This design comes from an exercise in tuning for small area, a short achievable clock period and few clock cycles per item on the open sky130 flow, not from production work. RTL that was checked went through simulation tests only; none was proved equivalent to the original. The series may have gaps, and a smaller design here may also do less where the tests do not look. The RTL of runs 2 to 9 was laid out without a check of its function.

**Run 1: the metal 4 layer**

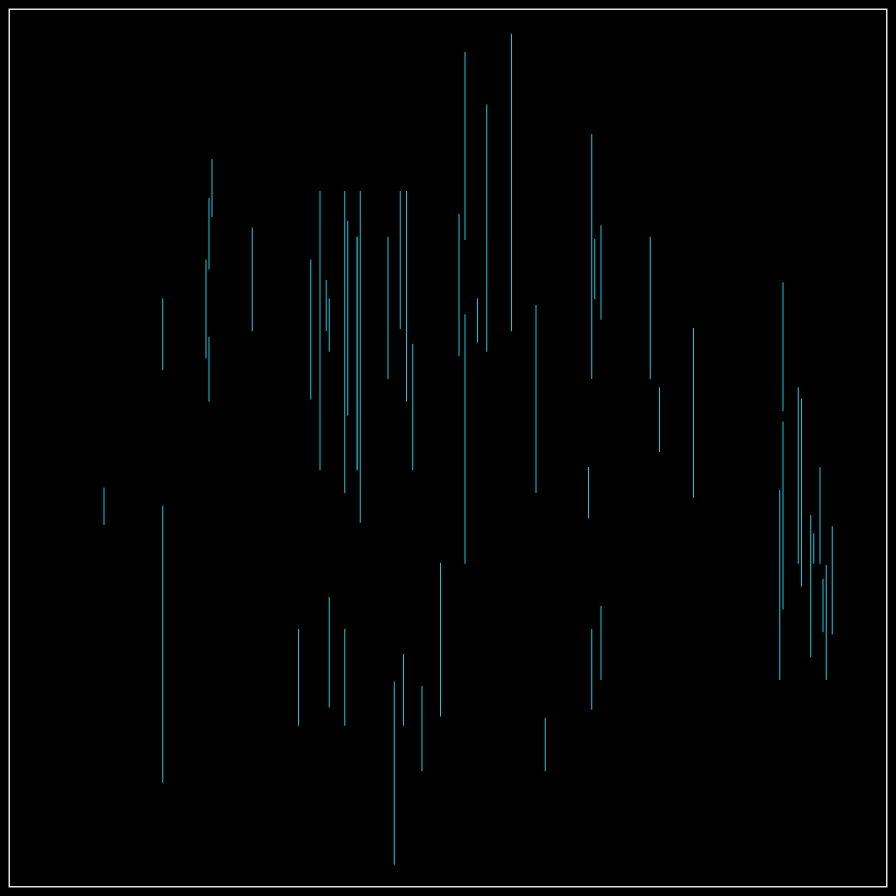
**Run 1: metal 1**

Cells faint in the background.
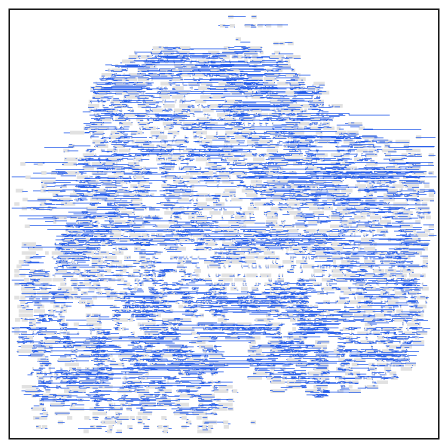
**Run 1: signal wires on met3**

Scale bar: 100 um. Cells faint in the background.
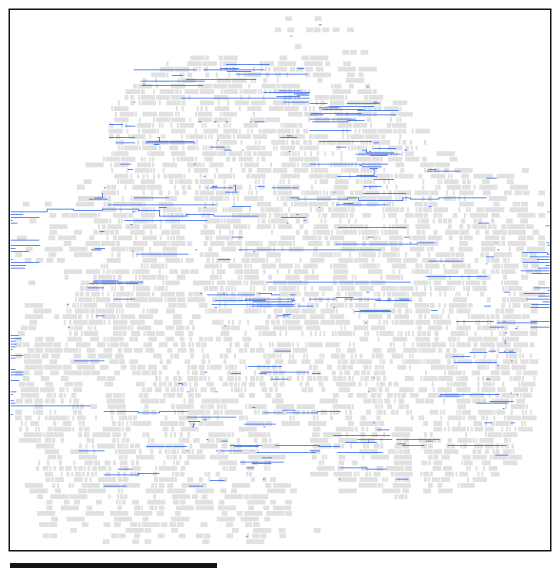
==> design.v <==
module multiplyer(
    clk,
    rst_n,
    A,
    B,
    result,
    start_sig,
    done_sig
);
    input   clk;
    input   rst_n;
    input   [31:0]A;
    input   [31:0]B;
    input   start_sig;
    output  [31:0]result;
    output  [3:0]done_sig;
    reg     [32:0]rA; 
    reg     [32:0]rB; 
    reg     rSign;
    reg     [9:0]rExp; 
    reg     [47:0]rM;
    reg     [31:0]rResult;
    reg     isOver;
    reg     isUnder;
    reg     isZero;
    reg     isDone;
    reg     [4:0]i;
    assign  done_sig = {isOver,isUnder,isZero,isDone};
    assign  result = rResult;
    always@(posedge clk or negedge rst_n)
    if(!rst_n)
    begin
        rA <= 0; 
        rB <= 0; 
        rSign <= 0;
        rExp <= 0; 
        rM <= 0;
        rResult <= 0;
        isOver <= 0;
        isUnder <= 0;
        isZero <= 0;
        isDone <= 0;
        i <= 0;
    end
    else if(start_sig)
    begin
        case (i)
            0: 
            begin
                rA <= {A[31:23],1'b1,A[22:0]};
                rB <= {B[31:23],1'b1,B[22:0]};
                rSign <= A[31]^B[31];
                isOver <= 1'b0;
                isUnder <= 1'b0;
                isZero <= 1'b0;
                i <= i + 1'b1;
            end
            1:
            begin
                if(rA[31:24]==rB[31:24]&&(rA[22:0]!=23'd0 && rB[22:0]!=23'd0)||rA[32]^rB[32])
                begin
                end
                i <= i+ 1'b1;
            end
            2:
            begin
                rExp <= rA[31:24]+rB[31:24]-8'd127;
                rM <= rA[23:0]*rB[23:0];
                i <= i+1'b1;
            end
            3:
            begin
                if(rM[47] ==  1'b1) 
                begin
                    rM <= rM;
                    rExp <= rExp + 1'b1;
                end
                else if(rM[46] ==  1'b1)
                begin
                    rM <= rM << 1;
                end else if(rM[45]==1'b1)
                begin
                    rM <= rM << 2;
                    rExp <= rExp - 1'b1;
                end
                i <= i+1'b1;
            end
            4:
            begin
                if(rExp[9:8]==2'b01)
                begin
                    isOver <= 1'b1;
                    rResult <= {1'b0,8'd127,23'd0};
                end else if(rExp[9:8]==2'b11)
                begin
                    isUnder <= 1'b1;
                    rResult <= {1'b0,8'd127,23'd0};
                end else if(rM[47:24]==24'd0)
                begin
                    isZero <= 1'b1;
                    rResult <= {1'b0,8'd127,23'd0};
                end else if(rM[23]== 1'b1) 
                    rResult <= {rSign,rExp[7:0],rM[46:24]}; 
                else
                    rResult <= {rSign,rExp[7:0],rM[46:24]};
                i <= i+1'b1;
            end
            5:
            begin
                isDone <= 1'b1;
                i <= i+1'b1;
            end
            6:
            begin
                isDone <= 1'b0;
                i <= 0;
            end
            default:i <= 0;
        endcase
    end
endmodule
==> run.sh <==
#!/bin/bash
# synth_recipe.tcl (not shown) runs the flow's synth.tcl, then flattens the netlist and writes it again
# the make line also repeats each setting of config.mk as NAME=value (left out here)
make -C /OpenROAD-flow-scripts/flow DESIGN_CONFIG=/design/flow/config.mk WORK_HOME=/design/flow/orfs CLKGATE_MAP_FILE= SYNTH_SCRIPT=/design/flow/synth_recipe.tcl finish
==> config.mk <==
export PLATFORM = sky130hd
export DESIGN_NAME = multiplyer
export DESIGN_NICKNAME = multiplyer
export VERILOG_FILES = /design/flow/design.v
export SDC_FILE = /design/flow/constraint.sdc
export NUM_CORES = 4
export LEC_CHECK = 0
export CAP_MARGIN = 20
export CORE_MARGIN = 2
export CORE_UTILIZATION = 40
export SLEW_MARGIN = 20
==> constraint.sdc <==
create_clock -name core_clock -period 8.0 [get_ports {clk}]
set_input_delay 1.6000 -clock core_clock [delete_from_list [all_inputs] [get_ports {clk}]]
set_output_delay 1.6000 -clock core_clock [all_outputs]
set_load 0.01 [all_outputs]
==> results.cfg, run 1 <==
[status]
outcome = complete, no violations

[route]
final_antenna_net_count = 0
drt-pass1-iter-count = 8
drt-initial-drc-count = 1284
vias_per_cell = 5.20

[worst_setup_path]
required_ns = 8.39
arrival_ns = 7.90
slowest_delay_ns = 0.68
r2r_start = rB[5]
cp_common_cell = fa_1
path_max_fanout = 13
crit_start = rB[5]
regToRegSetupSlack_ns = 0.49
r2r_cells = 25

[grt]
grt_pass1_wl_um = 112000
grt_util_met2 = 0.360
grt_max_degree = 101
grt.overflow.total = 0
antenna_found_initial = 0
grt.total_usage = 0.210

[flow_run]
max_cap_viol_count = 0

[die]
die_w_um = 261
die-area_sq_um = 68200
die_h_um = 261
pin_count = 103

[finish]
layout.cells.most_common_list = 571 x inv_1, 484 x fa_1, 376 x nand2_1
multi_input_area_sq_um = 19600
nFillCells = 6358
num_antenna_cells = 0
area_growth_pct = 9.43
fin_util = 0.441

[sta]
tightest_slew_ns = 1.09
fmax_mhz = 133
period_needed_ns = 7.51
slew_headroom = 0.273
finalWorstSetupSlack_ns = 0.488
min_period_over_period = 0.939

[logic_synthesis]
seq_area_frac_synth = 0.154
synth_edf_count = 0
syn_nets = 3567
postSynthCellCount = 2815
synth_area_per_cell_sq_um = 9.40
async_reset_ff_frac = 1.00

[clocking]
htreeDepth = 4
cts_setup_buffers = 0
cts-root-buf = clkbuf_16
cts.sinks = 163
path_clk_slew_ns = 0.09
cts_tree = done

[place]
place_congestion = 0.879
place_ws_ns = 0.395
port_buffers = 102

[worst_hold_path]
hold_path.class = register to register
Testbench counts for the RTL of run 1, summed over its fixed seeds: cycles 11,200, items 1,600.
## Picture notes: 'the metal 4 layer'
longest straight run = 98.6 um
main direction = vertical
via count: 19,287
Detailed Route WL: 67,400 um

## Picture notes: 'metal 1'
wire length on this layer = 28.1 mm
main direction = horizontal
longest straight run = 87.2 um
met1 global-route usage: 0.271

## Picture notes: 'signal wires on met3'
wire length on this layer = 3,220 um
longest straight run = 69.2 um
nets with wire on the layer = 195
share of all routed wire = 4.8%
main direction = horizontal
grt met3 use: 0.0291

[run 1: metal layers]
layer  routed length [um]  vias to the layer above
li1                     -                     8682
met5                    0                        -
met4                 2250                        0
met3                 3220                      121
met1                28100                     9972
met2                33800                      512
[run 1: cells by family (layout without fill, tap and decap cells)]
family                     count (synthesis)  count (layout)  share of synthesized area
xor gates and xnor gates                  56              56                     0.0185
AOI/OAI and AO/OA                        325             325                     0.0870
DFF                                      163             163                      0.154
adders and majority gates                685             685                      0.461
and+or+nand+nor                          796             796                      0.149
muxes                                     61              61                     0.0258
buffers and inverters                    729             756                      0.104
[run 1: metrics by stage]
stage	area [sq um]	hold WS, ns
floorplan	26500	0.459
global placement	28400	0.478
detailed placement	28400	0.475
CTS	28900	0.490
global route	29000	0.517
finish	29000	0.499
[run 1: synth_stat cells, types with 8 or more instances]
| cell type | count | share of area |
|---|---|---|
| inv_1 | 571 | 0.081 |
| nand3_1 | 10 | 0.0019 |
| xnor2_1 | 37 | 0.012 |
| dfrtp_1 | 163 | 0.15 |
| clkbuf_1 | 149 | 0.021 |
| nand2_1 | 376 | 0.053 |
| a21o_1 | 38 | 0.011 |
| nand4_1 | 11 | 0.0026 |
| xor2_1 | 19 | 0.0063 |
| a221oi_1 | 18 | 0.0060 |
| nor4_1 | 10 | 0.0024 |
| mux2_2 | 58 | 0.025 |
| fa_1 | 484 | 0.37 |
| nand2b_1 | 8 | 0.0019 |
| nor2_1 | 52 | 0.0074 |
| a22o_1 | 24 | 0.0079 |
| o21bai_1 | 8 | 0.0023 |
| o22ai_1 | 12 | 0.0028 |
| a21oi_1 | 66 | 0.012 |
| a222oi_1 | 24 | 0.0091 |
| nor3_1 | 8 | 0.0015 |
| nor2b_1 | 8 | 0.0019 |
| ha_1 | 201 | 0.095 |
| and2_1 | 283 | 0.067 |
| and3_1 | 11 | 0.0026 |
| a31oi_1 | 13 | 0.0031 |
| o21ai_0 | 62 | 0.012 |
[run 1: registers in the layout, summed over array words and instances (netlist names)]
register  flops
rResult      32
rSign         1
rM           48
i             5
isUnder       1
rA           32
rExp         10
rB           31
isOver        1
isZero        1
isDone        1
[run 1: worst max-delay path, delay by kind of cell, from the launching register on]
family | cells | cell delay (ns)
adder cells (fa/ha/maj) | 8 | 3.85
buffers and inverters | 6 | 0.56
AND/OR/NAND/NOR | 3 | 0.36
flip-flops | 1 | 0.68
AO/OA/AOI/OAI | 8 | 1.92
[run 1: layout make-up]
class | instances | area share
timing repair buffer | 153 | 0.0490
sequential | 163 | 0.141
multi-input combinational | 1923 | 0.678
inverter | 571 | 0.0740
clock buffer | 17 | 0.0147
clock inverter | 15 | 0.00527
tap | 864 | 0.0373
[run 1: what timing repair did]
action,CTS,global route
gates resized for setup,0,6
hold buffers,0,0
hold endpoints to repair,0,0
endpoints found under the setup margin,0,4
[run 1: how the worst min path moves through the flow]
stage,from,to,slack (ns),depth (start not counted)
after floorplan,i[4],i[2],0.46,1
after global placement,rSign,rResult[31],0.48,1
after detailed placement,i[4],i[2],0.47,1
after CTS,i[4],i[2],0.49,1
after global routing,i[4],i[2],0.52,1
final,i[4],i[2],0.50,1
**Run 1: routing congestion**

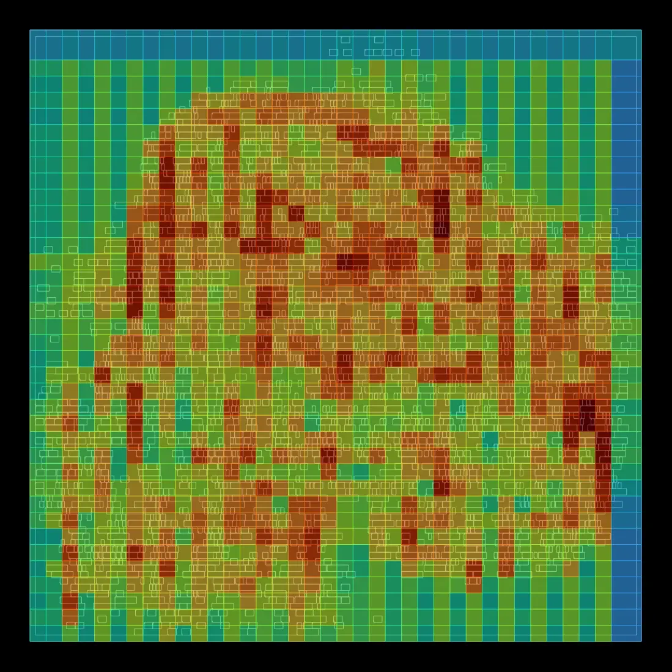

## Run 2: files that changed since run 1, shown whole
==> design.v <==
module multiplyer(
    clk,
    rst_n,
    A,
    B,
    result,
    start_sig,
    done_sig
);
    input   clk;
    input   rst_n;
    input   [31:0]A;
    input   [31:0]B;
    input   start_sig;
    output  [31:0]result;
    output  [3:0]done_sig;
    wire    [23:0]ma = {1'b1, A[22:0]};
    wire    [23:0]mb = {1'b1, B[22:0]};
    reg     [2:0]cnt;       
    reg     [24:0]rX;          
    reg     [24:0]rY;
    reg     rC;
    reg     [8:0]rS;           
    reg     rSign;
    wire    first = (cnt == 3'd0);
    wire    done = (cnt == 3'd4);
    always @(posedge clk or negedge rst_n)
        if (!rst_n)
            cnt <= 3'd0;
        else if (start_sig && !done)
            cnt <= cnt + 1'b1;
        else
            cnt <= 3'd0;
    reg     [5:0]dig;
    always @(*)
        case (cnt)
            3'd0: dig = mb[5:0];
            3'd1: dig = mb[11:6];
            3'd2: dig = mb[17:12];
            3'd3: dig = mb[23:18];
            default: dig = 6'd0;
        endcase
    wire    [24:0]ax = first ? 25'd0 : rX;
    wire    [24:0]ay = first ? 25'd0 : rY;
    wire    ac = first ? 1'b0 : rC;
    wire pp0_0;
    wire pp0_1;
    wire pp0_2;
    wire pp0_3;
    wire pp0_4;
    wire pp0_5;
    wire pp0_6;
    wire pp0_7;
    wire pp0_8;
    wire pp0_9;
    wire pp0_10;
    wire pp0_11;
    wire pp0_12;
    wire pp0_13;
    wire pp0_14;
    wire pp0_15;
    wire pp0_16;
    wire pp0_17;
    wire pp0_18;
    wire pp0_19;
    wire pp0_20;
    wire pp0_21;
    wire pp0_22;
    wire pp1_0;
    wire pp1_1;
    wire pp1_2;
    wire pp1_3;
    wire pp1_4;
    wire pp1_5;
    wire pp1_6;
    wire pp1_7;
    wire pp1_8;
    wire pp1_9;
    wire pp1_10;
    wire pp1_11;
    wire pp1_12;
    wire pp1_13;
    wire pp1_14;
    wire pp1_15;
    wire pp1_16;
    wire pp1_17;
    wire pp1_18;
    wire pp1_19;
    wire pp1_20;
    wire pp1_21;
    wire pp1_22;
    wire pp2_0;
    wire pp2_1;
    wire pp2_2;
    wire pp2_3;
    wire pp2_4;
    wire pp2_5;
    wire pp2_6;
    wire pp2_7;
    wire pp2_8;
    wire pp2_9;
    wire pp2_10;
    wire pp2_11;
    wire pp2_12;
    wire pp2_13;
    wire pp2_14;
    wire pp2_15;
    wire pp2_16;
    wire pp2_17;
    wire pp2_18;
    wire pp2_19;
    wire pp2_20;
    wire pp2_21;
    wire pp2_22;
    wire pp3_0;
    wire pp3_1;
    wire pp3_2;
    wire pp3_3;
    wire pp3_4;
    wire pp3_5;
    wire pp3_6;
    wire pp3_7;
    wire pp3_8;
    wire pp3_9;
    wire pp3_10;
    wire pp3_11;
    wire pp3_12;
    wire pp3_13;
    wire pp3_14;
    wire pp3_15;
    wire pp3_16;
    wire pp3_17;
    wire pp3_18;
    wire pp3_19;
    wire pp3_20;
    wire pp3_21;
    wire pp3_22;
    wire pp4_0;
    wire pp4_1;
    wire pp4_2;
    wire pp4_3;
    wire pp4_4;
    wire pp4_5;
    wire pp4_6;
    wire pp4_7;
    wire pp4_8;
    wire pp4_9;
    wire pp4_10;
    wire pp4_11;
    wire pp4_12;
    wire pp4_13;
    wire pp4_14;
    wire pp4_15;
    wire pp4_16;
    wire pp4_17;
    wire pp4_18;
    wire pp4_19;
    wire pp4_20;
    wire pp4_21;
    wire pp4_22;
    wire pp5_0;
    wire pp5_1;
    wire pp5_2;
    wire pp5_3;
    wire pp5_4;
    wire pp5_5;
    wire pp5_6;
    wire pp5_7;
    wire pp5_8;
    wire pp5_9;
    wire pp5_10;
    wire pp5_11;
    wire pp5_12;
    wire pp5_13;
    wire pp5_14;
    wire pp5_15;
    wire pp5_16;
    wire pp5_17;
    wire pp5_18;
    wire pp5_19;
    wire pp5_20;
    wire pp5_21;
    wire pp5_22;
    wire s1;
    wire c2;
    wire s3;
    wire c4;
    wire s5;
    wire c6;
    wire s7;
    wire c8;
    wire s9;
    wire c10;
    wire s11;
    wire c12;
    wire s13;
    wire c14;
    wire s15;
    wire c16;
    wire s17;
    wire c18;
    wire s19;
    wire c20;
    wire s21;
    wire c22;
    wire s23;
    wire c24;
    wire s25;
    wire c26;
    wire s27;
    wire c28;
    wire s29;
    wire c30;
    wire s31;
    wire c32;
    wire s33;
    wire c34;
    wire s35;
    wire c36;
    wire s37;
    wire c38;
    wire s39;
    wire c40;
    wire s41;
    wire c42;
    wire s43;
    wire c44;
    wire s45;
    wire c46;
    wire s47;
    wire c48;
    wire s49;
    wire c50;
    wire s51;
    wire c52;
    wire s53;
    wire c54;
    wire s55;
    wire c56;
    wire s57;
    wire c58;
    wire s59;
    wire c60;
    wire s61;
    wire c62;
    wire s63;
    wire c64;
    wire s65;
    wire c66;
    wire s67;
    wire c68;
    wire s69;
    wire c70;
    wire s71;
    wire c72;
    wire s73;
    wire c74;
    wire s75;
    wire c76;
    wire s77;
    wire c78;
    wire s79;
    wire c80;
    wire s81;
    wire c82;
    wire s83;
    wire c84;
    wire s85;
    wire c86;
    wire s87;
    wire c88;
    wire s89;
    wire c90;
    wire s91;
    wire c92;
    wire s93;
    wire c94;
    wire s95;
    wire c96;
    wire s97;
    wire c98;
    wire s99;
    wire c100;
    wire s101;
    wire c102;
    wire s103;
    wire c104;
    wire s105;
    wire c106;
    wire s107;
    wire c108;
    wire s109;
    wire c110;
    wire s111;
    wire c112;
    wire s113;
    wire c114;
    wire s115;
    wire c116;
    wire s117;
    wire c118;
    wire s119;
    wire c120;
    wire s121;
    wire c122;
    wire s123;
    wire c124;
    wire s125;
    wire c126;
    wire s127;
    wire c128;
    wire s129;
    wire c130;
    wire s131;
    wire c132;
    wire s133;
    wire c134;
    wire s135;
    wire c136;
    wire s137;
    wire c138;
    wire s139;
    wire c140;
    wire s141;
    wire c142;
    wire s143;
    wire c144;
    wire s145;
    wire c146;
    wire s147;
    wire c148;
    wire s149;
    wire c150;
    wire s151;
    wire c152;
    wire s153;
    wire c154;
    wire s155;
    wire c156;
    wire s157;
    wire c158;
    wire s159;
    wire c160;
    wire s161;
    wire c162;
    wire s163;
    wire c164;
    wire s165;
    wire c166;
    wire s167;
    wire c168;
    wire s169;
    wire c170;
    wire s171;
    wire c172;
    wire s173;
    wire c174;
    wire s175;
    wire c176;
    wire s177;
    wire c178;
    wire s179;
    wire c180;
    wire s181;
    wire c182;
    wire s183;
    wire c184;
    wire s185;
    wire c186;
    wire s187;
    wire c188;
    wire s189;
    wire c190;
    wire s191;
    wire c192;
    wire s193;
    wire c194;
    wire s195;
    wire c196;
    wire s197;
    wire c198;
    wire s199;
    wire c200;
    wire s201;
    wire c202;
    wire s203;
    wire c204;
    wire s205;
    wire c206;
    wire s207;
    wire c208;
    wire s209;
    wire c210;
    wire s211;
    wire c212;
    wire s213;
    wire c214;
    wire s215;
    wire c216;
    wire s217;
    wire c218;
    wire s219;
    wire c220;
    wire s221;
    wire c222;
    wire s223;
    wire c224;
    wire s225;
    wire c226;
    wire s227;
    wire c228;
    wire s229;
    wire c230;
    wire s231;
    wire c232;
    wire s233;
    wire c234;
    wire s235;
    wire c236;
    wire s237;
    wire c238;
    wire s239;
    wire c240;
    wire s241;
    wire c242;
    wire s243;
    wire c244;
    wire s245;
    wire c246;
    wire s247;
    wire c248;
    wire s249;
    wire c250;
    wire s251;
    wire c252;
    wire s253;
    wire c254;
    wire s255;
    wire c256;
    wire s257;
    wire c258;
    wire s259;
    wire c260;
    wire s261;
    wire c262;
    wire s263;
    wire c264;
    wire s265;
    wire c266;
    wire s267;
    wire c268;
    wire s269;
    wire c270;
    wire s271;
    wire c272;
    wire s273;
    wire c274;
    wire s275;
    wire c276;
    wire s277;
    wire c278;
    wire s279;
    wire c280;
    wire s281;
    wire c282;
    wire s283;
    wire c284;
    wire s285;
    wire c286;
    wire s287;
    wire c288;
    wire s289;
    wire c290;
    assign pp0_0 = ma[0] & dig[0];
    assign pp0_1 = ma[1] & dig[0];
    assign pp0_2 = ma[2] & dig[0];
    assign pp0_3 = ma[3] & dig[0];
    assign pp0_4 = ma[4] & dig[0];
    assign pp0_5 = ma[5] & dig[0];
    assign pp0_6 = ma[6] & dig[0];
    assign pp0_7 = ma[7] & dig[0];
    assign pp0_8 = ma[8] & dig[0];
    assign pp0_9 = ma[9] & dig[0];
    assign pp0_10 = ma[10] & dig[0];
    assign pp0_11 = ma[11] & dig[0];
    assign pp0_12 = ma[12] & dig[0];
    assign pp0_13 = ma[13] & dig[0];
    assign pp0_14 = ma[14] & dig[0];
    assign pp0_15 = ma[15] & dig[0];
    assign pp0_16 = ma[16] & dig[0];
    assign pp0_17 = ma[17] & dig[0];
    assign pp0_18 = ma[18] & dig[0];
    assign pp0_19 = ma[19] & dig[0];
    assign pp0_20 = ma[20] & dig[0];
    assign pp0_21 = ma[21] & dig[0];
    assign pp0_22 = ma[22] & dig[0];
    assign pp1_0 = ma[0] & dig[1];
    assign pp1_1 = ma[1] & dig[1];
    assign pp1_2 = ma[2] & dig[1];
    assign pp1_3 = ma[3] & dig[1];
    assign pp1_4 = ma[4] & dig[1];
    assign pp1_5 = ma[5] & dig[1];
    assign pp1_6 = ma[6] & dig[1];
    assign pp1_7 = ma[7] & dig[1];
    assign pp1_8 = ma[8] & dig[1];
    assign pp1_9 = ma[9] & dig[1];
    assign pp1_10 = ma[10] & dig[1];
    assign pp1_11 = ma[11] & dig[1];
    assign pp1_12 = ma[12] & dig[1];
    assign pp1_13 = ma[13] & dig[1];
    assign pp1_14 = ma[14] & dig[1];
    assign pp1_15 = ma[15] & dig[1];
    assign pp1_16 = ma[16] & dig[1];
    assign pp1_17 = ma[17] & dig[1];
    assign pp1_18 = ma[18] & dig[1];
    assign pp1_19 = ma[19] & dig[1];
    assign pp1_20 = ma[20] & dig[1];
    assign pp1_21 = ma[21] & dig[1];
    assign pp1_22 = ma[22] & dig[1];
    assign pp2_0 = ma[0] & dig[2];
    assign pp2_1 = ma[1] & dig[2];
    assign pp2_2 = ma[2] & dig[2];
    assign pp2_3 = ma[3] & dig[2];
    assign pp2_4 = ma[4] & dig[2];
    assign pp2_5 = ma[5] & dig[2];
    assign pp2_6 = ma[6] & dig[2];
    assign pp2_7 = ma[7] & dig[2];
    assign pp2_8 = ma[8] & dig[2];
    assign pp2_9 = ma[9] & dig[2];
    assign pp2_10 = ma[10] & dig[2];
    assign pp2_11 = ma[11] & dig[2];
    assign pp2_12 = ma[12] & dig[2];
    assign pp2_13 = ma[13] & dig[2];
    assign pp2_14 = ma[14] & dig[2];
    assign pp2_15 = ma[15] & dig[2];
    assign pp2_16 = ma[16] & dig[2];
    assign pp2_17 = ma[17] & dig[2];
    assign pp2_18 = ma[18] & dig[2];
    assign pp2_19 = ma[19] & dig[2];
    assign pp2_20 = ma[20] & dig[2];
    assign pp2_21 = ma[21] & dig[2];
    assign pp2_22 = ma[22] & dig[2];
    assign pp3_0 = ma[0] & dig[3];
    assign pp3_1 = ma[1] & dig[3];
    assign pp3_2 = ma[2] & dig[3];
    assign pp3_3 = ma[3] & dig[3];
    assign pp3_4 = ma[4] & dig[3];
    assign pp3_5 = ma[5] & dig[3];
    assign pp3_6 = ma[6] & dig[3];
    assign pp3_7 = ma[7] & dig[3];
    assign pp3_8 = ma[8] & dig[3];
    assign pp3_9 = ma[9] & dig[3];
    assign pp3_10 = ma[10] & dig[3];
    assign pp3_11 = ma[11] & dig[3];
    assign pp3_12 = ma[12] & dig[3];
    assign pp3_13 = ma[13] & dig[3];
    assign pp3_14 = ma[14] & dig[3];
    assign pp3_15 = ma[15] & dig[3];
    assign pp3_16 = ma[16] & dig[3];
    assign pp3_17 = ma[17] & dig[3];
    assign pp3_18 = ma[18] & dig[3];
    assign pp3_19 = ma[19] & dig[3];
    assign pp3_20 = ma[20] & dig[3];
    assign pp3_21 = ma[21] & dig[3];
    assign pp3_22 = ma[22] & dig[3];
    assign pp4_0 = ma[0] & dig[4];
    assign pp4_1 = ma[1] & dig[4];
    assign pp4_2 = ma[2] & dig[4];
    assign pp4_3 = ma[3] & dig[4];
    assign pp4_4 = ma[4] & dig[4];
    assign pp4_5 = ma[5] & dig[4];
    assign pp4_6 = ma[6] & dig[4];
    assign pp4_7 = ma[7] & dig[4];
    assign pp4_8 = ma[8] & dig[4];
    assign pp4_9 = ma[9] & dig[4];
    assign pp4_10 = ma[10] & dig[4];
    assign pp4_11 = ma[11] & dig[4];
    assign pp4_12 = ma[12] & dig[4];
    assign pp4_13 = ma[13] & dig[4];
    assign pp4_14 = ma[14] & dig[4];
    assign pp4_15 = ma[15] & dig[4];
    assign pp4_16 = ma[16] & dig[4];
    assign pp4_17 = ma[17] & dig[4];
    assign pp4_18 = ma[18] & dig[4];
    assign pp4_19 = ma[19] & dig[4];
    assign pp4_20 = ma[20] & dig[4];
    assign pp4_21 = ma[21] & dig[4];
    assign pp4_22 = ma[22] & dig[4];
    assign pp5_0 = ma[0] & dig[5];
    assign pp5_1 = ma[1] & dig[5];
    assign pp5_2 = ma[2] & dig[5];
    assign pp5_3 = ma[3] & dig[5];
    assign pp5_4 = ma[4] & dig[5];
    assign pp5_5 = ma[5] & dig[5];
    assign pp5_6 = ma[6] & dig[5];
    assign pp5_7 = ma[7] & dig[5];
    assign pp5_8 = ma[8] & dig[5];
    assign pp5_9 = ma[9] & dig[5];
    assign pp5_10 = ma[10] & dig[5];
    assign pp5_11 = ma[11] & dig[5];
    assign pp5_12 = ma[12] & dig[5];
    assign pp5_13 = ma[13] & dig[5];
    assign pp5_14 = ma[14] & dig[5];
    assign pp5_15 = ma[15] & dig[5];
    assign pp5_16 = ma[16] & dig[5];
    assign pp5_17 = ma[17] & dig[5];
    assign pp5_18 = ma[18] & dig[5];
    assign pp5_19 = ma[19] & dig[5];
    assign pp5_20 = ma[20] & dig[5];
    assign pp5_21 = ma[21] & dig[5];
    assign pp5_22 = ma[22] & dig[5];
    assign s1 = ax[5] ^ ay[5];
    assign c2 = ax[5] & ay[5];
    assign s3 = ax[6] ^ ay[6] ^ pp0_5;
    assign c4 = (ax[6] & ay[6]) | (ax[6] & pp0_5) | (ay[6] & pp0_5);
    assign s5 = pp1_4 ^ pp2_3;
    assign c6 = pp1_4 & pp2_3;
    assign s7 = ax[7] ^ ay[7] ^ pp0_6;
    assign c8 = (ax[7] & ay[7]) | (ax[7] & pp0_6) | (ay[7] & pp0_6);
    assign s9 = pp1_5 ^ pp2_4 ^ pp3_3;
    assign c10 = (pp1_5 & pp2_4) | (pp1_5 & pp3_3) | (pp2_4 & pp3_3);
    assign s11 = ax[8] ^ ay[8] ^ pp0_7;
    assign c12 = (ax[8] & ay[8]) | (ax[8] & pp0_7) | (ay[8] & pp0_7);
    assign s13 = pp1_6 ^ pp2_5 ^ pp3_4;
    assign c14 = (pp1_6 & pp2_5) | (pp1_6 & pp3_4) | (pp2_5 & pp3_4);
    assign s15 = ax[9] ^ ay[9] ^ pp0_8;
    assign c16 = (ax[9] & ay[9]) | (ax[9] & pp0_8) | (ay[9] & pp0_8);
    assign s17 = pp1_7 ^ pp2_6 ^ pp3_5;
    assign c18 = (pp1_7 & pp2_6) | (pp1_7 & pp3_5) | (pp2_6 & pp3_5);
    assign s19 = ax[10] ^ ay[10] ^ pp0_9;
    assign c20 = (ax[10] & ay[10]) | (ax[10] & pp0_9) | (ay[10] & pp0_9);
    assign s21 = pp1_8 ^ pp2_7 ^ pp3_6;
    assign c22 = (pp1_8 & pp2_7) | (pp1_8 & pp3_6) | (pp2_7 & pp3_6);
    assign s23 = ax[11] ^ ay[11] ^ pp0_10;
    assign c24 = (ax[11] & ay[11]) | (ax[11] & pp0_10) | (ay[11] & pp0_10);
    assign s25 = pp1_9 ^ pp2_8 ^ pp3_7;
    assign c26 = (pp1_9 & pp2_8) | (pp1_9 & pp3_7) | (pp2_8 & pp3_7);
    assign s27 = ax[12] ^ ay[12] ^ pp0_11;
    assign c28 = (ax[12] & ay[12]) | (ax[12] & pp0_11) | (ay[12] & pp0_11);
    assign s29 = pp1_10 ^ pp2_9 ^ pp3_8;
    assign c30 = (pp1_10 & pp2_9) | (pp1_10 & pp3_8) | (pp2_9 & pp3_8);
    assign s31 = ax[13] ^ ay[13] ^ pp0_12;
    assign c32 = (ax[13] & ay[13]) | (ax[13] & pp0_12) | (ay[13] & pp0_12);
    assign s33 = pp1_11 ^ pp2_10 ^ pp3_9;
    assign c34 = (pp1_11 & pp2_10) | (pp1_11 & pp3_9) | (pp2_10 & pp3_9);
    assign s35 = ax[14] ^ ay[14] ^ pp0_13;
    assign c36 = (ax[14] & ay[14]) | (ax[14] & pp0_13) | (ay[14] & pp0_13);
    assign s37 = pp1_12 ^ pp2_11 ^ pp3_10;
    assign c38 = (pp1_12 & pp2_11) | (pp1_12 & pp3_10) | (pp2_11 & pp3_10);
    assign s39 = ax[15] ^ ay[15] ^ pp0_14;
    assign c40 = (ax[15] & ay[15]) | (ax[15] & pp0_14) | (ay[15] & pp0_14);
    assign s41 = pp1_13 ^ pp2_12 ^ pp3_11;
    assign c42 = (pp1_13 & pp2_12) | (pp1_13 & pp3_11) | (pp2_12 & pp3_11);
    assign s43 = ax[16] ^ ay[16] ^ pp0_15;
    assign c44 = (ax[16] & ay[16]) | (ax[16] & pp0_15) | (ay[16] & pp0_15);
    assign s45 = pp1_14 ^ pp2_13 ^ pp3_12;
    assign c46 = (pp1_14 & pp2_13) | (pp1_14 & pp3_12) | (pp2_13 & pp3_12);
    assign s47 = ax[17] ^ ay[17] ^ pp0_16;
    assign c48 = (ax[17] & ay[17]) | (ax[17] & pp0_16) | (ay[17] & pp0_16);
    assign s49 = pp1_15 ^ pp2_14 ^ pp3_13;
    assign c50 = (pp1_15 & pp2_14) | (pp1_15 & pp3_13) | (pp2_14 & pp3_13);
    assign s51 = ax[18] ^ ay[18] ^ pp0_17;
    assign c52 = (ax[18] & ay[18]) | (ax[18] & pp0_17) | (ay[18] & pp0_17);
    assign s53 = pp1_16 ^ pp2_15 ^ pp3_14;
    assign c54 = (pp1_16 & pp2_15) | (pp1_16 & pp3_14) | (pp2_15 & pp3_14);
    assign s55 = ax[19] ^ ay[19] ^ pp0_18;
    assign c56 = (ax[19] & ay[19]) | (ax[19] & pp0_18) | (ay[19] & pp0_18);
    assign s57 = pp1_17 ^ pp2_16 ^ pp3_15;
    assign c58 = (pp1_17 & pp2_16) | (pp1_17 & pp3_15) | (pp2_16 & pp3_15);
    assign s59 = ax[20] ^ ay[20] ^ pp0_19;
    assign c60 = (ax[20] & ay[20]) | (ax[20] & pp0_19) | (ay[20] & pp0_19);
    assign s61 = pp1_18 ^ pp2_17 ^ pp3_16;
    assign c62 = (pp1_18 & pp2_17) | (pp1_18 & pp3_16) | (pp2_17 & pp3_16);
    assign s63 = ax[21] ^ ay[21] ^ pp0_20;
    assign c64 = (ax[21] & ay[21]) | (ax[21] & pp0_20) | (ay[21] & pp0_20);
    assign s65 = pp1_19 ^ pp2_18 ^ pp3_17;
    assign c66 = (pp1_19 & pp2_18) | (pp1_19 & pp3_17) | (pp2_18 & pp3_17);
    assign s67 = ax[22] ^ ay[22] ^ pp0_21;
    assign c68 = (ax[22] & ay[22]) | (ax[22] & pp0_21) | (ay[22] & pp0_21);
    assign s69 = pp1_20 ^ pp2_19 ^ pp3_18;
    assign c70 = (pp1_20 & pp2_19) | (pp1_20 & pp3_18) | (pp2_19 & pp3_18);
    assign s71 = ax[23] ^ ay[23] ^ pp0_22;
    assign c72 = (ax[23] & ay[23]) | (ax[23] & pp0_22) | (ay[23] & pp0_22);
    assign s73 = pp1_21 ^ pp2_20 ^ pp3_19;
    assign c74 = (pp1_21 & pp2_20) | (pp1_21 & pp3_19) | (pp2_20 & pp3_19);
    assign s75 = ax[24] ^ ay[24] ^ dig[0];
    assign c76 = (ax[24] & ay[24]) | (ax[24] & dig[0]) | (ay[24] & dig[0]);
    assign s77 = pp1_22 ^ pp2_21 ^ pp3_20;
    assign c78 = (pp1_22 & pp2_21) | (pp1_22 & pp3_20) | (pp2_21 & pp3_20);
    assign s79 = dig[1] ^ pp2_22;
    assign c80 = dig[1] & pp2_22;
    assign s81 = ax[3] ^ ay[3];
    assign c82 = ax[3] & ay[3];
    assign s83 = ax[4] ^ ay[4] ^ pp0_3;
    assign c84 = (ax[4] & ay[4]) | (ax[4] & pp0_3) | (ay[4] & pp0_3);
    assign s85 = pp1_2 ^ pp2_1;
    assign c86 = pp1_2 & pp2_1;
    assign s87 = s1 ^ pp0_4 ^ pp1_3;
    assign c88 = (s1 & pp0_4) | (s1 & pp1_3) | (pp0_4 & pp1_3);
    assign s89 = pp2_2 ^ pp3_1 ^ pp4_0;
    assign c90 = (pp2_2 & pp3_1) | (pp2_2 & pp4_0) | (pp3_1 & pp4_0);
    assign s91 = c2 ^ pp3_2 ^ pp4_1;
    assign c92 = (c2 & pp3_2) | (c2 & pp4_1) | (pp3_2 & pp4_1);
    assign s93 = pp5_0 ^ s5 ^ s3;
    assign c94 = (pp5_0 & s5) | (pp5_0 & s3) | (s5 & s3);
    assign s95 = pp4_2 ^ pp5_1 ^ c6;
    assign c96 = (pp4_2 & pp5_1) | (pp4_2 & c6) | (pp5_1 & c6);
    assign s97 = c4 ^ s7 ^ s9;
    assign c98 = (c4 & s7) | (c4 & s9) | (s7 & s9);
    assign s99 = pp4_3 ^ pp5_2 ^ c10;
    assign c100 = (pp4_3 & pp5_2) | (pp4_3 & c10) | (pp5_2 & c10);
    assign s101 = c8 ^ s11 ^ s13;
    assign c102 = (c8 & s11) | (c8 & s13) | (s11 & s13);
    assign s103 = pp4_4 ^ pp5_3 ^ c12;
    assign c104 = (pp4_4 & pp5_3) | (pp4_4 & c12) | (pp5_3 & c12);
    assign s105 = c14 ^ s15 ^ s17;
    assign c106 = (c14 & s15) | (c14 & s17) | (s15 & s17);
    assign s107 = pp4_5 ^ pp5_4 ^ c16;
    assign c108 = (pp4_5 & pp5_4) | (pp4_5 & c16) | (pp5_4 & c16);
    assign s109 = c18 ^ s19 ^ s21;
    assign c110 = (c18 & s19) | (c18 & s21) | (s19 & s21);
    assign s111 = pp4_6 ^ pp5_5 ^ c20;
    assign c112 = (pp4_6 & pp5_5) | (pp4_6 & c20) | (pp5_5 & c20);
    assign s113 = c22 ^ s23 ^ s25;
    assign c114 = (c22 & s23) | (c22 & s25) | (s23 & s25);
    assign s115 = pp4_7 ^ pp5_6 ^ c24;
    assign c116 = (pp4_7 & pp5_6) | (pp4_7 & c24) | (pp5_6 & c24);
    assign s117 = c26 ^ s27 ^ s29;
    assign c118 = (c26 & s27) | (c26 & s29) | (s27 & s29);
    assign s119 = pp4_8 ^ pp5_7 ^ c28;
    assign c120 = (pp4_8 & pp5_7) | (pp4_8 & c28) | (pp5_7 & c28);
    assign s121 = c30 ^ s31 ^ s33;
    assign c122 = (c30 & s31) | (c30 & s33) | (s31 & s33);
    assign s123 = pp4_9 ^ pp5_8 ^ c32;
    assign c124 = (pp4_9 & pp5_8) | (pp4_9 & c32) | (pp5_8 & c32);
    assign s125 = c34 ^ s35 ^ s37;
    assign c126 = (c34 & s35) | (c34 & s37) | (s35 & s37);
    assign s127 = pp4_10 ^ pp5_9 ^ c36;
    assign c128 = (pp4_10 & pp5_9) | (pp4_10 & c36) | (pp5_9 & c36);
    assign s129 = c38 ^ s39 ^ s41;
    assign c130 = (c38 & s39) | (c38 & s41) | (s39 & s41);
    assign s131 = pp4_11 ^ pp5_10 ^ c40;
    assign c132 = (pp4_11 & pp5_10) | (pp4_11 & c40) | (pp5_10 & c40);
    assign s133 = c42 ^ s43 ^ s45;
    assign c134 = (c42 & s43) | (c42 & s45) | (s43 & s45);
    assign s135 = pp4_12 ^ pp5_11 ^ c44;
    assign c136 = (pp4_12 & pp5_11) | (pp4_12 & c44) | (pp5_11 & c44);
    assign s137 = c46 ^ s47 ^ s49;
    assign c138 = (c46 & s47) | (c46 & s49) | (s47 & s49);
    assign s139 = pp4_13 ^ pp5_12 ^ c48;
    assign c140 = (pp4_13 & pp5_12) | (pp4_13 & c48) | (pp5_12 & c48);
    assign s141 = c50 ^ s51 ^ s53;
    assign c142 = (c50 & s51) | (c50 & s53) | (s51 & s53);
    assign s143 = pp4_14 ^ pp5_13 ^ c52;
    assign c144 = (pp4_14 & pp5_13) | (pp4_14 & c52) | (pp5_13 & c52);
    assign s145 = c54 ^ s55 ^ s57;
    assign c146 = (c54 & s55) | (c54 & s57) | (s55 & s57);
    assign s147 = pp4_15 ^ pp5_14 ^ c56;
    assign c148 = (pp4_15 & pp5_14) | (pp4_15 & c56) | (pp5_14 & c56);
    assign s149 = c58 ^ s59 ^ s61;
    assign c150 = (c58 & s59) | (c58 & s61) | (s59 & s61);
    assign s151 = pp4_16 ^ pp5_15 ^ c60;
    assign c152 = (pp4_16 & pp5_15) | (pp4_16 & c60) | (pp5_15 & c60);
    assign s153 = c62 ^ s63 ^ s65;
    assign c154 = (c62 & s63) | (c62 & s65) | (s63 & s65);
    assign s155 = pp4_17 ^ pp5_16 ^ c64;
    assign c156 = (pp4_17 & pp5_16) | (pp4_17 & c64) | (pp5_16 & c64);
    assign s157 = c66 ^ s67 ^ s69;
    assign c158 = (c66 & s67) | (c66 & s69) | (s67 & s69);
    assign s159 = pp4_18 ^ pp5_17 ^ c68;
    assign c160 = (pp4_18 & pp5_17) | (pp4_18 & c68) | (pp5_17 & c68);
    assign s161 = c70 ^ s71 ^ s73;
    assign c162 = (c70 & s71) | (c70 & s73) | (s71 & s73);
    assign s163 = pp4_19 ^ pp5_18 ^ s75;
    assign c164 = (pp4_19 & pp5_18) | (pp4_19 & s75) | (pp5_18 & s75);
    assign s165 = c72 ^ c74 ^ s77;
    assign c166 = (c72 & c74) | (c72 & s77) | (c74 & s77);
    assign s167 = pp3_21 ^ pp4_20 ^ pp5_19;
    assign c168 = (pp3_21 & pp4_20) | (pp3_21 & pp5_19) | (pp4_20 & pp5_19);
    assign s169 = c76 ^ s79 ^ c78;
    assign c170 = (c76 & s79) | (c76 & c78) | (s79 & c78);
    assign s171 = dig[2] ^ pp3_22 ^ pp4_21;
    assign c172 = (dig[2] & pp3_22) | (dig[2] & pp4_21) | (pp3_22 & pp4_21);
    assign s173 = pp5_20 ^ c80;
    assign c174 = pp5_20 & c80;
    assign s175 = dig[3] ^ pp4_22;
    assign c176 = dig[3] & pp4_22;
    assign s177 = ax[2] ^ ay[2];
    assign c178 = ax[2] & ay[2];
    assign s179 = s81 ^ pp0_2 ^ pp1_1;
    assign c180 = (s81 & pp0_2) | (s81 & pp1_1) | (pp0_2 & pp1_1);
    assign s181 = c82 ^ pp3_0 ^ s85;
    assign c182 = (c82 & pp3_0) | (c82 & s85) | (pp3_0 & s85);
    assign s183 = c86 ^ c84 ^ s87;
    assign c184 = (c86 & c84) | (c86 & s87) | (c84 & s87);
    assign s185 = c88 ^ c90 ^ s91;
    assign c186 = (c88 & c90) | (c88 & s91) | (c90 & s91);
    assign s187 = c92 ^ s95 ^ c94;
    assign c188 = (c92 & s95) | (c92 & c94) | (s95 & c94);
    assign s189 = c96 ^ c98 ^ s99;
    assign c190 = (c96 & c98) | (c96 & s99) | (c98 & s99);
    assign s191 = c100 ^ c102 ^ s103;
    assign c192 = (c100 & c102) | (c100 & s103) | (c102 & s103);
    assign s193 = c104 ^ c106 ^ s107;
    assign c194 = (c104 & c106) | (c104 & s107) | (c106 & s107);
    assign s195 = c108 ^ c110 ^ s111;
    assign c196 = (c108 & c110) | (c108 & s111) | (c110 & s111);
    assign s197 = c112 ^ c114 ^ s115;
    assign c198 = (c112 & c114) | (c112 & s115) | (c114 & s115);
    assign s199 = c116 ^ c118 ^ s119;
    assign c200 = (c116 & c118) | (c116 & s119) | (c118 & s119);
    assign s201 = c120 ^ c122 ^ s123;
    assign c202 = (c120 & c122) | (c120 & s123) | (c122 & s123);
    assign s203 = c124 ^ c126 ^ s127;
    assign c204 = (c124 & c126) | (c124 & s127) | (c126 & s127);
    assign s205 = c128 ^ c130 ^ s131;
    assign c206 = (c128 & c130) | (c128 & s131) | (c130 & s131);
    assign s207 = c132 ^ c134 ^ s135;
    assign c208 = (c132 & c134) | (c132 & s135) | (c134 & s135);
    assign s209 = c136 ^ c138 ^ s139;
    assign c210 = (c136 & c138) | (c136 & s139) | (c138 & s139);
    assign s211 = c140 ^ c142 ^ s143;
    assign c212 = (c140 & c142) | (c140 & s143) | (c142 & s143);
    assign s213 = c144 ^ c146 ^ s147;
    assign c214 = (c144 & c146) | (c144 & s147) | (c146 & s147);
    assign s215 = c148 ^ c150 ^ s151;
    assign c216 = (c148 & c150) | (c148 & s151) | (c150 & s151);
    assign s217 = c152 ^ c154 ^ s155;
    assign c218 = (c152 & c154) | (c152 & s155) | (c154 & s155);
    assign s219 = c156 ^ c158 ^ s159;
    assign c220 = (c156 & c158) | (c156 & s159) | (c158 & s159);
    assign s221 = s163 ^ c160 ^ c162;
    assign c222 = (s163 & c160) | (s163 & c162) | (c160 & c162);
    assign s223 = s167 ^ c164 ^ c166;
    assign c224 = (s167 & c164) | (s167 & c166) | (c164 & c166);
    assign s225 = c168 ^ s171 ^ s173;
    assign c226 = (c168 & s171) | (c168 & s173) | (s171 & s173);
    assign s227 = pp5_21 ^ s175 ^ c172;
    assign c228 = (pp5_21 & s175) | (pp5_21 & c172) | (s175 & c172);
    assign s229 = dig[4] ^ pp5_22;
    assign c230 = dig[4] & pp5_22;
    assign s231 = ac ^ ax[0];
    assign c232 = ac & ax[0];
    assign s233 = ax[1] ^ ay[1] ^ pp0_0;
    assign c234 = (ax[1] & ay[1]) | (ax[1] & pp0_0) | (ay[1] & pp0_0);
    assign s235 = s177 ^ pp0_1 ^ pp1_0;
    assign c236 = (s177 & pp0_1) | (s177 & pp1_0) | (pp0_1 & pp1_0);
    assign s237 = c178 ^ pp2_0 ^ s179;
    assign c238 = (c178 & pp2_0) | (c178 & s179) | (pp2_0 & s179);
    assign s239 = c180 ^ s83 ^ s181;
    assign c240 = (c180 & s83) | (c180 & s181) | (s83 & s181);
    assign s241 = s89 ^ c182 ^ s183;
    assign c242 = (s89 & c182) | (s89 & s183) | (c182 & s183);
    assign s243 = c184 ^ s185 ^ s93;
    assign c244 = (c184 & s185) | (c184 & s93) | (s185 & s93);
    assign s245 = c186 ^ s97 ^ s187;
    assign c246 = (c186 & s97) | (c186 & s187) | (s97 & s187);
    assign s247 = s101 ^ c188 ^ s189;
    assign c248 = (s101 & c188) | (s101 & s189) | (c188 & s189);
    assign s249 = s105 ^ c190 ^ s191;
    assign c250 = (s105 & c190) | (s105 & s191) | (c190 & s191);
    assign s251 = s109 ^ c192 ^ s193;
    assign c252 = (s109 & c192) | (s109 & s193) | (c192 & s193);
    assign s253 = s113 ^ c194 ^ s195;
    assign c254 = (s113 & c194) | (s113 & s195) | (c194 & s195);
    assign s255 = s117 ^ c196 ^ s197;
    assign c256 = (s117 & c196) | (s117 & s197) | (c196 & s197);
    assign s257 = s121 ^ c198 ^ s199;
    assign c258 = (s121 & c198) | (s121 & s199) | (c198 & s199);
    assign s259 = s125 ^ c200 ^ s201;
    assign c260 = (s125 & c200) | (s125 & s201) | (c200 & s201);
    assign s261 = s129 ^ c202 ^ s203;
    assign c262 = (s129 & c202) | (s129 & s203) | (c202 & s203);
    assign s263 = s133 ^ c204 ^ s205;
    assign c264 = (s133 & c204) | (s133 & s205) | (c204 & s205);
    assign s265 = s137 ^ c206 ^ s207;
    assign c266 = (s137 & c206) | (s137 & s207) | (c206 & s207);
    assign s267 = s141 ^ c208 ^ s209;
    assign c268 = (s141 & c208) | (s141 & s209) | (c208 & s209);
    assign s269 = s145 ^ c210 ^ s211;
    assign c270 = (s145 & c210) | (s145 & s211) | (c210 & s211);
    assign s271 = s149 ^ c212 ^ s213;
    assign c272 = (s149 & c212) | (s149 & s213) | (c212 & s213);
    assign s273 = s153 ^ c214 ^ s215;
    assign c274 = (s153 & c214) | (s153 & s215) | (c214 & s215);
    assign s275 = s157 ^ c216 ^ s217;
    assign c276 = (s157 & c216) | (s157 & s217) | (c216 & s217);
    assign s277 = s161 ^ c218 ^ s219;
    assign c278 = (s161 & c218) | (s161 & s219) | (c218 & s219);
    assign s279 = s165 ^ c220 ^ s221;
    assign c280 = (s165 & c220) | (s165 & s221) | (c220 & s221);
    assign s281 = s169 ^ c222 ^ s223;
    assign c282 = (s169 & c222) | (s169 & s223) | (c222 & s223);
    assign s283 = c170 ^ s225 ^ c224;
    assign c284 = (c170 & s225) | (c170 & c224) | (s225 & c224);
    assign s285 = c174 ^ s227 ^ c226;
    assign c286 = (c174 & s227) | (c174 & c226) | (s227 & c226);
    assign s287 = c176 ^ s229 ^ c228;
    assign c288 = (c176 & s229) | (c176 & c228) | (s229 & c228);
    assign s289 = dig[5] ^ c230;
    assign c290 = dig[5] & c230;
    wire    [30:0]zx = {c290, s289, s287, s285, c282, c280, c278, c276, c274, c272, c270, c268, c266, c264, c262, c260, c258, c256, c254, c252, c250, c248, c246, c244, c242, c240, c238, c236, c234, c232, ay[0]};
    wire    [30:0]zy = {1'b0, c288, c286, c284, s283, s281, s279, s277, s275, s273, s271, s269, s267, s265, s263, s261, s259, s257, s255, s253, s251, s249, s247, s245, s243, s241, s239, s237, s235, s233, s231};
    wire    [6:0]zl = {1'b0, zx[5:0]} + {1'b0, zy[5:0]};
    always @(posedge clk) begin
        rX <= zx[30:6];
        rY <= zy[30:6];
        rC <= zl[6];
        rS <= {1'b0, A[30:23]} + {1'b0, B[30:23]};
        rSign <= A[31] ^ B[31];
    end
    wire    [24:0]P = rX + rY + rC;
    wire    p47 = P[24];
    wire    [22:0]M = p47 ? P[23:1] : P[22:0];
    wire    [9:0]E0 = {1'b0, rS} - 10'd127;
    wire    [9:0]E1 = {1'b0, rS} - 10'd126;
    wire    ov0 = (E0[9:8] == 2'b01);
    wire    un0 = (E0[9:8] == 2'b11);
    wire    ov1 = (E1[9:8] == 2'b01);
    wire    un1 = (E1[9:8] == 2'b11);
    wire    isOver = p47 ? ov1 : ov0;
    wire    isUnder = p47 ? un1 : un0;
    wire    ovf = p47 ? (ov1 | un1) : (ov0 | un0);
    wire    [7:0]Ex = p47 ? E1[7:0] : E0[7:0];
    assign  result = ovf ? 32'h3F800000 : {rSign, Ex, M};
    assign  done_sig = {isOver, isUnder, 1'b0, done};
endmodule
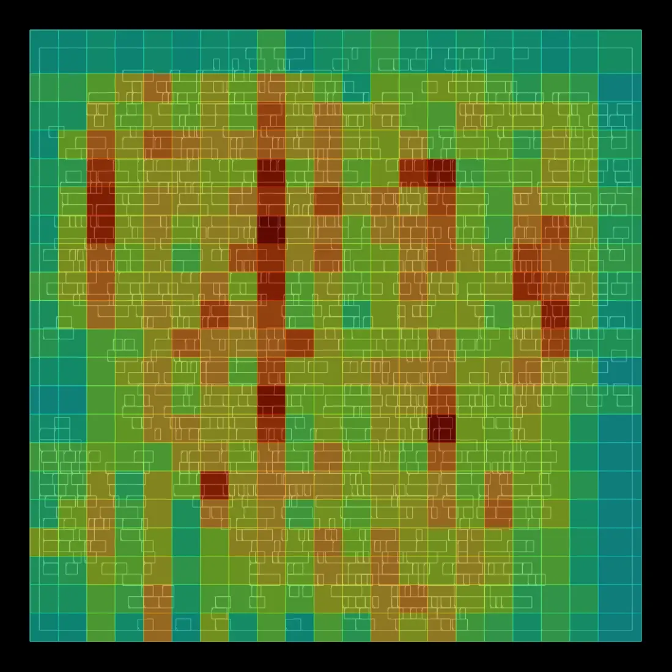
**Above:** run 2 (routing congestion).
GR Layer Usage met2: 0.318
GRT Overall Usage: 0.198
Most Crowded Layer GR: met2
final core utilization: 0.487
grt met3 use: 0.0340

==> results.cfg, run 2 <==
[route]
final_antenna_net_count = 0
drt-pass1-iter-count = 7
vias_per_cell = 5.00
drt-initial-drc-count = 346

[finish]
area_growth_pct = 18.8
largest_reg_flops = 25
biggestRegsByFlops = rX (25), rY (24), rS (9)
num_antenna_cells = 0
nFillCells = 1931
regMostFlops = rX
design_area_sq_um = 9920

[worst_setup_path]
path_max_fanout = 20
crit_cells = 12
required_ns = 6.40
cp_common_cell = fa_1
arrival_ns = 4.36
r2r_cells = 14
crit_buf_inv = 2
slowest_delay_ns = 0.57

[clocking]
cts.repair.resized = 0
cts_setup_buffers = 0
path_clk_slew_ns = 0.05
cts.sinks = 63
cts_hold_buffers = 0

[status]
outcome = complete, no violations

[sta]
hold_ws_ns = 0.494
min_period_over_period = 0.745
tightest_slew_ns = 0.966

[grt]
grt.overflow.total = 0
antenna_found_initial = 0
grt_max_degree = 40

[flow_run]
max_cap_viol_count = 0

[logic_synthesis]
async_reset_ff_frac = 0.0476
postSynthCellCount = 918
synth_most_common_cell = inv_1
synth_edf_count = 0
synth_area_leaders = fa_1 33%, dfxtp_1 14%, and2_1 9.1%, ha_1 8.2%, inv_1 7.4%
synth_area_per_cell_sq_um = 9.10
synth_top_area_cell = fa_1
synthTopCellsByCount = 164 x inv_1, 136 x fa_1, 121 x and2_1
yosysTopAreaCellShare = 0.326
syn_nets = 1176

[die]
die_w_um = 149
pin_count = 103
die-area_sq_um = 22100

[place]
place_area_sq_um = 9620

[worst_hold_path]
hold-path-cell-count = 1
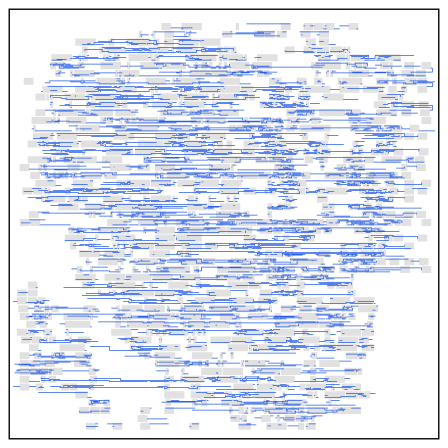
**Above:** run 2 (metal 1).
Cells faint in the background.
Detailed Route WL: 20,400 um
via count: 6,389
met1 global-route usage: 0.281

run 2: final timing paths:
kind	startpoint	end	slack (ns)
max in group asynchronous	rst_n	cnt[2]	6.42
worst min register to register	cnt[0]	cnt[0]	0.49
worst max register to register	cnt[0]	rC	3.77
min in group asynchronous	rst_n	cnt[1]	1.44
worst min-delay path	cnt[0]	cnt[0]	0.49
worst max-delay path	rX[0]	done_sig[2]	2.04
run 2: area by class of cell:
type / instances / share of cell area
Multi-Input combinational cell: 658 / 0.638
Timing Repair Buffer: 108 / 0.107
Clock buffer: 13 / 0.0264
Inverter: 164 / 0.0621
Sequential cell: 63 / 0.129
Clock inverter: 3 / 0.00404
Tap cell: 270 / 0.0341
run 2: logic make-up after synthesis:
kind of cell | count (synthesis) | synth area share
AND/OR/NAND/NOR | 280 | 0.178
buffers and inverters | 197 | 0.0908
adder cells (fa/ha/maj) | 191 | 0.408
AO/OA/AOI/OAI | 153 | 0.135
flip-flops | 63 | 0.153
XOR/XNOR | 30 | 0.0315
multiplexers | 3 | 0.00374
other | 1 | 0.000449
run 2: layer usage:
metal  vias to the layer above  share of wire  global-route usage
li1                       3086              -                   -
met4                         0          0.011              0.0452
met5                         -              0                   0
met1                      3135           0.48               0.281
met2                       150           0.46               0.318
met3                        18          0.055              0.0340
run 2: through the flow:
stage / setup slack (ns) / instances
after CTS: 2.00 / 1279
final: 2.04 / 1279
after detailed placement: 2.38 / 1263
after floorplan: 3.31 / 918
after global routing: 1.67 / 1279
after global placement: 2.46 / 1263
**Run 2: signal wires on met3**

Scale bar: 50 um. Cells faint in the background.
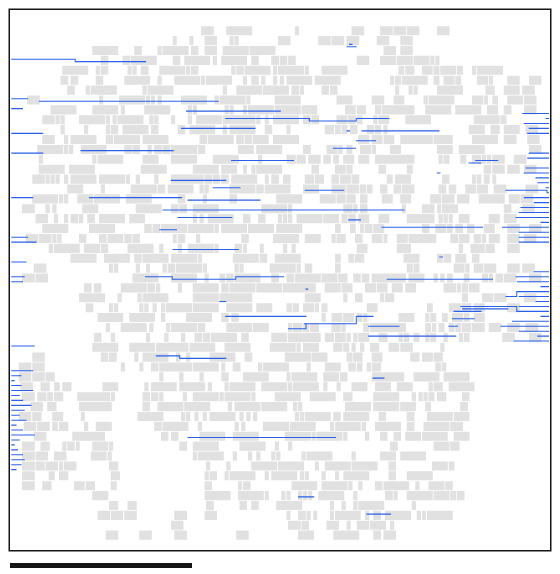

--- run 3 (diff from run 2) ---
==> flow/run.sh (new file) <==
#!/bin/bash
export BUFFER_PORTS_ARGS="-buffer_cell sky130_fd_sc_hd__buf_2"
bash standard.sh > standard.log 2>&1
==> standard.sh (new file) <==
#!/bin/bash
# synth_recipe.tcl (not shown) runs the flow's synth.tcl, then flattens the netlist and writes it again
# the make line also repeats each setting of config.mk as NAME=value (left out here)
make -C /OpenROAD-flow-scripts/flow DESIGN_CONFIG=/design/flow/config.mk WORK_HOME=/design/flow/orfs CLKGATE_MAP_FILE= SYNTH_SCRIPT=/design/flow/synth_recipe.tcl "${@:-finish}"
--- a/config.mk
+++ b/config.mk
@@ -8,4 +8,5 @@
 export CAP_MARGIN = 20
 export CORE_MARGIN = 2
 export CORE_UTILIZATION = 40
+export SETUP_SLACK_MARGIN = 3.4
 export SLEW_MARGIN = 20
removed: run.sh
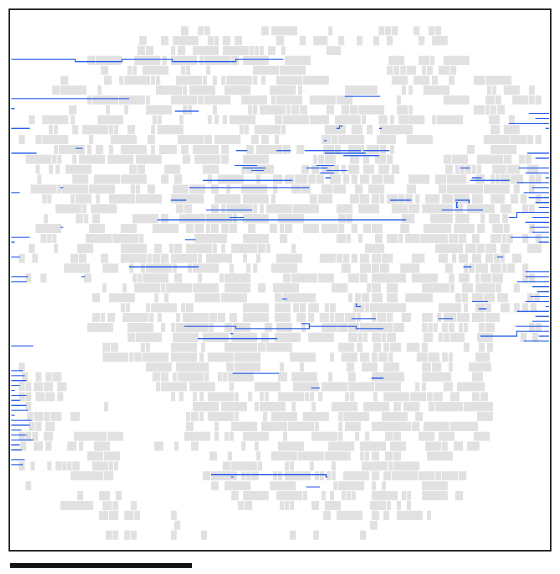
**Above:** run 3 (signal wires on met3).
Scale bar: 50 um. Cells faint in the background.
via count: 6,625
Detailed Route WL: 21,800 um

==> results.cfg, run 3 <==
[place]
dp.cells = 1264

[route]
drt-pass1-iter-count = 4
vias_per_cell = 5.08
final_antenna_net_count = 0

[worst_setup_path]
r2r_start = cnt[2]
crit_start = rX[0]
arrival_ns = 3.46
cp_common_cell = fa_2
path_max_fanout = 5
required_ns = 6.40
slowest_delay_ns = 0.39

[clocking]
cts_hold_buffers = 0
path_clk_slew_ns = 0.06
cts.sinks = 63

[logic_synthesis]
synth_most_common_cell = inv_1
synthTopCellsByCount = 164 x inv_1, 136 x fa_1, 121 x and2_1
syn_nets = 1176
postSynthCellCount = 918
synth_edf_count = 0

[sta]
tightest_slew_ns = 1.10
min_period_over_period = 0.633

[grt]
grt_use_met3 = 0.0279
grt.total_usage = 0.205
met1_usage = 0.292
antenna_found_initial = 1

[die]
pin_count = 103
die-area_sq_um = 22100

[status]
outcome = complete, no violations

[flow_run]
max_cap_viol_count = 0

[finish]
regMostFlops = rX
area_growth_pct = 19.2
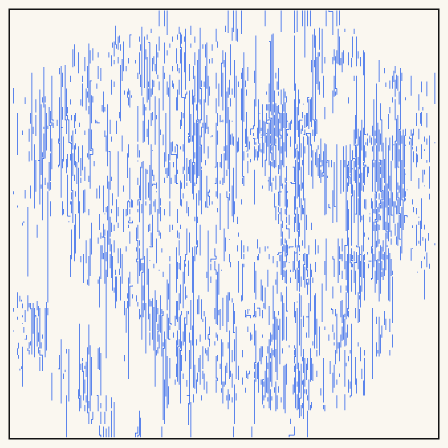
**Above:** run 3 (signal wires on met2).
nets with wire on the layer = 1,099
wire length on this layer = 10,200 um
share of all routed wire = 47%
main direction = vertical
longest straight run = 45.6 um
GR Layer Usage met2: 0.333

run 3: routing by layer:
metal | vias up | wire length [um]
li1 | 3138 | -
met1 | 3298 | 10400
met2 | 166 | 10200
met3 | 21 | 887
met4 | 2 | 305
met5 | - | 12
run 3: worst paths after layout:
| kind | cells past startpoint | to | slack (ns) |
|---|---|---|---|
| hold reg to reg | 1 | cnt[0] | 0.51 |
| setup / recovery | 14 | result[26] | 2.94 |
| hold / removal | 1 | cnt[0] | 0.51 |
| max in group asynchronous | 1 | cnt[2] | 6.85 |
| setup reg to reg | 12 | rY[17] | 4.01 |
| min in group asynchronous | 1 | cnt[0] | 1.04 |
run 3: cells by family after synthesis:
family,Yosys count,synth area share
DFF,63,0.153
buffers and inverters,197,0.0908
and+or+nand+nor,280,0.178
other,1,0.000449
xor gates and xnor gates,30,0.0315
adders and majority gates,191,0.408
muxes,3,0.00374
AOI/OAI and AO/OA,153,0.135
run 3: through the flow:
step	utilization	hold WS [ns]	instance area [sq um]	worst slack (ns)
floorplan	-	0.455	8360	3.43
global placement	0.448	0.476	9130	2.90
detailed placement	0.448	0.503	9130	2.85
CTS	0.477	0.511	9700	2.96
global route	0.489	0.533	9960	2.78
finish	0.489	0.507	9960	2.94
run 3: timing repair:
item | CTS | global route
gates cloned | 0 | 2
setup buffers | 13 | 10
pin swaps | 11 | 14
endpoints found under the setup margin | 34 | 34
gates resized for setup | 29 | 40
run 3: worst max-delay path, delay by kind of cell, from the launching register on:
family,cells,cell delay (ns)
adders and majority gates,2,0.57
buffers and inverters,4,0.52
AOI/OAI and AO/OA,6,1.14
DFF,1,0.32
and+or+nand+nor,2,0.56
run 3: layout make-up:
type | instances | area (sq um)
fill | 1909 | 10400
multi-input combinational | 659 | 6600
sequential | 63 | 1280
timing repair buffer | 133 | 797
inverter | 164 | 616
tap | 270 | 338
clock buffer | 12 | 278
clock inverter | 4 | 50.0
**Run 3: finished layout with every layer on**

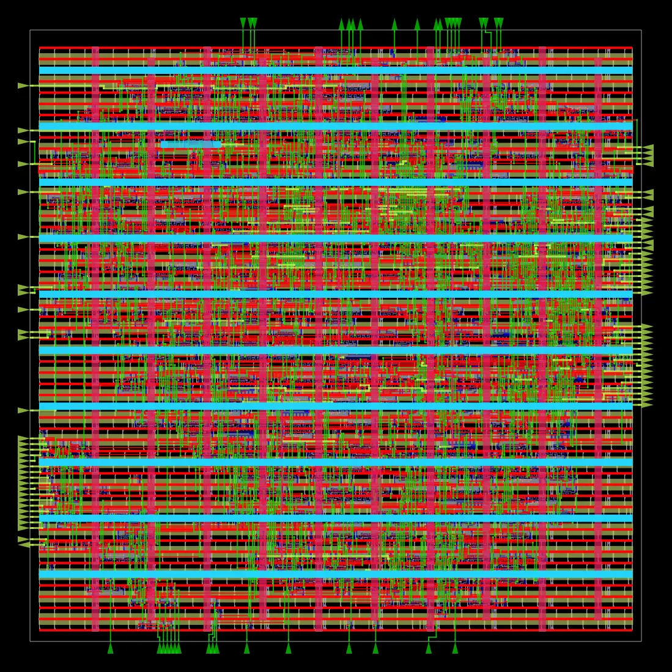

==> run 4: too many edits to list; what changed since run 3 <==
design.v: 927 -> 1778 lines; modules unchanged: 0
  multiplyer: edited, 927 -> 1778 lines
--- a/config.mk
+++ b/config.mk
@@ -9,4 +9,4 @@
 export CORE_MARGIN = 2
 export CORE_UTILIZATION = 40
-export SETUP_SLACK_MARGIN = 3.4
+export SETUP_SLACK_MARGIN = 2.8
 export SLEW_MARGIN = 20
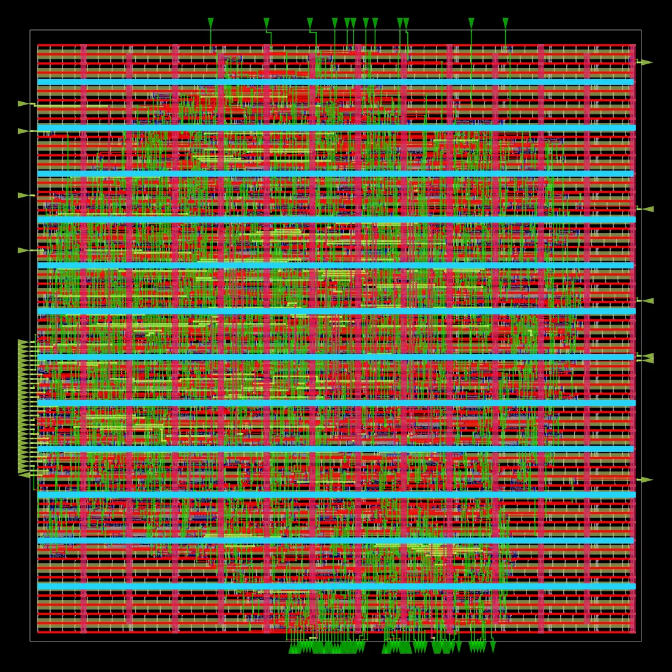
**Above:** run 4 (finished layout with every layer on).
Rows: 64
die area: 32,900 sq um
die height: 181 um
final core utilization: 0.453
Top Ports: 103

==> results.cfg, run 4 <==
[route]
highest_layer = met4
vias_per_cell = 5.12
wl_met1_um = 14500
drt-pass1-iter-count = 5
wl_met2_um = 17600
wl_met3_um = 1920
final_antenna_net_count = 0

[clocking]
cts.sinks = 62
path_clk_slew_ns = 0.06
numCtsBuffers = 9
cts-root-buf = clkbuf_16
insertion_delay_ns = 0.34
cts_tree = done

[sta]
finalWorstSetupSlack_ns = 2.81
slew_violations = 0
period_needed_ns = 5.19
min_period_over_period = 0.649
tightest_slew_ns = 0.751

[worst_setup_path]
arrival_ns = 5.42
slowest_delay_ns = 0.54
cp_common_cell = fa_1
regToRegSetupSlack_ns = 3.14
required_ns = 8.23
crit_start = B[5]
start_kind = input port
end_kind = register
path_max_fanout = 12
r2r_start = cnt[0]
crit_buf_inv = 3
path_cells = buf_2, a22o_4, and2_1, ha_1, fa_1, fa_1, inv_1, fa_1, inv_1, fa_1, ha_2, or4_1, a21oi_2, a21oi_1
critical_path.top_delay_family = adder cells

[logic_synthesis]
synthTopCellsByCount = 305 x inv_1, 268 x fa_1, 151 x nand2_1
seq_area_frac_synth = 0.0995
postSynthCellCount = 1386
syn_nets = 1792
synth_edf_count = 0
synth_most_common_cell = inv_1
ys.flop_type = dfxtp_1
ys_seq_elements = 62

[finish]
regMostFlops = rX
area_growth_pct = 10.7
nFillCells = 3056

[grt]
antenna_found_initial = 1
grt.total_usage = 0.212

[status]
outcome = complete, no violations

[flow_run]
max_cap_viol_count = 0

[place]
dp.cells = 1823
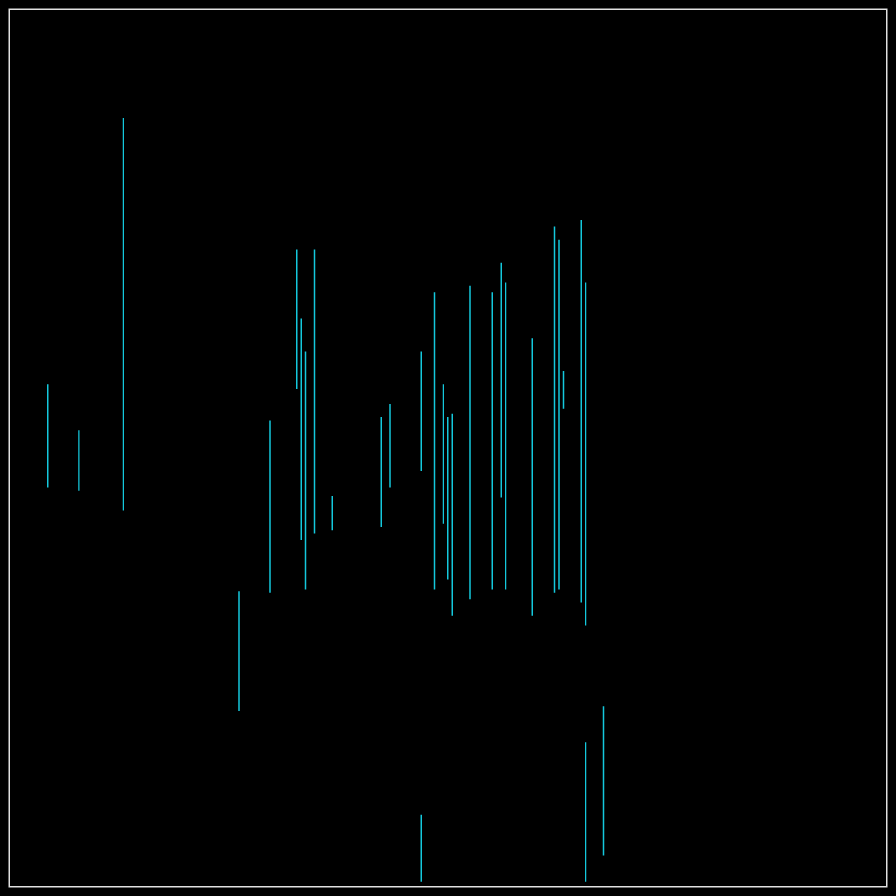
**Above:** run 4 (the metal 4 layer).
main direction = vertical
nets with wire on the layer = 28
longest straight run = 80.9 um
wire length on this layer = 1,260 um
via count: 9,485
Detailed Route WL: 35,200 um

## run 4: path summary, 6_finish.rpt
path	cells after the start	end
min in group asynchronous	1	cnt[0]
worst max register to register	16	rC
max in group asynchronous	1	cnt[1]
worst min-delay path	1	cnt[0]
worst max-delay path	14	rC
worst min register to register	1	cnt[0]
## run 4: logic make-up after synthesis
group / share of synthesized area
xor gates and xnor gates: 0.0223
AOI/OAI and AO/OA: 0.0849
adders and majority gates: 0.497
buffers and inverters: 0.114
and+or+nand+nor: 0.181
other: 0.000298
muxes: 0.000796
DFF: 0.0995
## run 4: stage by stage
step	utilization	area [sq um]	hold WS (ns)
final	0.453	13900	0.468
after global routing	0.453	13900	0.509
after CTS	0.448	13800	0.474
after detailed placement	0.437	13400	0.466
after global placement	0.437	13400	0.462
after floorplan	-	12700	0.437
## run 4: final cells by class
type / instances / area (sq um) / area share
Clock buffer: 10 / 229 / 0.0165
Timing Repair Buffer: 119 / 661 / 0.0475
Tap cell: 396 / 495 / 0.0356
Clock inverter: 6 / 86.3 / 0.00620
Sequential cell: 62 / 1250 / 0.0899
Multi-Input combinational cell: 956 / 10000 / 0.722
Inverter: 305 / 1140 / 0.0823
## run 4: per-layer routing
metal  up-vias  GRT usage
li1       4301          -
met1      4849      0.264
met2       272      0.376
met3        63     0.0270
met4         0     0.0820
met5         -          0
## run 4: worst reg2reg max path, cell delays in order (launching register included)
cell and delay (ns):
dfrtp_1 0.40, inv_1 0.13, ha_4 0.32, buf_8 0.33
a22o_1 0.20, buf_4 0.30, and2_1 0.22, fa_1 0.42
fa_1 0.54, inv_1 0.05, fa_1 0.49, inv_1 0.05
fa_1 0.43, ha_2 0.18, or4_1 0.49, a21oi_2 0.12
a21oi_1 0.07
## run 4: what timing repair did
action	CTS	global route
setup buffers	1	8
setup endpoints to repair	5	7
gates cloned	1	5
resized for setup	3	8
pin swaps	1	3
hold buffers	0	0
**Run 4: metal 1**

Cells faint in the background.
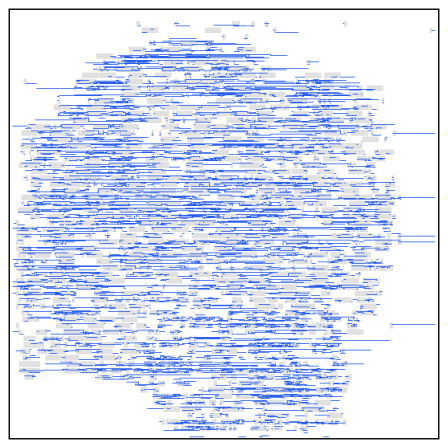

--- run 5 (diff from run 4) ---
==> flow/run.sh (replaced) <==
#!/bin/bash
set -uo pipefail
export BUFFER_PORTS_ARGS="-buffer_cell sky130_fd_sc_hd__buf_2"
bash standard.sh synth > synth.log 2>&1 || exit 1
R=$(sed -n 's/.*WORK_HOME=\([^ ]*\).*/\1/p' standard.sh | head -1)/results/$FLOW_PLATFORM/multiplyer/base
LIB=$FLOW_HOME/platforms/$FLOW_PLATFORM/lib/sky130_fd_sc_hd__tt_025C_1v80.lib
cp $R/1_2_yosys.v yosys_orig.v
python3 flow/polopt2.py $LIB yosys_orig.v yosys_pol.v > polopt.log 2>&1
python3 flow/cutff.py yosys_orig.v orig_comb.v
python3 flow/cutff.py yosys_pol.v pol_comb.v
cat > equiv.ys <<EOS
read_liberty -ignore_miss_func $LIB
read_verilog orig_comb.v
rename $FLOW_TOP gold
read_verilog pol_comb.v
rename $FLOW_TOP gate
flatten
miter -equiv -flatten gold gate miter
hierarchy -top miter
techmap
opt -fast
aigmap
write_aiger -zinit miter.aig
EOS
ABC=$(dirname $(command -v yosys))/yosys-abc
if [ -s yosys_pol.v ] && yosys -s equiv.ys > equiv.log 2>&1 && \
   $ABC -c "read miter.aig; print_stats; iprove" > cec.log 2>&1 && \
   grep -q "^UNSATISFIABLE" cec.log; then
  cp yosys_pol.v $R/1_2_yosys.v
  rm -f $R/1_synth.odb
  echo "polarity rewrite used" >> polopt.log
else
  echo "equivalence not proven; keeping synthesized netlist" >> polopt.log
fi
bash standard.sh > standard.log 2>&1
==> flow/cutff.py (new file) <==
#!/usr/bin/env python3
"""Make a combinational copy of a mapped netlist for equivalence checking:
every flip-flop instance is removed, its Q net becomes input port
q_<n> and each of its inputs (D, RESET_B, ...) output port d_<n>_<pin>,
where <n> is the instance's position among the flip-flops sorted by name.

usage: cutff.py in.v out.v"""
import re, sys
src = open(sys.argv[1]).read()
cell_re = re.compile(r"^(\s*)(sky130_fd_sc_hd__\w+)\s+(\S+)\s*\((.*?)\);\n", re.S | re.M)
pin_re = re.compile(r"\.(\w+)\(([^()]*)\)")
ffs = []
for m in cell_re.finditer(src):
    if re.search(r"__(df|sdf|edf|dl)", m.group(2)):
        ffs.append((m.group(3), m.span(), [(p, n.strip()) for p, n in pin_re.findall(m.group(4))]))
ffs.sort()
ports, assigns, decls = [], [], []
spans = set()
for i, (name, span, pins) in enumerate(ffs):
    spans.add(span)
    for p, n in pins:
        if p in ("Q",):
            ports.append(f"q_{i}_{p}")
            decls.append(f"  input q_{i}_{p};\n")
            assigns.append(f"  assign {n} = q_{i}_{p};\n")
        elif p in ("Q_N",):
            ports.append(f"q_{i}_{p}")
            decls.append(f"  input q_{i}_{p};\n")
            assigns.append(f"  assign {n} = q_{i}_{p};\n")
        elif p not in ("CLK", "CLK_N", "GATE"):
            ports.append(f"d_{i}_{p}")
            decls.append(f"  output d_{i}_{p};\n")
            assigns.append(f"  assign d_{i}_{p} = {n} ;\n")
out = []
pos = 0
for m in cell_re.finditer(src):
    if m.span() in spans:
        out.append(src[pos:m.start()])
        pos = m.end()
out.append(src[pos:])
text = "".join(out)
i = text.index(");", text.index("module"))
text = text[:i] + "".join(", " + p for p in ports) + text[i:]
j = text.index(";", i) + 1
text = text[:j] + "\n" + "".join(decls) + text[j:]
k = text.rfind("endmodule")
text = text[:k] + "".join(assigns) + text[k:]
open(sys.argv[2], "w").write(text)
==> flow/polopt2.py (new file) <==
#!/usr/bin/env python3
"""Inverter minimisation on a mapped sky130 netlist by output polarity.

Every full adder is self-dual (FA(~a,~b,~c) = (~sum,~cout)), and many
single-output gates have a complementary cell with the same inputs
(and2/nand2, a21o/a21oi, xor2/xnor2, ...).  This pass chooses for each full
adder and each such gate whether it produces its signal true or
complemented, so that the inverters between cells plus the gates' area are
as small as possible, and rewires the netlist with at most one inverter per
signal.  Flip-flops, half adders, ports and other cells keep their
function; the result is logically equivalent (checked by the flow with Yosys).

usage: polopt2.py liberty in.v out.v
"""
import re
import sys
import random
import itertools
from collections import defaultdict

libf, inf, outf = sys.argv[1:4]
OUTPINS = {"X", "Y", "SUM", "COUT", "Q", "Q_N", "HI", "LO"}
INV_AREA = 3.7536

# ---- liberty: area, single-output function truth tables, complements ----
lib = open(libf).read()
libcells = {}
for m in re.finditer(r'cell \("(sky130_fd_sc_hd__\w+)"\) \{', lib):
    name = m.group(1)
    start = m.end()
    nxt = lib.find('\n    cell (', start)
    blk = lib[start:nxt if nxt > 0 else len(lib)]
    am = re.search(r'area : ([\d.]+)', blk)
    if not am or 'ff (' in blk or 'latch (' in blk or 'statetable' in blk:
        continue
    funcs = re.findall(r'pin \("(\w+)"\) \{(?:(?!pin \().)*?direction : "output";(?:(?!pin \().)*?function : "([^"]*)"', blk, re.S)
    ins = re.findall(r'pin \("(\w+)"\) \{\s*(?:[^{}]*?)direction : "input"', blk)
    libcells[name] = (float(am.group(1)), funcs, tuple(sorted(ins)))


def truth(func, ins):
    expr = func.replace('!', '~')
    tt = 0
    for i, vals in enumerate(itertools.product((0, 1), repeat=len(ins))):
        env = dict(zip(ins, vals))
        if eval(expr, {}, env) & 1:
            tt |= 1 << i
    return tt


bad = re.compile(r'lpflow|probe|clk|dly|buf_|bufinv|bufbuf|einv|ebuf|conb|diode|tap|fill|decap|mux2i|lsbuf')
sig = {}
for name, (area, funcs, ins) in libcells.items():
    if len(funcs) != 1 or bad.search(name) or not ins:
        continue
    sig[name] = (ins, truth(funcs[0][1], ins), funcs[0][0], area)
bykey = defaultdict(list)
for name, (ins, tt, op, area) in sig.items():
    bykey[(ins, tt)].append((area, name))
comp = {}
for name, (ins, tt, op, area) in sig.items():
    full = (1 << (1 << len(ins))) - 1
    c = bykey.get((ins, tt ^ full))
    if c:
        comp[name] = min(c)[1]

# ---- netlist ----
src = open(inf).read()
cell_re = re.compile(r"^(\s*)(sky130_fd_sc_hd__\w+)\s+(\S+)\s*\((.*?)\);\n", re.S | re.M)
pin_re = re.compile(r"\.(\w+)\(([^()]*)\)")
cells = []
for m in cell_re.finditer(src):
    pins = [(p, n.strip()) for p, n in pin_re.findall(m.group(4))]
    cells.append(dict(type=m.group(2), name=m.group(3), pins=pins, span=m.span(), ind=m.group(1)))

outports = set()
for m in re.finditer(r"^\s*output\s+(\[(\d+):(\d+)\]\s*)?(\S+?)\s*;", src, re.M):
    if m.group(1):
        hi, lo = int(m.group(2)), int(m.group(3))
        for i in range(min(hi, lo), max(hi, lo) + 1):
            outports.add(f"{m.group(4)}[{i}]")
    else:
        outports.add(m.group(4))

driver = {}
for ci, c in enumerate(cells):
    for p, n in c["pins"]:
        if p in OUTPINS:
            driver[n] = (ci, p)

is_inv = lambda t: re.match(r"sky130_fd_sc_hd__inv_\d+$", t) is not None
is_fa = lambda t: re.match(r"sky130_fd_sc_hd__fa_\d+$", t) is not None

removable = set()
for ci, c in enumerate(cells):
    if is_inv(c["type"]) and dict(c["pins"])["Y"] not in outports:
        removable.add(ci)

# gates that may swap to their complement: not driving a port directly
swappable = set()
for ci, c in enumerate(cells):
    if ci in removable or c["type"] not in comp:
        continue
    outs = [n for p, n in c["pins"] if p in OUTPINS]
    if len(outs) == 1 and outs[0] not in outports:
        swappable.add(ci)
fas = set(ci for ci, c in enumerate(cells) if is_fa(c["type"]))


def base(n):
    pol = 0
    for _ in range(1000):
        if n in driver and driver[n][0] in removable:
            n = dict(cells[driver[n][0]]["pins"])["A"]
            pol ^= 1
        else:
            return n, pol
    raise Exception("inverter loop")


cons = defaultdict(list)   # base -> [(ci, pi, pol)]
reads = defaultdict(set)   # ci -> bases it reads
for ci, c in enumerate(cells):
    if ci in removable:
        continue
    for pi, (p, n) in enumerate(c["pins"]):
        if p in OUTPINS or n.startswith("1'") or n == "":
            continue
        b, pol = base(n)
        cons[b].append((ci, pi, pol))
        reads[ci].add(b)
outs_of = {ci: [n for p, n in cells[ci]["pins"] if p in OUTPINS] for ci in range(len(cells))}

flip = defaultdict(int)


def phys(b):
    d = driver.get(b)
    if d and (d[0] in fas or d[0] in swappable):
        return flip[d[0]]
    return 0


def inv_needed(b):
    ph = phys(b)
    for ci, pi, pol in cons.get(b, ()):
        if (pol ^ (flip[ci] if ci in fas else 0)) != ph:
            return 1
    return 0


def gate_area(ci):
    t = cells[ci]["type"]
    return sig[comp[t]][3] if flip[ci] else sig[t][3]


def local(ci):
    bs = set(outs_of[ci])
    if ci in fas:
        bs |= reads[ci]
    a = sum(inv_needed(b) for b in bs) * INV_AREA
    if ci in swappable:
        a += gate_area(ci)
    return a


allbases = list(cons.keys())
before_inv = sum(inv_needed(b) for b in allbases)
vars_ = sorted(fas | swappable)
import math
rng = random.Random(1)
cur = sum(inv_needed(b) for b in allbases) * INV_AREA + sum(gate_area(c) for c in swappable)
best = cur
bestflip = dict(flip)
T0, T1, steps = 4.0, 0.05, 200000
for st in range(steps):
    T = T0 * (T1 / T0) ** (st / steps)
    ci = vars_[rng.randrange(len(vars_))]
    a0 = local(ci)
    flip[ci] ^= 1
    a1 = local(ci)
    d = a1 - a0
    if d <= 0 or rng.random() < math.exp(-d / T):
        cur += d
        if cur < best - 1e-9:
            best = cur
            bestflip = dict(flip)
    else:
        flip[ci] ^= 1
flip = defaultdict(int, bestflip)
after_inv = sum(inv_needed(b) for b in allbases)
sys.stderr.write(f"removable inverters {len(removable)} -> signals needing an inverter "
                 f"{before_inv} -> {after_inv}; adders flipped {sum(flip[c] for c in fas)}, "
                 f"gates swapped {sum(flip[c] for c in swappable)} of {len(swappable)}\n")

# ---- rewrite ----
newpins = {ci: list(c["pins"]) for ci, c in enumerate(cells)}
newtype = {ci: c["type"] for ci, c in enumerate(cells)}
for ci in swappable:
    if flip[ci]:
        t = cells[ci]["type"]
        nt = comp[t]
        op_old = sig[t][2]
        op_new = sig[nt][2]
        newtype[ci] = nt
        newpins[ci] = [(op_new if p == op_old else p, n) for p, n in newpins[ci]]
newcells = []
newwires = []
k = 0
for b, lst in cons.items():
    ph = phys(b)
    invnet = None
    for ci, pi, pol in lst:
        req = pol ^ (flip[ci] if ci in fas else 0)
        p, _ = newpins[ci][pi]
        if req == ph:
            newpins[ci][pi] = (p, b)
        else:
            if invnet is None:
                k += 1
                invnet = f"_polinv{k}_"
                newwires.append(invnet)
                newcells.append(f"  sky130_fd_sc_hd__inv_1 _polinvc{k}_ (\n    .A({b} ),\n    .Y({invnet} )\n  );\n")
            newpins[ci][pi] = (p, invnet)

out = []
pos = 0
for ci, c in enumerate(cells):
    s, e = c["span"]
    out.append(src[pos:s])
    pos = e
    if ci in removable:
        continue
    body = ",\n".join(f"    .{p}({n} )" for p, n in newpins[ci])
    out.append(f"{c['ind']}{newtype[ci]} {c['name']} (\n{body}\n  );\n")
tail = src[pos:]
i = tail.rfind("endmodule")
out.append(tail[:i] + "".join(newcells) + tail[i:])
text = "".join(out)
decl = "".join(f"  wire {w};\n" for w in newwires)
j = text.index(");", text.index("module")) + 3
text = text[:j] + decl + text[j:]
open(outf, "w").write(text)
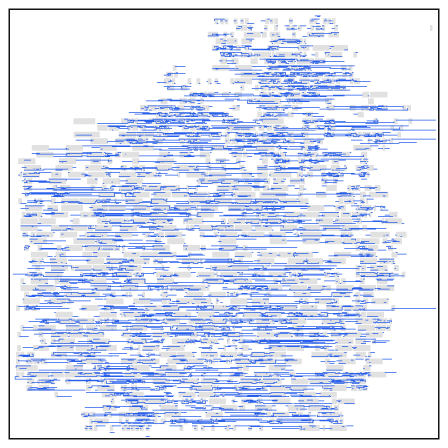
**Above:** run 5 (metal 1).
Cells faint in the background.
via count: 8,756
Detailed Route WL: 33,100 um
met1 global-route usage: 0.266

==> results.cfg, run 5 <==
[status]
outcome = complete, no violations

[clocking]
path_clk_slew_ns = 0.07
numCtsBuffers = 9
cts.sinks = 62
insertion_delay_ns = 0.34
cts-root-buf = clkbuf_16
cts_tree = done

[worst_setup_path]
end_kind = register
path_cells = buf_2, a22o_4, and2_4, fa_1, fa_1, fa_2, fa_1, fa_1, ha_2, or4_4, a21oi_2, a21oi_1
slowest_delay_ns = 0.56
required_ns = 8.23
start_kind = input port
path_max_fanout = 7
r2r_start = cnt[0]
regToRegSetupSlack_ns = 3.04
cp_common_cell = fa_1
r2r_cells = 13
timing.rr.end = rC
arrival_ns = 5.36

[sta]
slew_violations = 0
period_needed_ns = 5.13
finalWorstSetupSlack_ns = 2.87
tightest_slew_ns = 0.963

[grt]
grt_pass1_wl_um = 51500
grt.total_usage = 0.220

[route]
vias_per_cell = 5.39
drt-pass1-iter-count = 5

[finish]
multi_input_area_sq_um = 10000
regMostFlops = rX
nFillCells = 2732
area_growth_pct = 13.3
regArea_sq_um = 1250

[worst_hold_path]
hold-path-cell-count = 1

[logic_synthesis]
syn_nets = 1561
postSynthCellCount = 1155

[die]
pin_count = 103
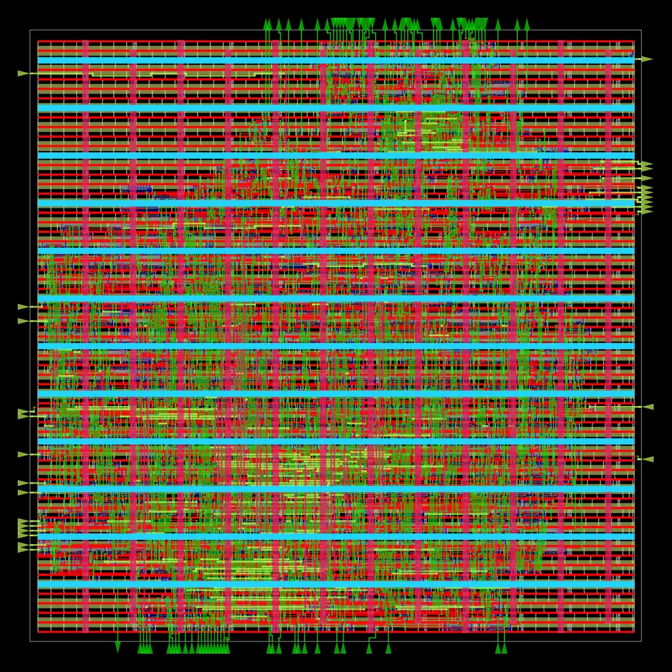
**Above:** run 5 (finished layout with every layer on).
die height: 175 um
final core utilization: 0.459
Rows: 62
die width: 175 um
die area: 30,500 sq um

[run 5: worst max-delay path by stage]
stage | endpoint | depth (start not counted)
global placement | rC | 12
floorplan | rC | 12
CTS | result[26] | 18
finish | rC | 12
detailed placement | rC | 12
global route | result[26] | 18
[run 5: cell type report]
| class | count | share of cell area |
|---|---|---|
| clock inverters | 7 | 0.00968 |
| multi-input cells | 955 | 0.760 |
| repair buffers | 133 | 0.0590 |
| flip-flops and latches | 62 | 0.0951 |
| well taps | 384 | 0.0364 |
| repair inverters | 1 | 0.000569 |
| inverters | 74 | 0.0221 |
| clock buffers | 9 | 0.0171 |
[run 5: per-stage QoR]
step / std cells / hold WS, ns / util / instance area (sq um)
4_1_cts: 1604 / 0.480 / 0.450 / 12900
6_report: 1625 / 0.472 / 0.459 / 13200
3_3_place_gp: 1579 / 0.460 / 0.434 / 12500
2_1_floorplan: 1155 / 0.437 / - / 11700
5_1_grt: 1625 / 0.517 / 0.459 / 13200
3_5_place_dp: 1579 / 0.469 / 0.434 / 12500
[run 5: critical path: cells and delay by family]
kind	cells	cell delay, ns
AND/OR/NAND/NOR	2	0.64
adder cells (fa/ha/maj)	6	2.50
AO/OA/AOI/OAI	3	0.47
buffers and inverters	1	0.14
[run 5: metal layers]
layer  vias up  routed length, um  global-route usage
li1       3857                  -                   -
met1      4504              12800               0.266
met2       305              16900               0.394
met3        90               1810              0.0285
met4         0               1620              0.0944
met5         -                  0                   0
[run 5: repair_timing]
item | CTS | global route
gates resized for setup | 11 | 29
setup endpoints to repair | 33 | 35
gates cloned | 1 | 5
hold buffers | 0 | 0
setup buffers | 8 | 16
pin swaps | 1 | 11
**Run 5: the metal 4 layer**

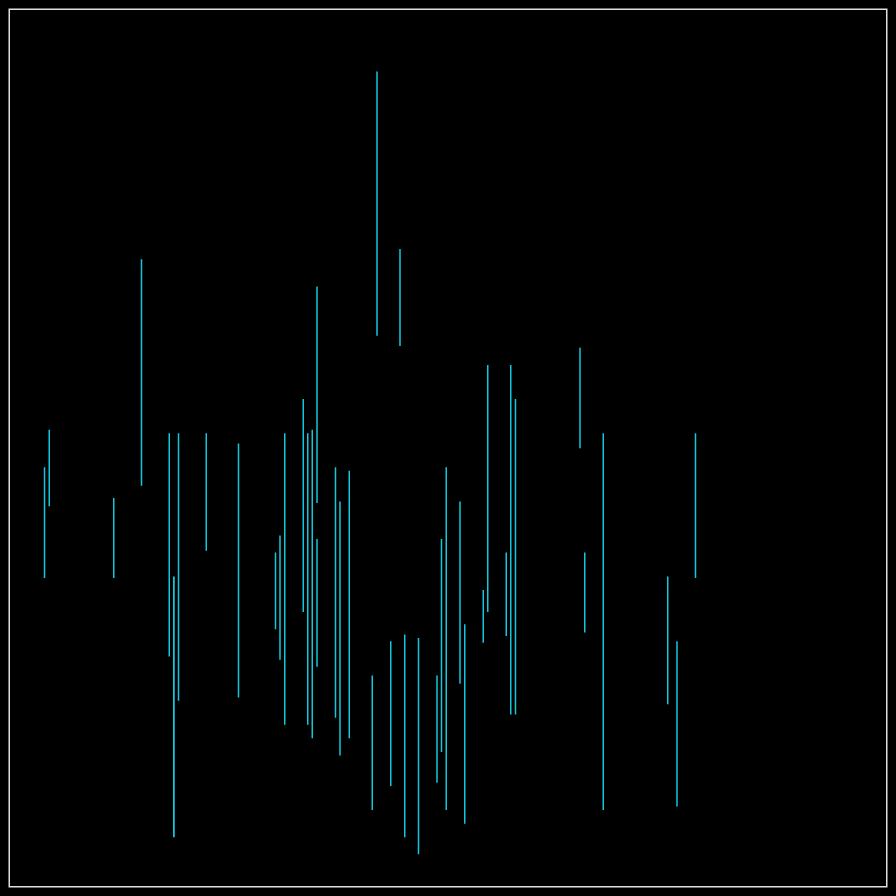

--- run 6 (diff from run 5) ---
--- a/design.v
+++ b/design.v
@@ -1759,7 +1759,8 @@
         rS <= {1'b0, A[30:23]} + {1'b0, B[30:23]};
         rSign <= A[31] ^ B[31];
     end
-    wire    [24:0]P = rX + rY + rC;
+    wire    [25:0]Pc = {rX, rC} + {rY, 1'b1};
+    wire    [24:0]P = Pc[25:1];
     wire    p47 = P[24];
     wire    [9:0]E0 = {1'b0, rS} - 10'd127;
     wire    [9:0]E1 = {1'b0, rS} - 10'd126;
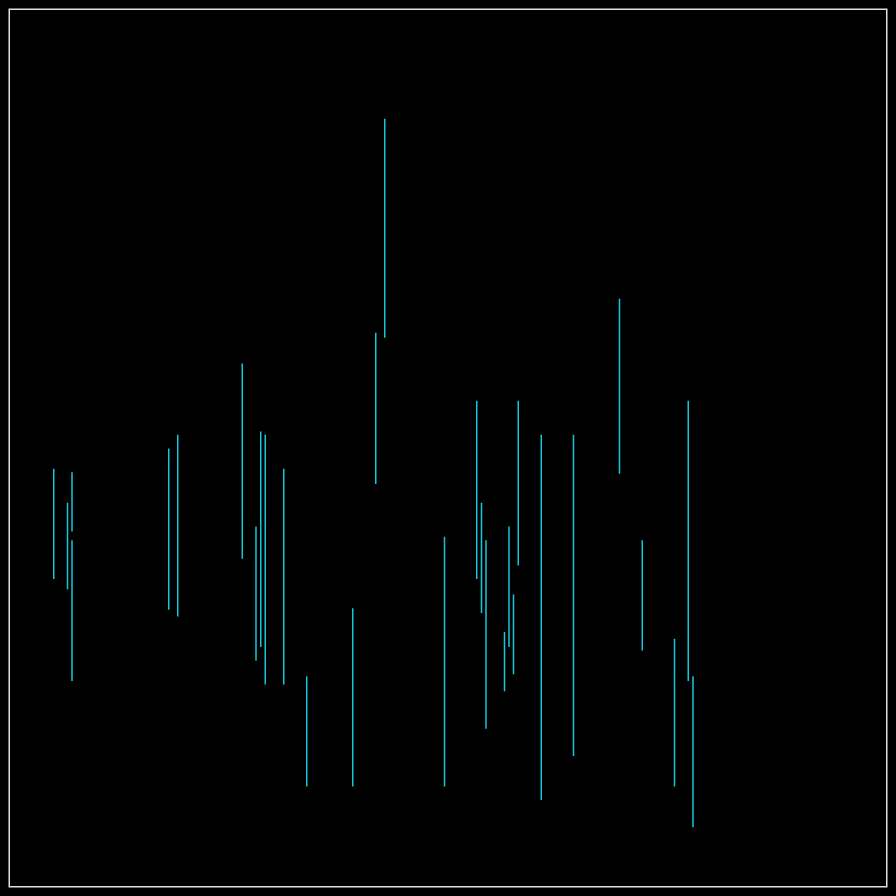
**Above:** run 6 (the metal 4 layer).
via count: 8,521
Detailed Route WL: 31,900 um

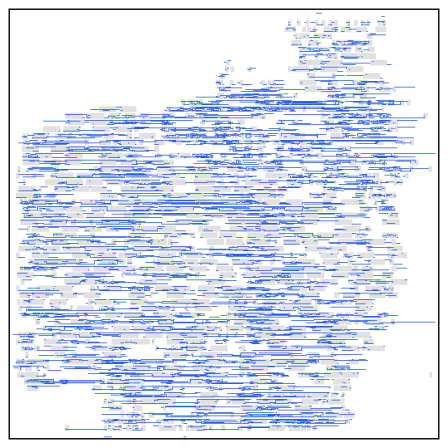
**Above:** run 6 (metal 1).
Cells faint in the background.
wire length on this layer = 13,400 um
main direction = horizontal
longest straight run = 46.5 um
share of all routed wire = 42%
met1 global-route usage: 0.285

==> results.cfg, run 6 <==
[place]
place_congestion = 0.863
dp.cells = 1592
place_area_sq_um = 12500

[finish]
final_cells = 1613
area_growth_pct = 9.74
largest_reg_flops = 25
nFillCells = 2781
regMostFlops = rX
design_area_sq_um = 12900

[clocking]
cts_hold_buffers = 0
htreeDepth = 3
cts.sinks = 62
cts_tree = done
numCtsBuffers = 9
insertion_delay_ns = 0.34
path_clk_slew_ns = 0.06
cts-root-buf = clkbuf_16

[die]
pin_count = 103
die_h_um = 175
die-area_sq_um = 30700
fp-row-count = 62
die_w_um = 175

[worst_setup_path]
cp_common_cell = fa_1
path_max_fanout = 13
slowest_delay_ns = 0.56
r2r_start = cnt[0]
r2r_cells = 10
cp_slowest_cell = fa_1
arrival_ns = 5.35
end_kind = register
start_kind = input port
required_ns = 8.23
timing.rr.end = rY[14]
path_cells = buf_2, a22o_4, buf_4, and2_0, fa_1, fa_1, fa_2, fa_1, fa_1, ha_1, a31o_2
regToRegSetupSlack_ns = 3.06

[sta]
tightest_slew_ns = 1.04
period_needed_ns = 5.11
slew_violations = 0
hold_viol_final = 0

[worst_hold_path]
hold_end = cnt[0]
hold-path-cell-count = 1

[logic_synthesis]
postSynthCellCount = 1166
syn_nets = 1572

[grt]
grt.total_usage = 0.220
grt_pass1_wl_um = 51700

[route]
drt-pass1-iter-count = 5
wl_per_cell_um = 19.8
vias_per_cell = 5.28

[status]
outcome = complete, no violations
run 6: cell type report:
class | instances | area [sq um] | area share
multi-input combinational | 958 | 9950 | 0.773
sequential | 62 | 1250 | 0.0973
timing repair buffer | 112 | 596 | 0.0463
tap | 384 | 480 | 0.0373
inverter | 79 | 300 | 0.0233
clock buffer | 10 | 239 | 0.0186
clock inverter | 6 | 43.8 | 0.00340
timing repair inverter | 1 | 7.51 | 0.000583
antenna | 1 | 2.50 | 0.000194
run 6: worst max path at each step:
stage	from	to	slack, ns
detailed placement	B[2]	rC	2.25
floorplan	B[0]	rC	2.80
global route	B[0]	rC	2.79
finish	B[3]	rC	2.89
global placement	B[2]	rC	2.33
CTS	rX[0]	result[28]	2.79
run 6: metal layers:
| metal | vias to the layer above | routed length, um | GRT usage |
|---|---|---|---|
| li1 | 3828 | - | - |
| met1 | 4405 | 13400 | 0.285 |
| met2 | 226 | 16100 | 0.382 |
| met3 | 62 | 1400 | 0.0279 |
| met4 | 0 | 1010 | 0.0740 |
| met5 | - | 0 | 0 |
run 6: timing repair:
action	4_1_cts	5_1_grt
pin swaps	1	2
resized for setup	9	12
gates cloned	2	0
buffers inserted	2	0
endpoints found under the hold margin	0	0
setup endpoints to repair	27	45
run 6: per-stage QoR:
stage | worst slack (ns) | utilization | hold WS, ns
6_report | 2.89 | 0.447 | 0.468
5_1_grt | 2.79 | 0.447 | 0.488
4_1_cts | 2.79 | 0.446 | 0.469
3_5_place_dp | 2.25 | 0.434 | 0.461
3_3_place_gp | 2.33 | 0.434 | 0.457
2_1_floorplan | 2.80 | - | 0.437
run 6: critical path, delay by kind of cell:
family | cells | cell delay [ns]
fa+ha+maj | 6 | 2.72
compound gates | 2 | 0.52
buf+inv | 2 | 0.30
simple gates | 1 | 0.19
**Run 6: routing congestion**

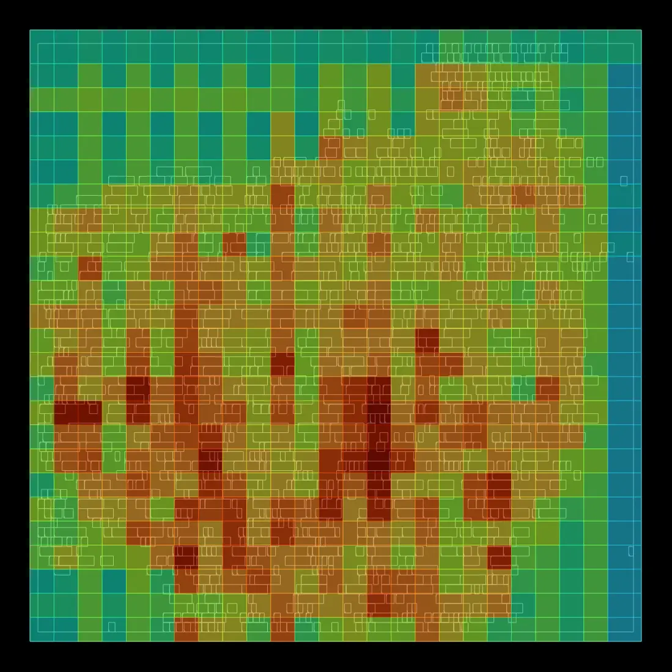

--- run 7 (diff from run 6) ---
--- a/config.mk
+++ b/config.mk
@@ -8,5 +8,7 @@
 export CAP_MARGIN = 20
 export CORE_MARGIN = 2
 export CORE_UTILIZATION = 40
+export CTS_BUF_LIST = sky130_fd_sc_hd__clkbuf_4 sky130_fd_sc_hd__clkbuf_8
+export CTS_CLUSTER_SIZE = 30
 export SETUP_SLACK_MARGIN = 2.8
 export SLEW_MARGIN = 20
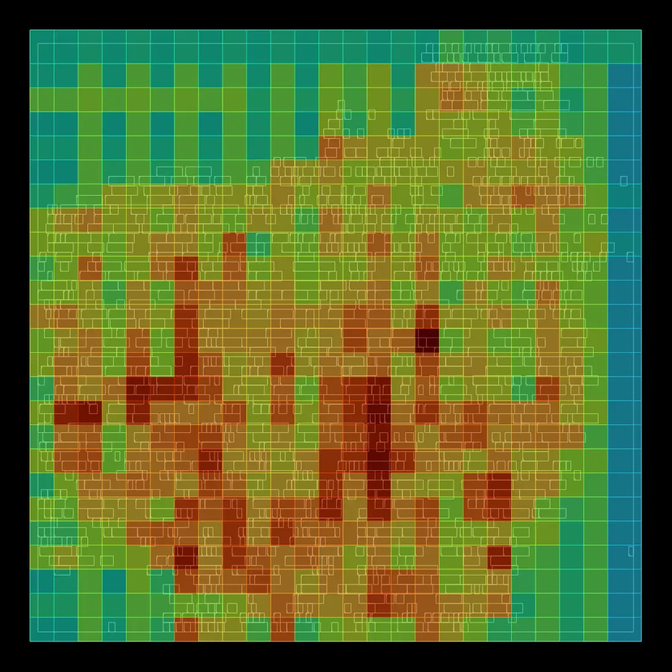
**Above:** run 7 (routing congestion).
mean routed wirelength per cell: 19.9 um
met1 global-route usage: 0.284

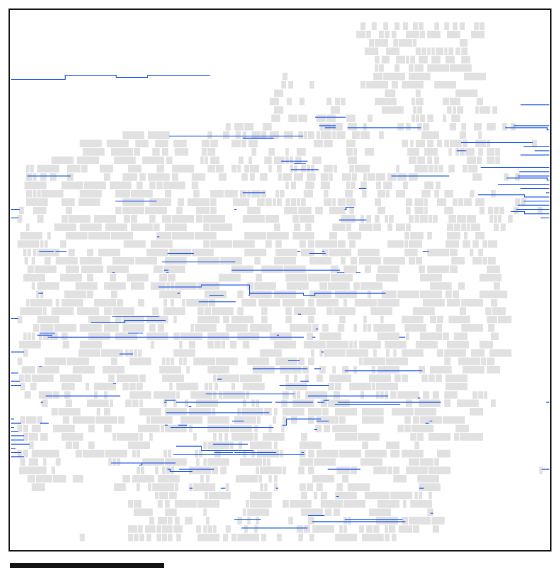
**Above:** run 7 (signal wires on met3).
Scale bar: 50 um. Cells faint in the background.
longest straight run = 82.8 um
share of all routed wire = 4.5%
wire length on this layer = 1,440 um
nets with wire on the layer = 94
main direction = horizontal
grt met3 use: 0.0302
Detailed Route WL: 32,000 um
via count: 8,514

==> results.cfg, run 7 <==
[worst_setup_path]
r2r_start = cnt[0]
end_kind = register
crit_start = B[3]
cp_slowest_cell = fa_1
slowest_delay_ns = 0.56
cp_common_cell = fa_1
r2r_cells = 10
path_cells = buf_2, a22o_4, buf_4, and2_0, fa_1, fa_1, fa_2, fa_1, fa_1, ha_1, a31o_2

[place]
dp.cells = 1592
place_congestion = 0.863

[clocking]
cts_tree = done
path_clk_slew_ns = 0.09
numCtsBuffers = 9

[die]
die_h_um = 175
die_w_um = 175

[route]
vias_per_cell = 5.28

[status]
outcome = complete, no violations

[logic_synthesis]
postSynthCellCount = 1166

[finish]
regMostFlops = rX
nFillCells = 2800

[grt]
grt_pass1_wl_um = 51700
==> run 7: layout make-up <==
cell class                 instances  share of cell area
timing repair inverter             1            0.000587
clock buffer                      10              0.0108
multi-input combinational        958               0.780
inverter                          79              0.0235
sequential                        62              0.0979
clock inverter                     6             0.00342
timing repair buffer             112              0.0466
tap                              384              0.0376
==> run 7: metal layers <==
layer,global-route usage,vias up,share of wire,wire (um)
li1,-,3827,-,-
met1,0.284,4411,0.42,13400
met2,0.382,211,0.50,16100
met3,0.0302,65,0.045,1440
met4,0.0792,0,0.033,1060
met5,0,-,0,0
==> run 7: repair_timing <==
action,in CTS,in global routing
resized for setup,9,19
setup buffers,2,0
hold buffers,0,0
setup endpoints to repair,27,46
cloned,2,0
pin swaps,1,2
==> run 7: final timing paths <==
path | to | slack (ns)
setup / recovery | rC | 2.93
hold / removal | cnt[0] | 0.47
setup reg to reg | rY[14] | 3.09
hold reg to reg | cnt[0] | 0.47
max in group asynchronous | cnt[1] | 6.91
min in group asynchronous | cnt[0] | 1.00
==> run 7: critical path, delay by kind of cell <==
kind            cells  cell delay [ns]
fa+ha+maj           6             2.72
simple gates        1             0.18
buf+inv             2             0.30
compound gates      2             0.52
==> run 7: through the flow <==
stage	hold slack, ns	cell area (sq um)	setup slack, ns
final	0.472	12800	2.93
after global routing	0.491	12800	2.80
after CTS	0.473	12700	2.82
after detailed placement	0.461	12500	2.25
after global placement	0.457	12500	2.33
after floorplan	0.437	11700	2.80
**Run 7: finished layout with every layer on**

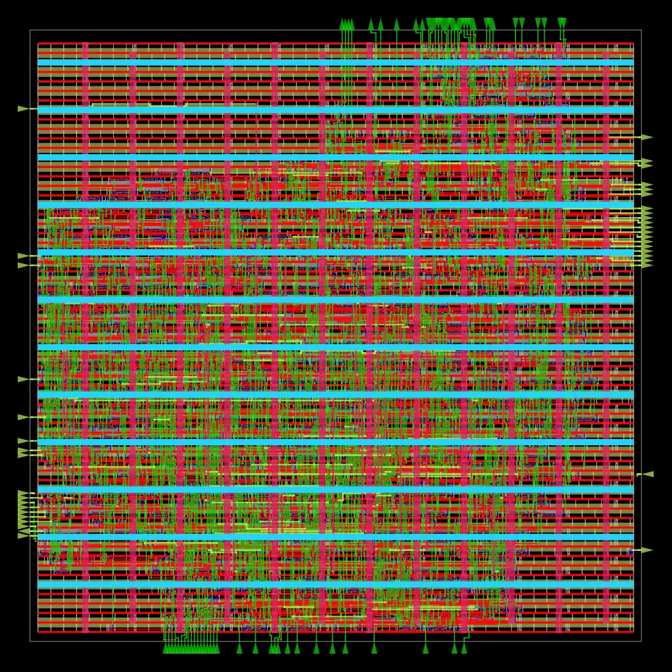

--- run 8 (diff from run 7) ---
--- a/design.v
+++ b/design.v
@@ -20,6 +20,8 @@
     reg     [24:0]rX;          
     reg     [24:0]rY;
     reg     rC;
+    reg     [2:0]rDX;        
+    reg     [2:0]rDY;
     reg     [8:0]rS;           
     reg     rSign;
     wire    first = (cnt == 2'd0);
@@ -40,7 +42,9 @@
         endcase
     wire    [24:0]ax = first ? 25'd0 : rX;
     wire    [24:0]ay = first ? 25'd0 : rY;
-    wire    ac = first ? 1'b0 : rC;
+    wire    [3:0]dl = {1'b0, rDX} + {1'b0, rDY} + rC;
+    wire    cin = dl[3];
+    wire    ac = first ? 1'b0 : cin;
     wire pp0_0;
     wire pp0_1;
     wire pp0_2;
@@ -1751,15 +1755,17 @@
     assign c578 = dig[11] & c506;
     wire    [36:0]zx = {c578, s577, s575, s573, c570, s569, c566, c564, s563, s561, c558, c556, c554, c552, c550, c548, c546, c544, c542, c540, c538, c536, c534, c532, c530, c528, c526, c524, c522, c520, c518, c516, c514, c512, c510, c508, ay[0]};
     wire    [36:0]zy = {1'b0, c576, c574, c572, s571, c568, s567, s565, c562, c560, s559, s557, s555, s553, s551, s549, s547, s545, s543, s541, s539, s537, s535, s533, s531, s529, s527, s525, s523, s521, s519, s517, s515, s513, s511, s509, s507};
-    wire    [12:0]zl = {1'b0, zx[11:0]} + {1'b0, zy[11:0]};
+    wire    [9:0]zl = {1'b0, zx[8:0]} + {1'b0, zy[8:0]};
     always @(posedge clk) begin
         rX <= zx[36:12];
         rY <= zy[36:12];
-        rC <= zl[12];
+        rC <= zl[9];
+        rDX <= zx[11:9];
+        rDY <= zy[11:9];
         rS <= {1'b0, A[30:23]} + {1'b0, B[30:23]};
         rSign <= A[31] ^ B[31];
     end
-    wire    [25:0]Pc = {rX, rC} + {rY, 1'b1};
+    wire    [25:0]Pc = {rX, cin} + {rY, 1'b1};
     wire    [24:0]P = Pc[25:1];
     wire    p47 = P[24];
     wire    [9:0]E0 = {1'b0, rS} - 10'd127;
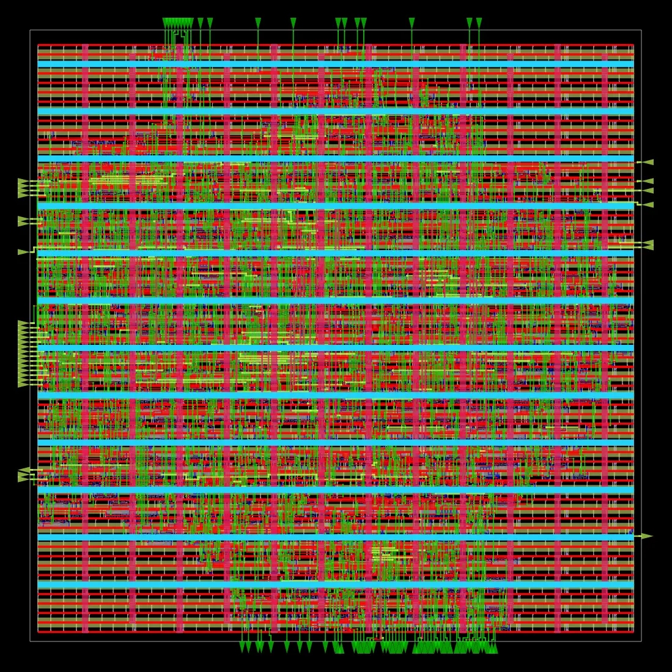
**Above:** run 8 (finished layout with every layer on).
Detailed Route WL: 32,800 um
post-route cell area: 13,000 sq um
die width: 176 um

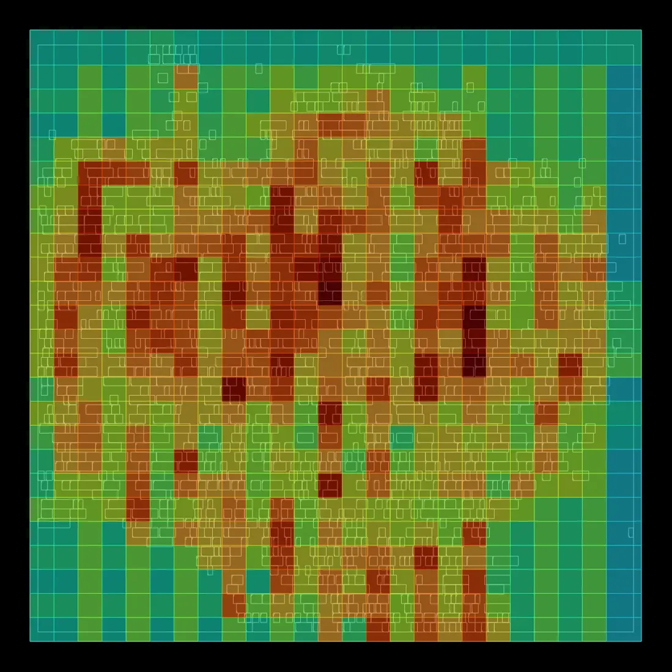
**Above:** run 8 (routing congestion).
mean routed wirelength per cell: 20.4 um
grt met3 use: 0.0372
final core utilization: 0.450
GR Layer Usage met2: 0.396
met1 global-route usage: 0.265

==> results.cfg, run 8 <==
[status]
outcome = complete, no violations

[worst_setup_path]
regToRegSetupSlack_ns = 3.07
r2r_start = cnt[0]
crit_end = result[19]
crit_start = rDX[0]
end_kind = output pin
timing.rr.end = rY[1]
r2r_cells = 10

[grt]
grt_pass1_wl_um = 51900

[clocking]
numCtsBuffers = 9
htreeDepth = 3
insertion_delay_ns = 0.39
cts_hold_buffers = 0
path_clk_slew_ns = 0.08
cts_tree = done

[die]
pin_count = 103
die-area_sq_um = 30900

[logic_synthesis]
postSynthCellCount = 1154

[route]
vias = 8615
vias_per_cell = 5.35

[finish]
biggestRegsByFlops = rX (25), rY (24), rS (9)
regMostFlops = rX
nFillCells = 2838

[place]
place_congestion = 0.857

[sta]
fin_tns_setup_ns = 0
==> run 8: layer usage <==
| layer | GRT usage | vias up | wire length [um] |
|---|---|---|---|
| li1 | - | 3824 | - |
| met1 | 0.265 | 4459 | 13000 |
| met2 | 0.396 | 247 | 17100 |
| met3 | 0.0372 | 85 | 1420 |
| met4 | 0.0902 | 0 | 1400 |
| met5 | 0 | - | 0 |
==> run 8: cell type report <==
type	count	area, sq um	share of cell area
clock buffer	10	138	0.0106
tap	384	480	0.0370
sequential	68	1370	0.106
multi-input combinational	939	9970	0.768
clock inverter	6	63.8	0.00492
inverter	82	312	0.0240
timing repair buffer	118	633	0.0488
timing repair inverter	2	12.5	0.000964
==> run 8: worst min path at each step <==
stage                      start  endpoint  slack, ns  depth (start not counted)
after floorplan           cnt[0]    cnt[0]       0.44                          1
after global placement    cnt[0]    cnt[0]       0.46                          1
after detailed placement  cnt[0]    cnt[0]       0.48                          1
after CTS                 cnt[0]    cnt[0]       0.49                          1
after global routing      cnt[0]    cnt[0]       0.53                          1
final                     cnt[0]    cnt[0]       0.48                          1
==> run 8: metrics by stage <==
| stage | setup slack [ns] | instances | area [sq um] | hold slack, ns |
|---|---|---|---|---|
| after CTS | 2.68 | 1604 | 12900 | 0.488 |
| final | 2.76 | 1609 | 13000 | 0.480 |
| after detailed placement | 2.41 | 1583 | 12600 | 0.476 |
| after floorplan | 3.04 | 1154 | 11800 | 0.437 |
| after global placement | 2.47 | 1583 | 12600 | 0.456 |
| after global routing | 2.59 | 1609 | 13000 | 0.526 |
==> run 8: worst max-delay path, stage by stage (launching register included) <==
cell	delay [ns]
dfxtp_2	0.33
ha_4	0.24
a211oi_4	0.26
o21bai_2	0.13
fa_2	0.35
a21o_1	0.20
a221o_1	0.31
inv_2	0.07
or3_4	0.12
nand4bb_1	0.16
a221o_1	0.42
a31oi_2	0.24
xnor2_2	0.10
a22o_1	0.21
buf_2	0.13
==> run 8: repair_timing <==
item	in CTS	in global routing
cloned	0	2
pin swaps	15	13
resized for setup	15	19
endpoints found under the setup margin	61	27
buffers inserted	5	3
**Run 8: signal wires on met3**

Scale bar: 50 um. Cells faint in the background.
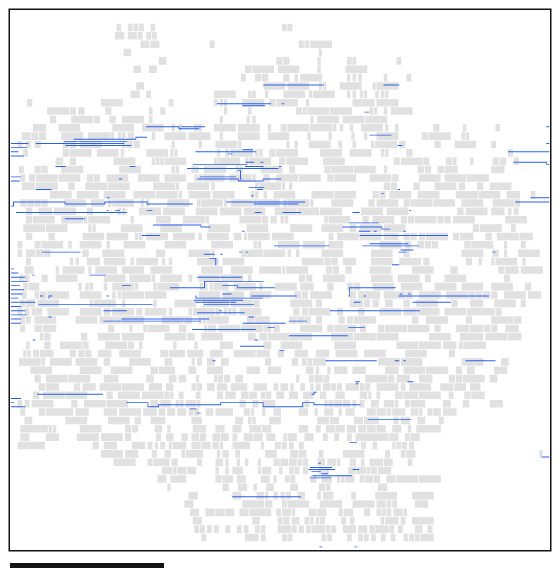

--- run 9: outline of the changes from run 8 ---
design.v: 1785 -> 1210 lines; modules unchanged: 0
  multiplyer: edited, 1785 -> 1210 lines
==> run.sh (new file) <==
#!/bin/bash
# synth_recipe.tcl (not shown) runs the flow's synth.tcl, then flattens the netlist and writes it again
# the make line also repeats each setting of config.mk as NAME=value (left out here)
make -C /OpenROAD-flow-scripts/flow DESIGN_CONFIG=/design/flow/config.mk WORK_HOME=/design/flow/orfs CLKGATE_MAP_FILE= SYNTH_SCRIPT=/design/flow/synth_recipe.tcl finish
--- a/config.mk
+++ b/config.mk
@@ -9,6 +9,3 @@
 export CORE_MARGIN = 2
 export CORE_UTILIZATION = 40
-export CTS_BUF_LIST = sky130_fd_sc_hd__clkbuf_4 sky130_fd_sc_hd__clkbuf_8
-export CTS_CLUSTER_SIZE = 30
-export SETUP_SLACK_MARGIN = 2.8
 export SLEW_MARGIN = 20
removed: flow/run.sh
removed: flow/cutff.py
removed: flow/polopt2.py
removed: standard.sh
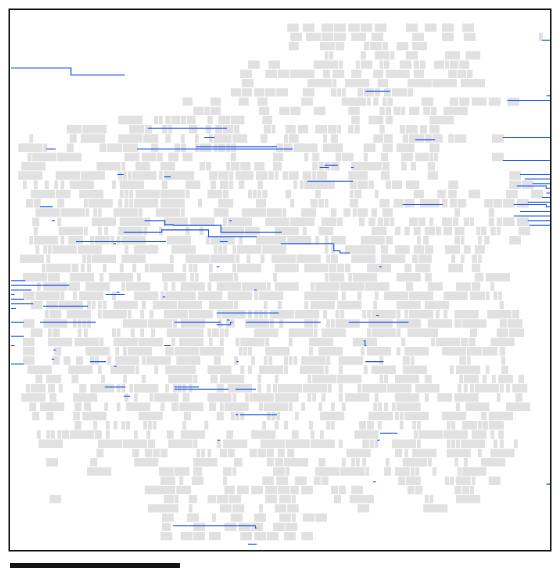
**Above:** run 9 (signal wires on met3).
Scale bar: 50 um. Cells faint in the background.
grt met3 use: 0.0282
via count: 7,366

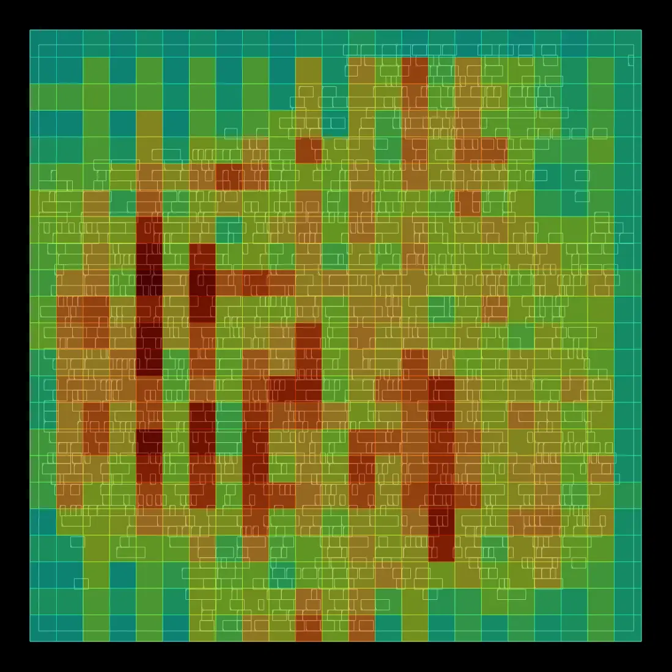
**Above:** run 9 (routing congestion).
GRT Overall Usage: 0.200
mean routed wirelength per cell: 16.4 um
final core utilization: 0.475

==> results.cfg, run 9 <==
[place]
place_congestion = 0.894
dp.cells = 1461
dp_hpwl_um = 20000

[worst_setup_path]
cp_slowest_cell = nor3_2
path_max_fanout = 15
end_kind = output pin
required_ns = 6.40
start_kind = register
path_cells = fa_1, inv_1, fa_1, nand2b_1, a211oi_2, nor2_1, o21ai_1, nor3_2, nor3_2, o21ai_0, a221oi_2, clkdlybuf4s50_1
slowest_delay_ns = 0.69

[finish]
regMostFlops = rX
largest_reg_flops = 25
final_cells = 1478
num_antenna_cells = 0
nFillCells = 2320
final_common_cell = inv_1
biggestRegsByFlops = rX (25), rY (24), rS (9)

[route]
drt-pass1-iter-count = 5
vias_per_cell = 4.98
wl_um = 24200
drcViolationCount = 0
drt-initial-drc-count = 268

[sta]
slew_headroom = 0.398
rsz0062_at_grt = no
finalSetupViolCount = 0
tightest_slew_ns = 0.900
fin_tns_setup_ns = 0

[flow_run]
max_cap_viol_count = 0

[clocking]
htreeDepth = 3
cts.path.max_buffers = 2
numCtsBuffers = 9
cts.repair.resized = 0
insertion_delay_ns = 0.34
path_clk_slew_ns = 0.05
cts_setup_buffers = 0
cts_hold_buffers = 0
cts_tree = done

[logic_synthesis]
synth_area_per_cell_sq_um = 8.93
async_reset_ff_frac = 0.0323
postSynthCellCount = 1074
ys.flop_type = dfxtp_1
synth_area_leaders = fa_1 38%, dfxtp_1 13%, inv_1 8.4%, ha_1 7.8%, nand2_1 6.4%

[status]
outcome = complete, no violations

[die]
die-area_sq_um = 25200
start_util = 0.408
pin_count = 103
fp-row-count = 56
coreArea_sq_um = 23500
die_w_um = 159

[grt]
antenna_found_initial = 0
grt_pass1_wl_um = 40100
grt_max_degree = 34
==> run 9: area by class of cell <==
class	instances	area [sq um]	share of cell area
clock buffers	12	236	0.0212
clock inverters	4	47.5	0.00425
inverters	214	803	0.0719
multi-input cells	756	7330	0.656
flip-flops and latches	62	1250	0.112
well taps	319	399	0.0357
repair buffers	111	1110	0.0989
==> run 9: kinds of logic after synthesis <==
group / count (synthesis) / share of synthesized area
compound gates: 137 / 0.105
xor+xnor: 34 / 0.0318
fa+ha+maj: 240 / 0.454
buf+inv: 256 / 0.105
flops: 62 / 0.130
other cells: 1 / 0.000391
simple gates: 344 / 0.174
==> run 9: critical path: cells and delay by family (launching register included) <==
kind	cells	cell delay, ns
compound gates	4	1.02
flops	1	0.37
simple gates	4	1.16
fa+ha+maj	2	0.63
buf+inv	2	0.65
==> run 9: final timing paths <==
kind | slack, ns | to | from | cells after the start
min in group asynchronous | 1.43 | cnt[0] | rst_n | 1
max in group asynchronous | 6.46 | cnt[1] | rst_n | 1
setup reg to reg | 3.32 | rY[7] | cnt[0] | 15
hold reg to reg | 0.50 | cnt[0] | cnt[0] | 1
setup / recovery | 2.24 | result[30] | rX[0] | 12
hold / removal | 0.50 | cnt[0] | cnt[0] | 1
==> run 9: per-layer routing <==
metal / vias to the layer above / global-route usage / wire length (um)
met5: - / 0 / 0
met4: 0 / 0.0624 / 602
met3: 39 / 0.0282 / 696
met2: 119 / 0.370 / 12700
met1: 3721 / 0.239 / 10200
li1: 3487 / - / -
==> run 9: per-stage QoR <==
step / cell area (sq um) / hold WS [ns] / setup WS, ns
2_1_floorplan: 9590 / 0.465 / 3.18
3_3_place_gp: 10900 / 0.494 / 2.28
3_5_place_dp: 10900 / 0.503 / 2.25
4_1_cts: 11200 / 0.509 / 2.17
5_1_grt: 11200 / 0.547 / 1.89
6_report: 11200 / 0.503 / 2.24

## Gallery

Signal wires on met2.
Plate I
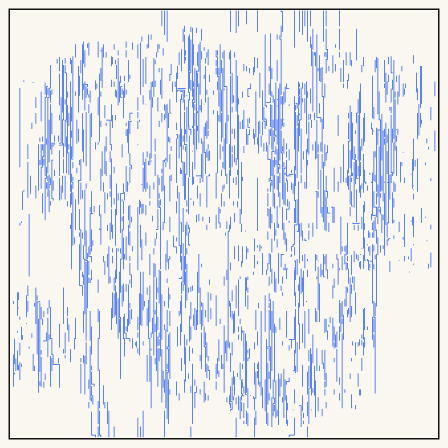
Plate II
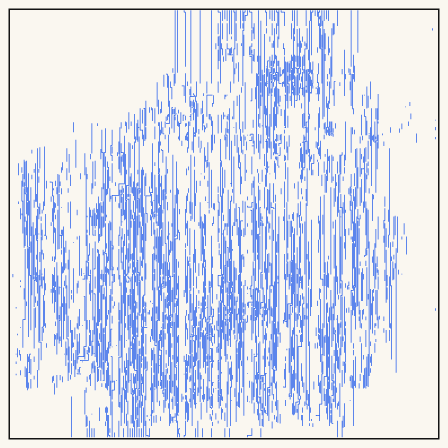
Plate III
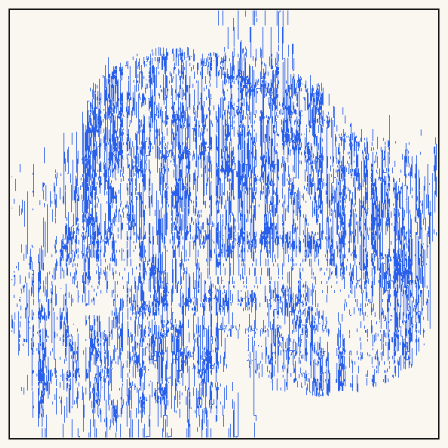
Plate IV
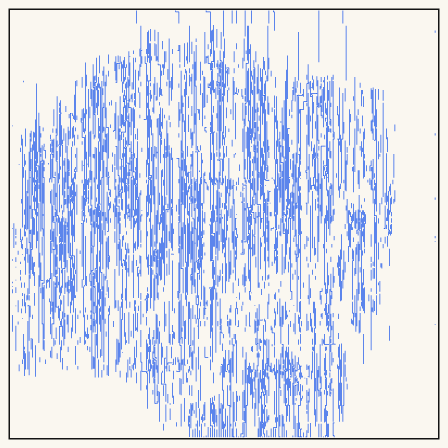
- Plate III = run 1
- Plate IV = run 4
- Plate I = run 2
- Plate II = run 5


==> screenshots <==
Routing congestion.
(a)
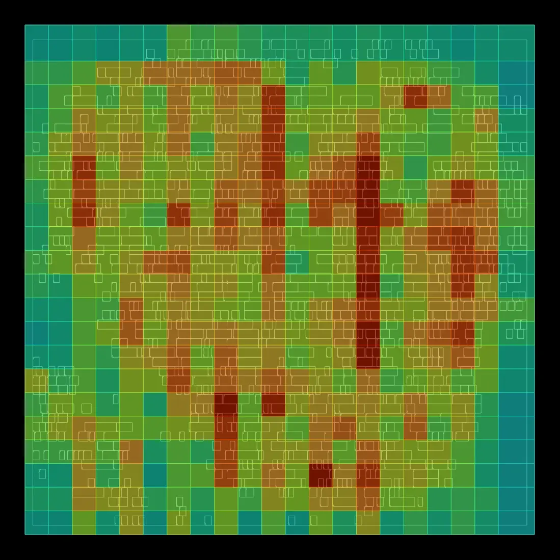
(b)
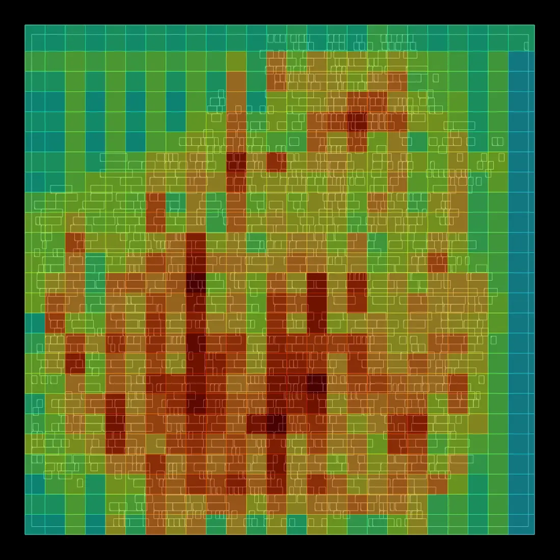
(c)
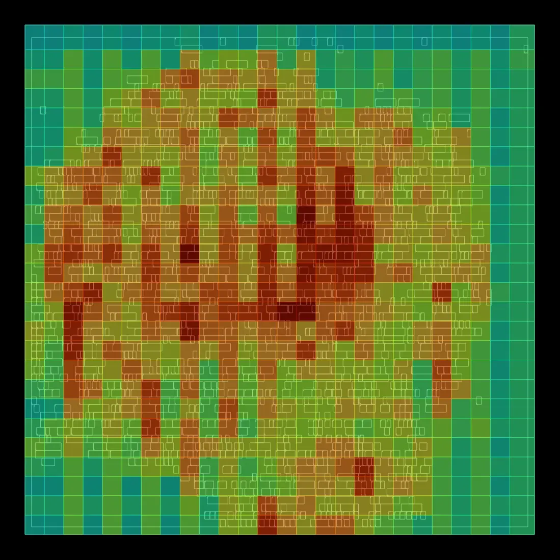
For run 5, see (b).
For run 3, see (a).
For run 4, see (c).

-- re-timing with driven ports --
In the flow no input, the clock included, has a driving cell. The finished layouts below were timed again as built, in two steps.
Step 1: set_driving_cell puts a clkbuf_16 on clk and a buf_2 on each other input, an assumption about the parent block.
Step 2 also shifts input and output timing later by t, the mid clock arrival at the registers, as if the neighbouring blocks saw the same clock.
a / b / c = ideal / step 1 / step 2; a / b = the first two.
run | t, ns | slack for setup (ns) | worst data-port slew with drivers (ns)
run 1 | 0.544 | 0.488 / 0.488 / 0.488 | 0.06
run 2 | 0.388 | 2.038 / 1.991 / 2.379 | 0.04
run 3 | 0.385 | 2.937 / 2.889 / 3.273 | 0.06
run 4 | 0.391 | 2.810 / 2.836 / 2.445 | 0.03
run 5 | 0.378 | 2.871 / 2.882 / 2.510 | 0.03
run 6 | 0.376 | 2.888 / 2.908 / 2.532 | 0.04
run 7 | 0.405 | 2.930 / 2.949 / 2.546 | 0.04
run 8 | 0.424 | 2.764 / 2.720 / 2.638 | 0.04
run 9 | 0.377 | 2.241 / 2.197 / 2.232 | 0.05
After both steps setup and hold are still met in every run listed. The setup slack of run 7, which loses most, moves by +0.019 ns with the drivers and by -0.384 ns with both steps.
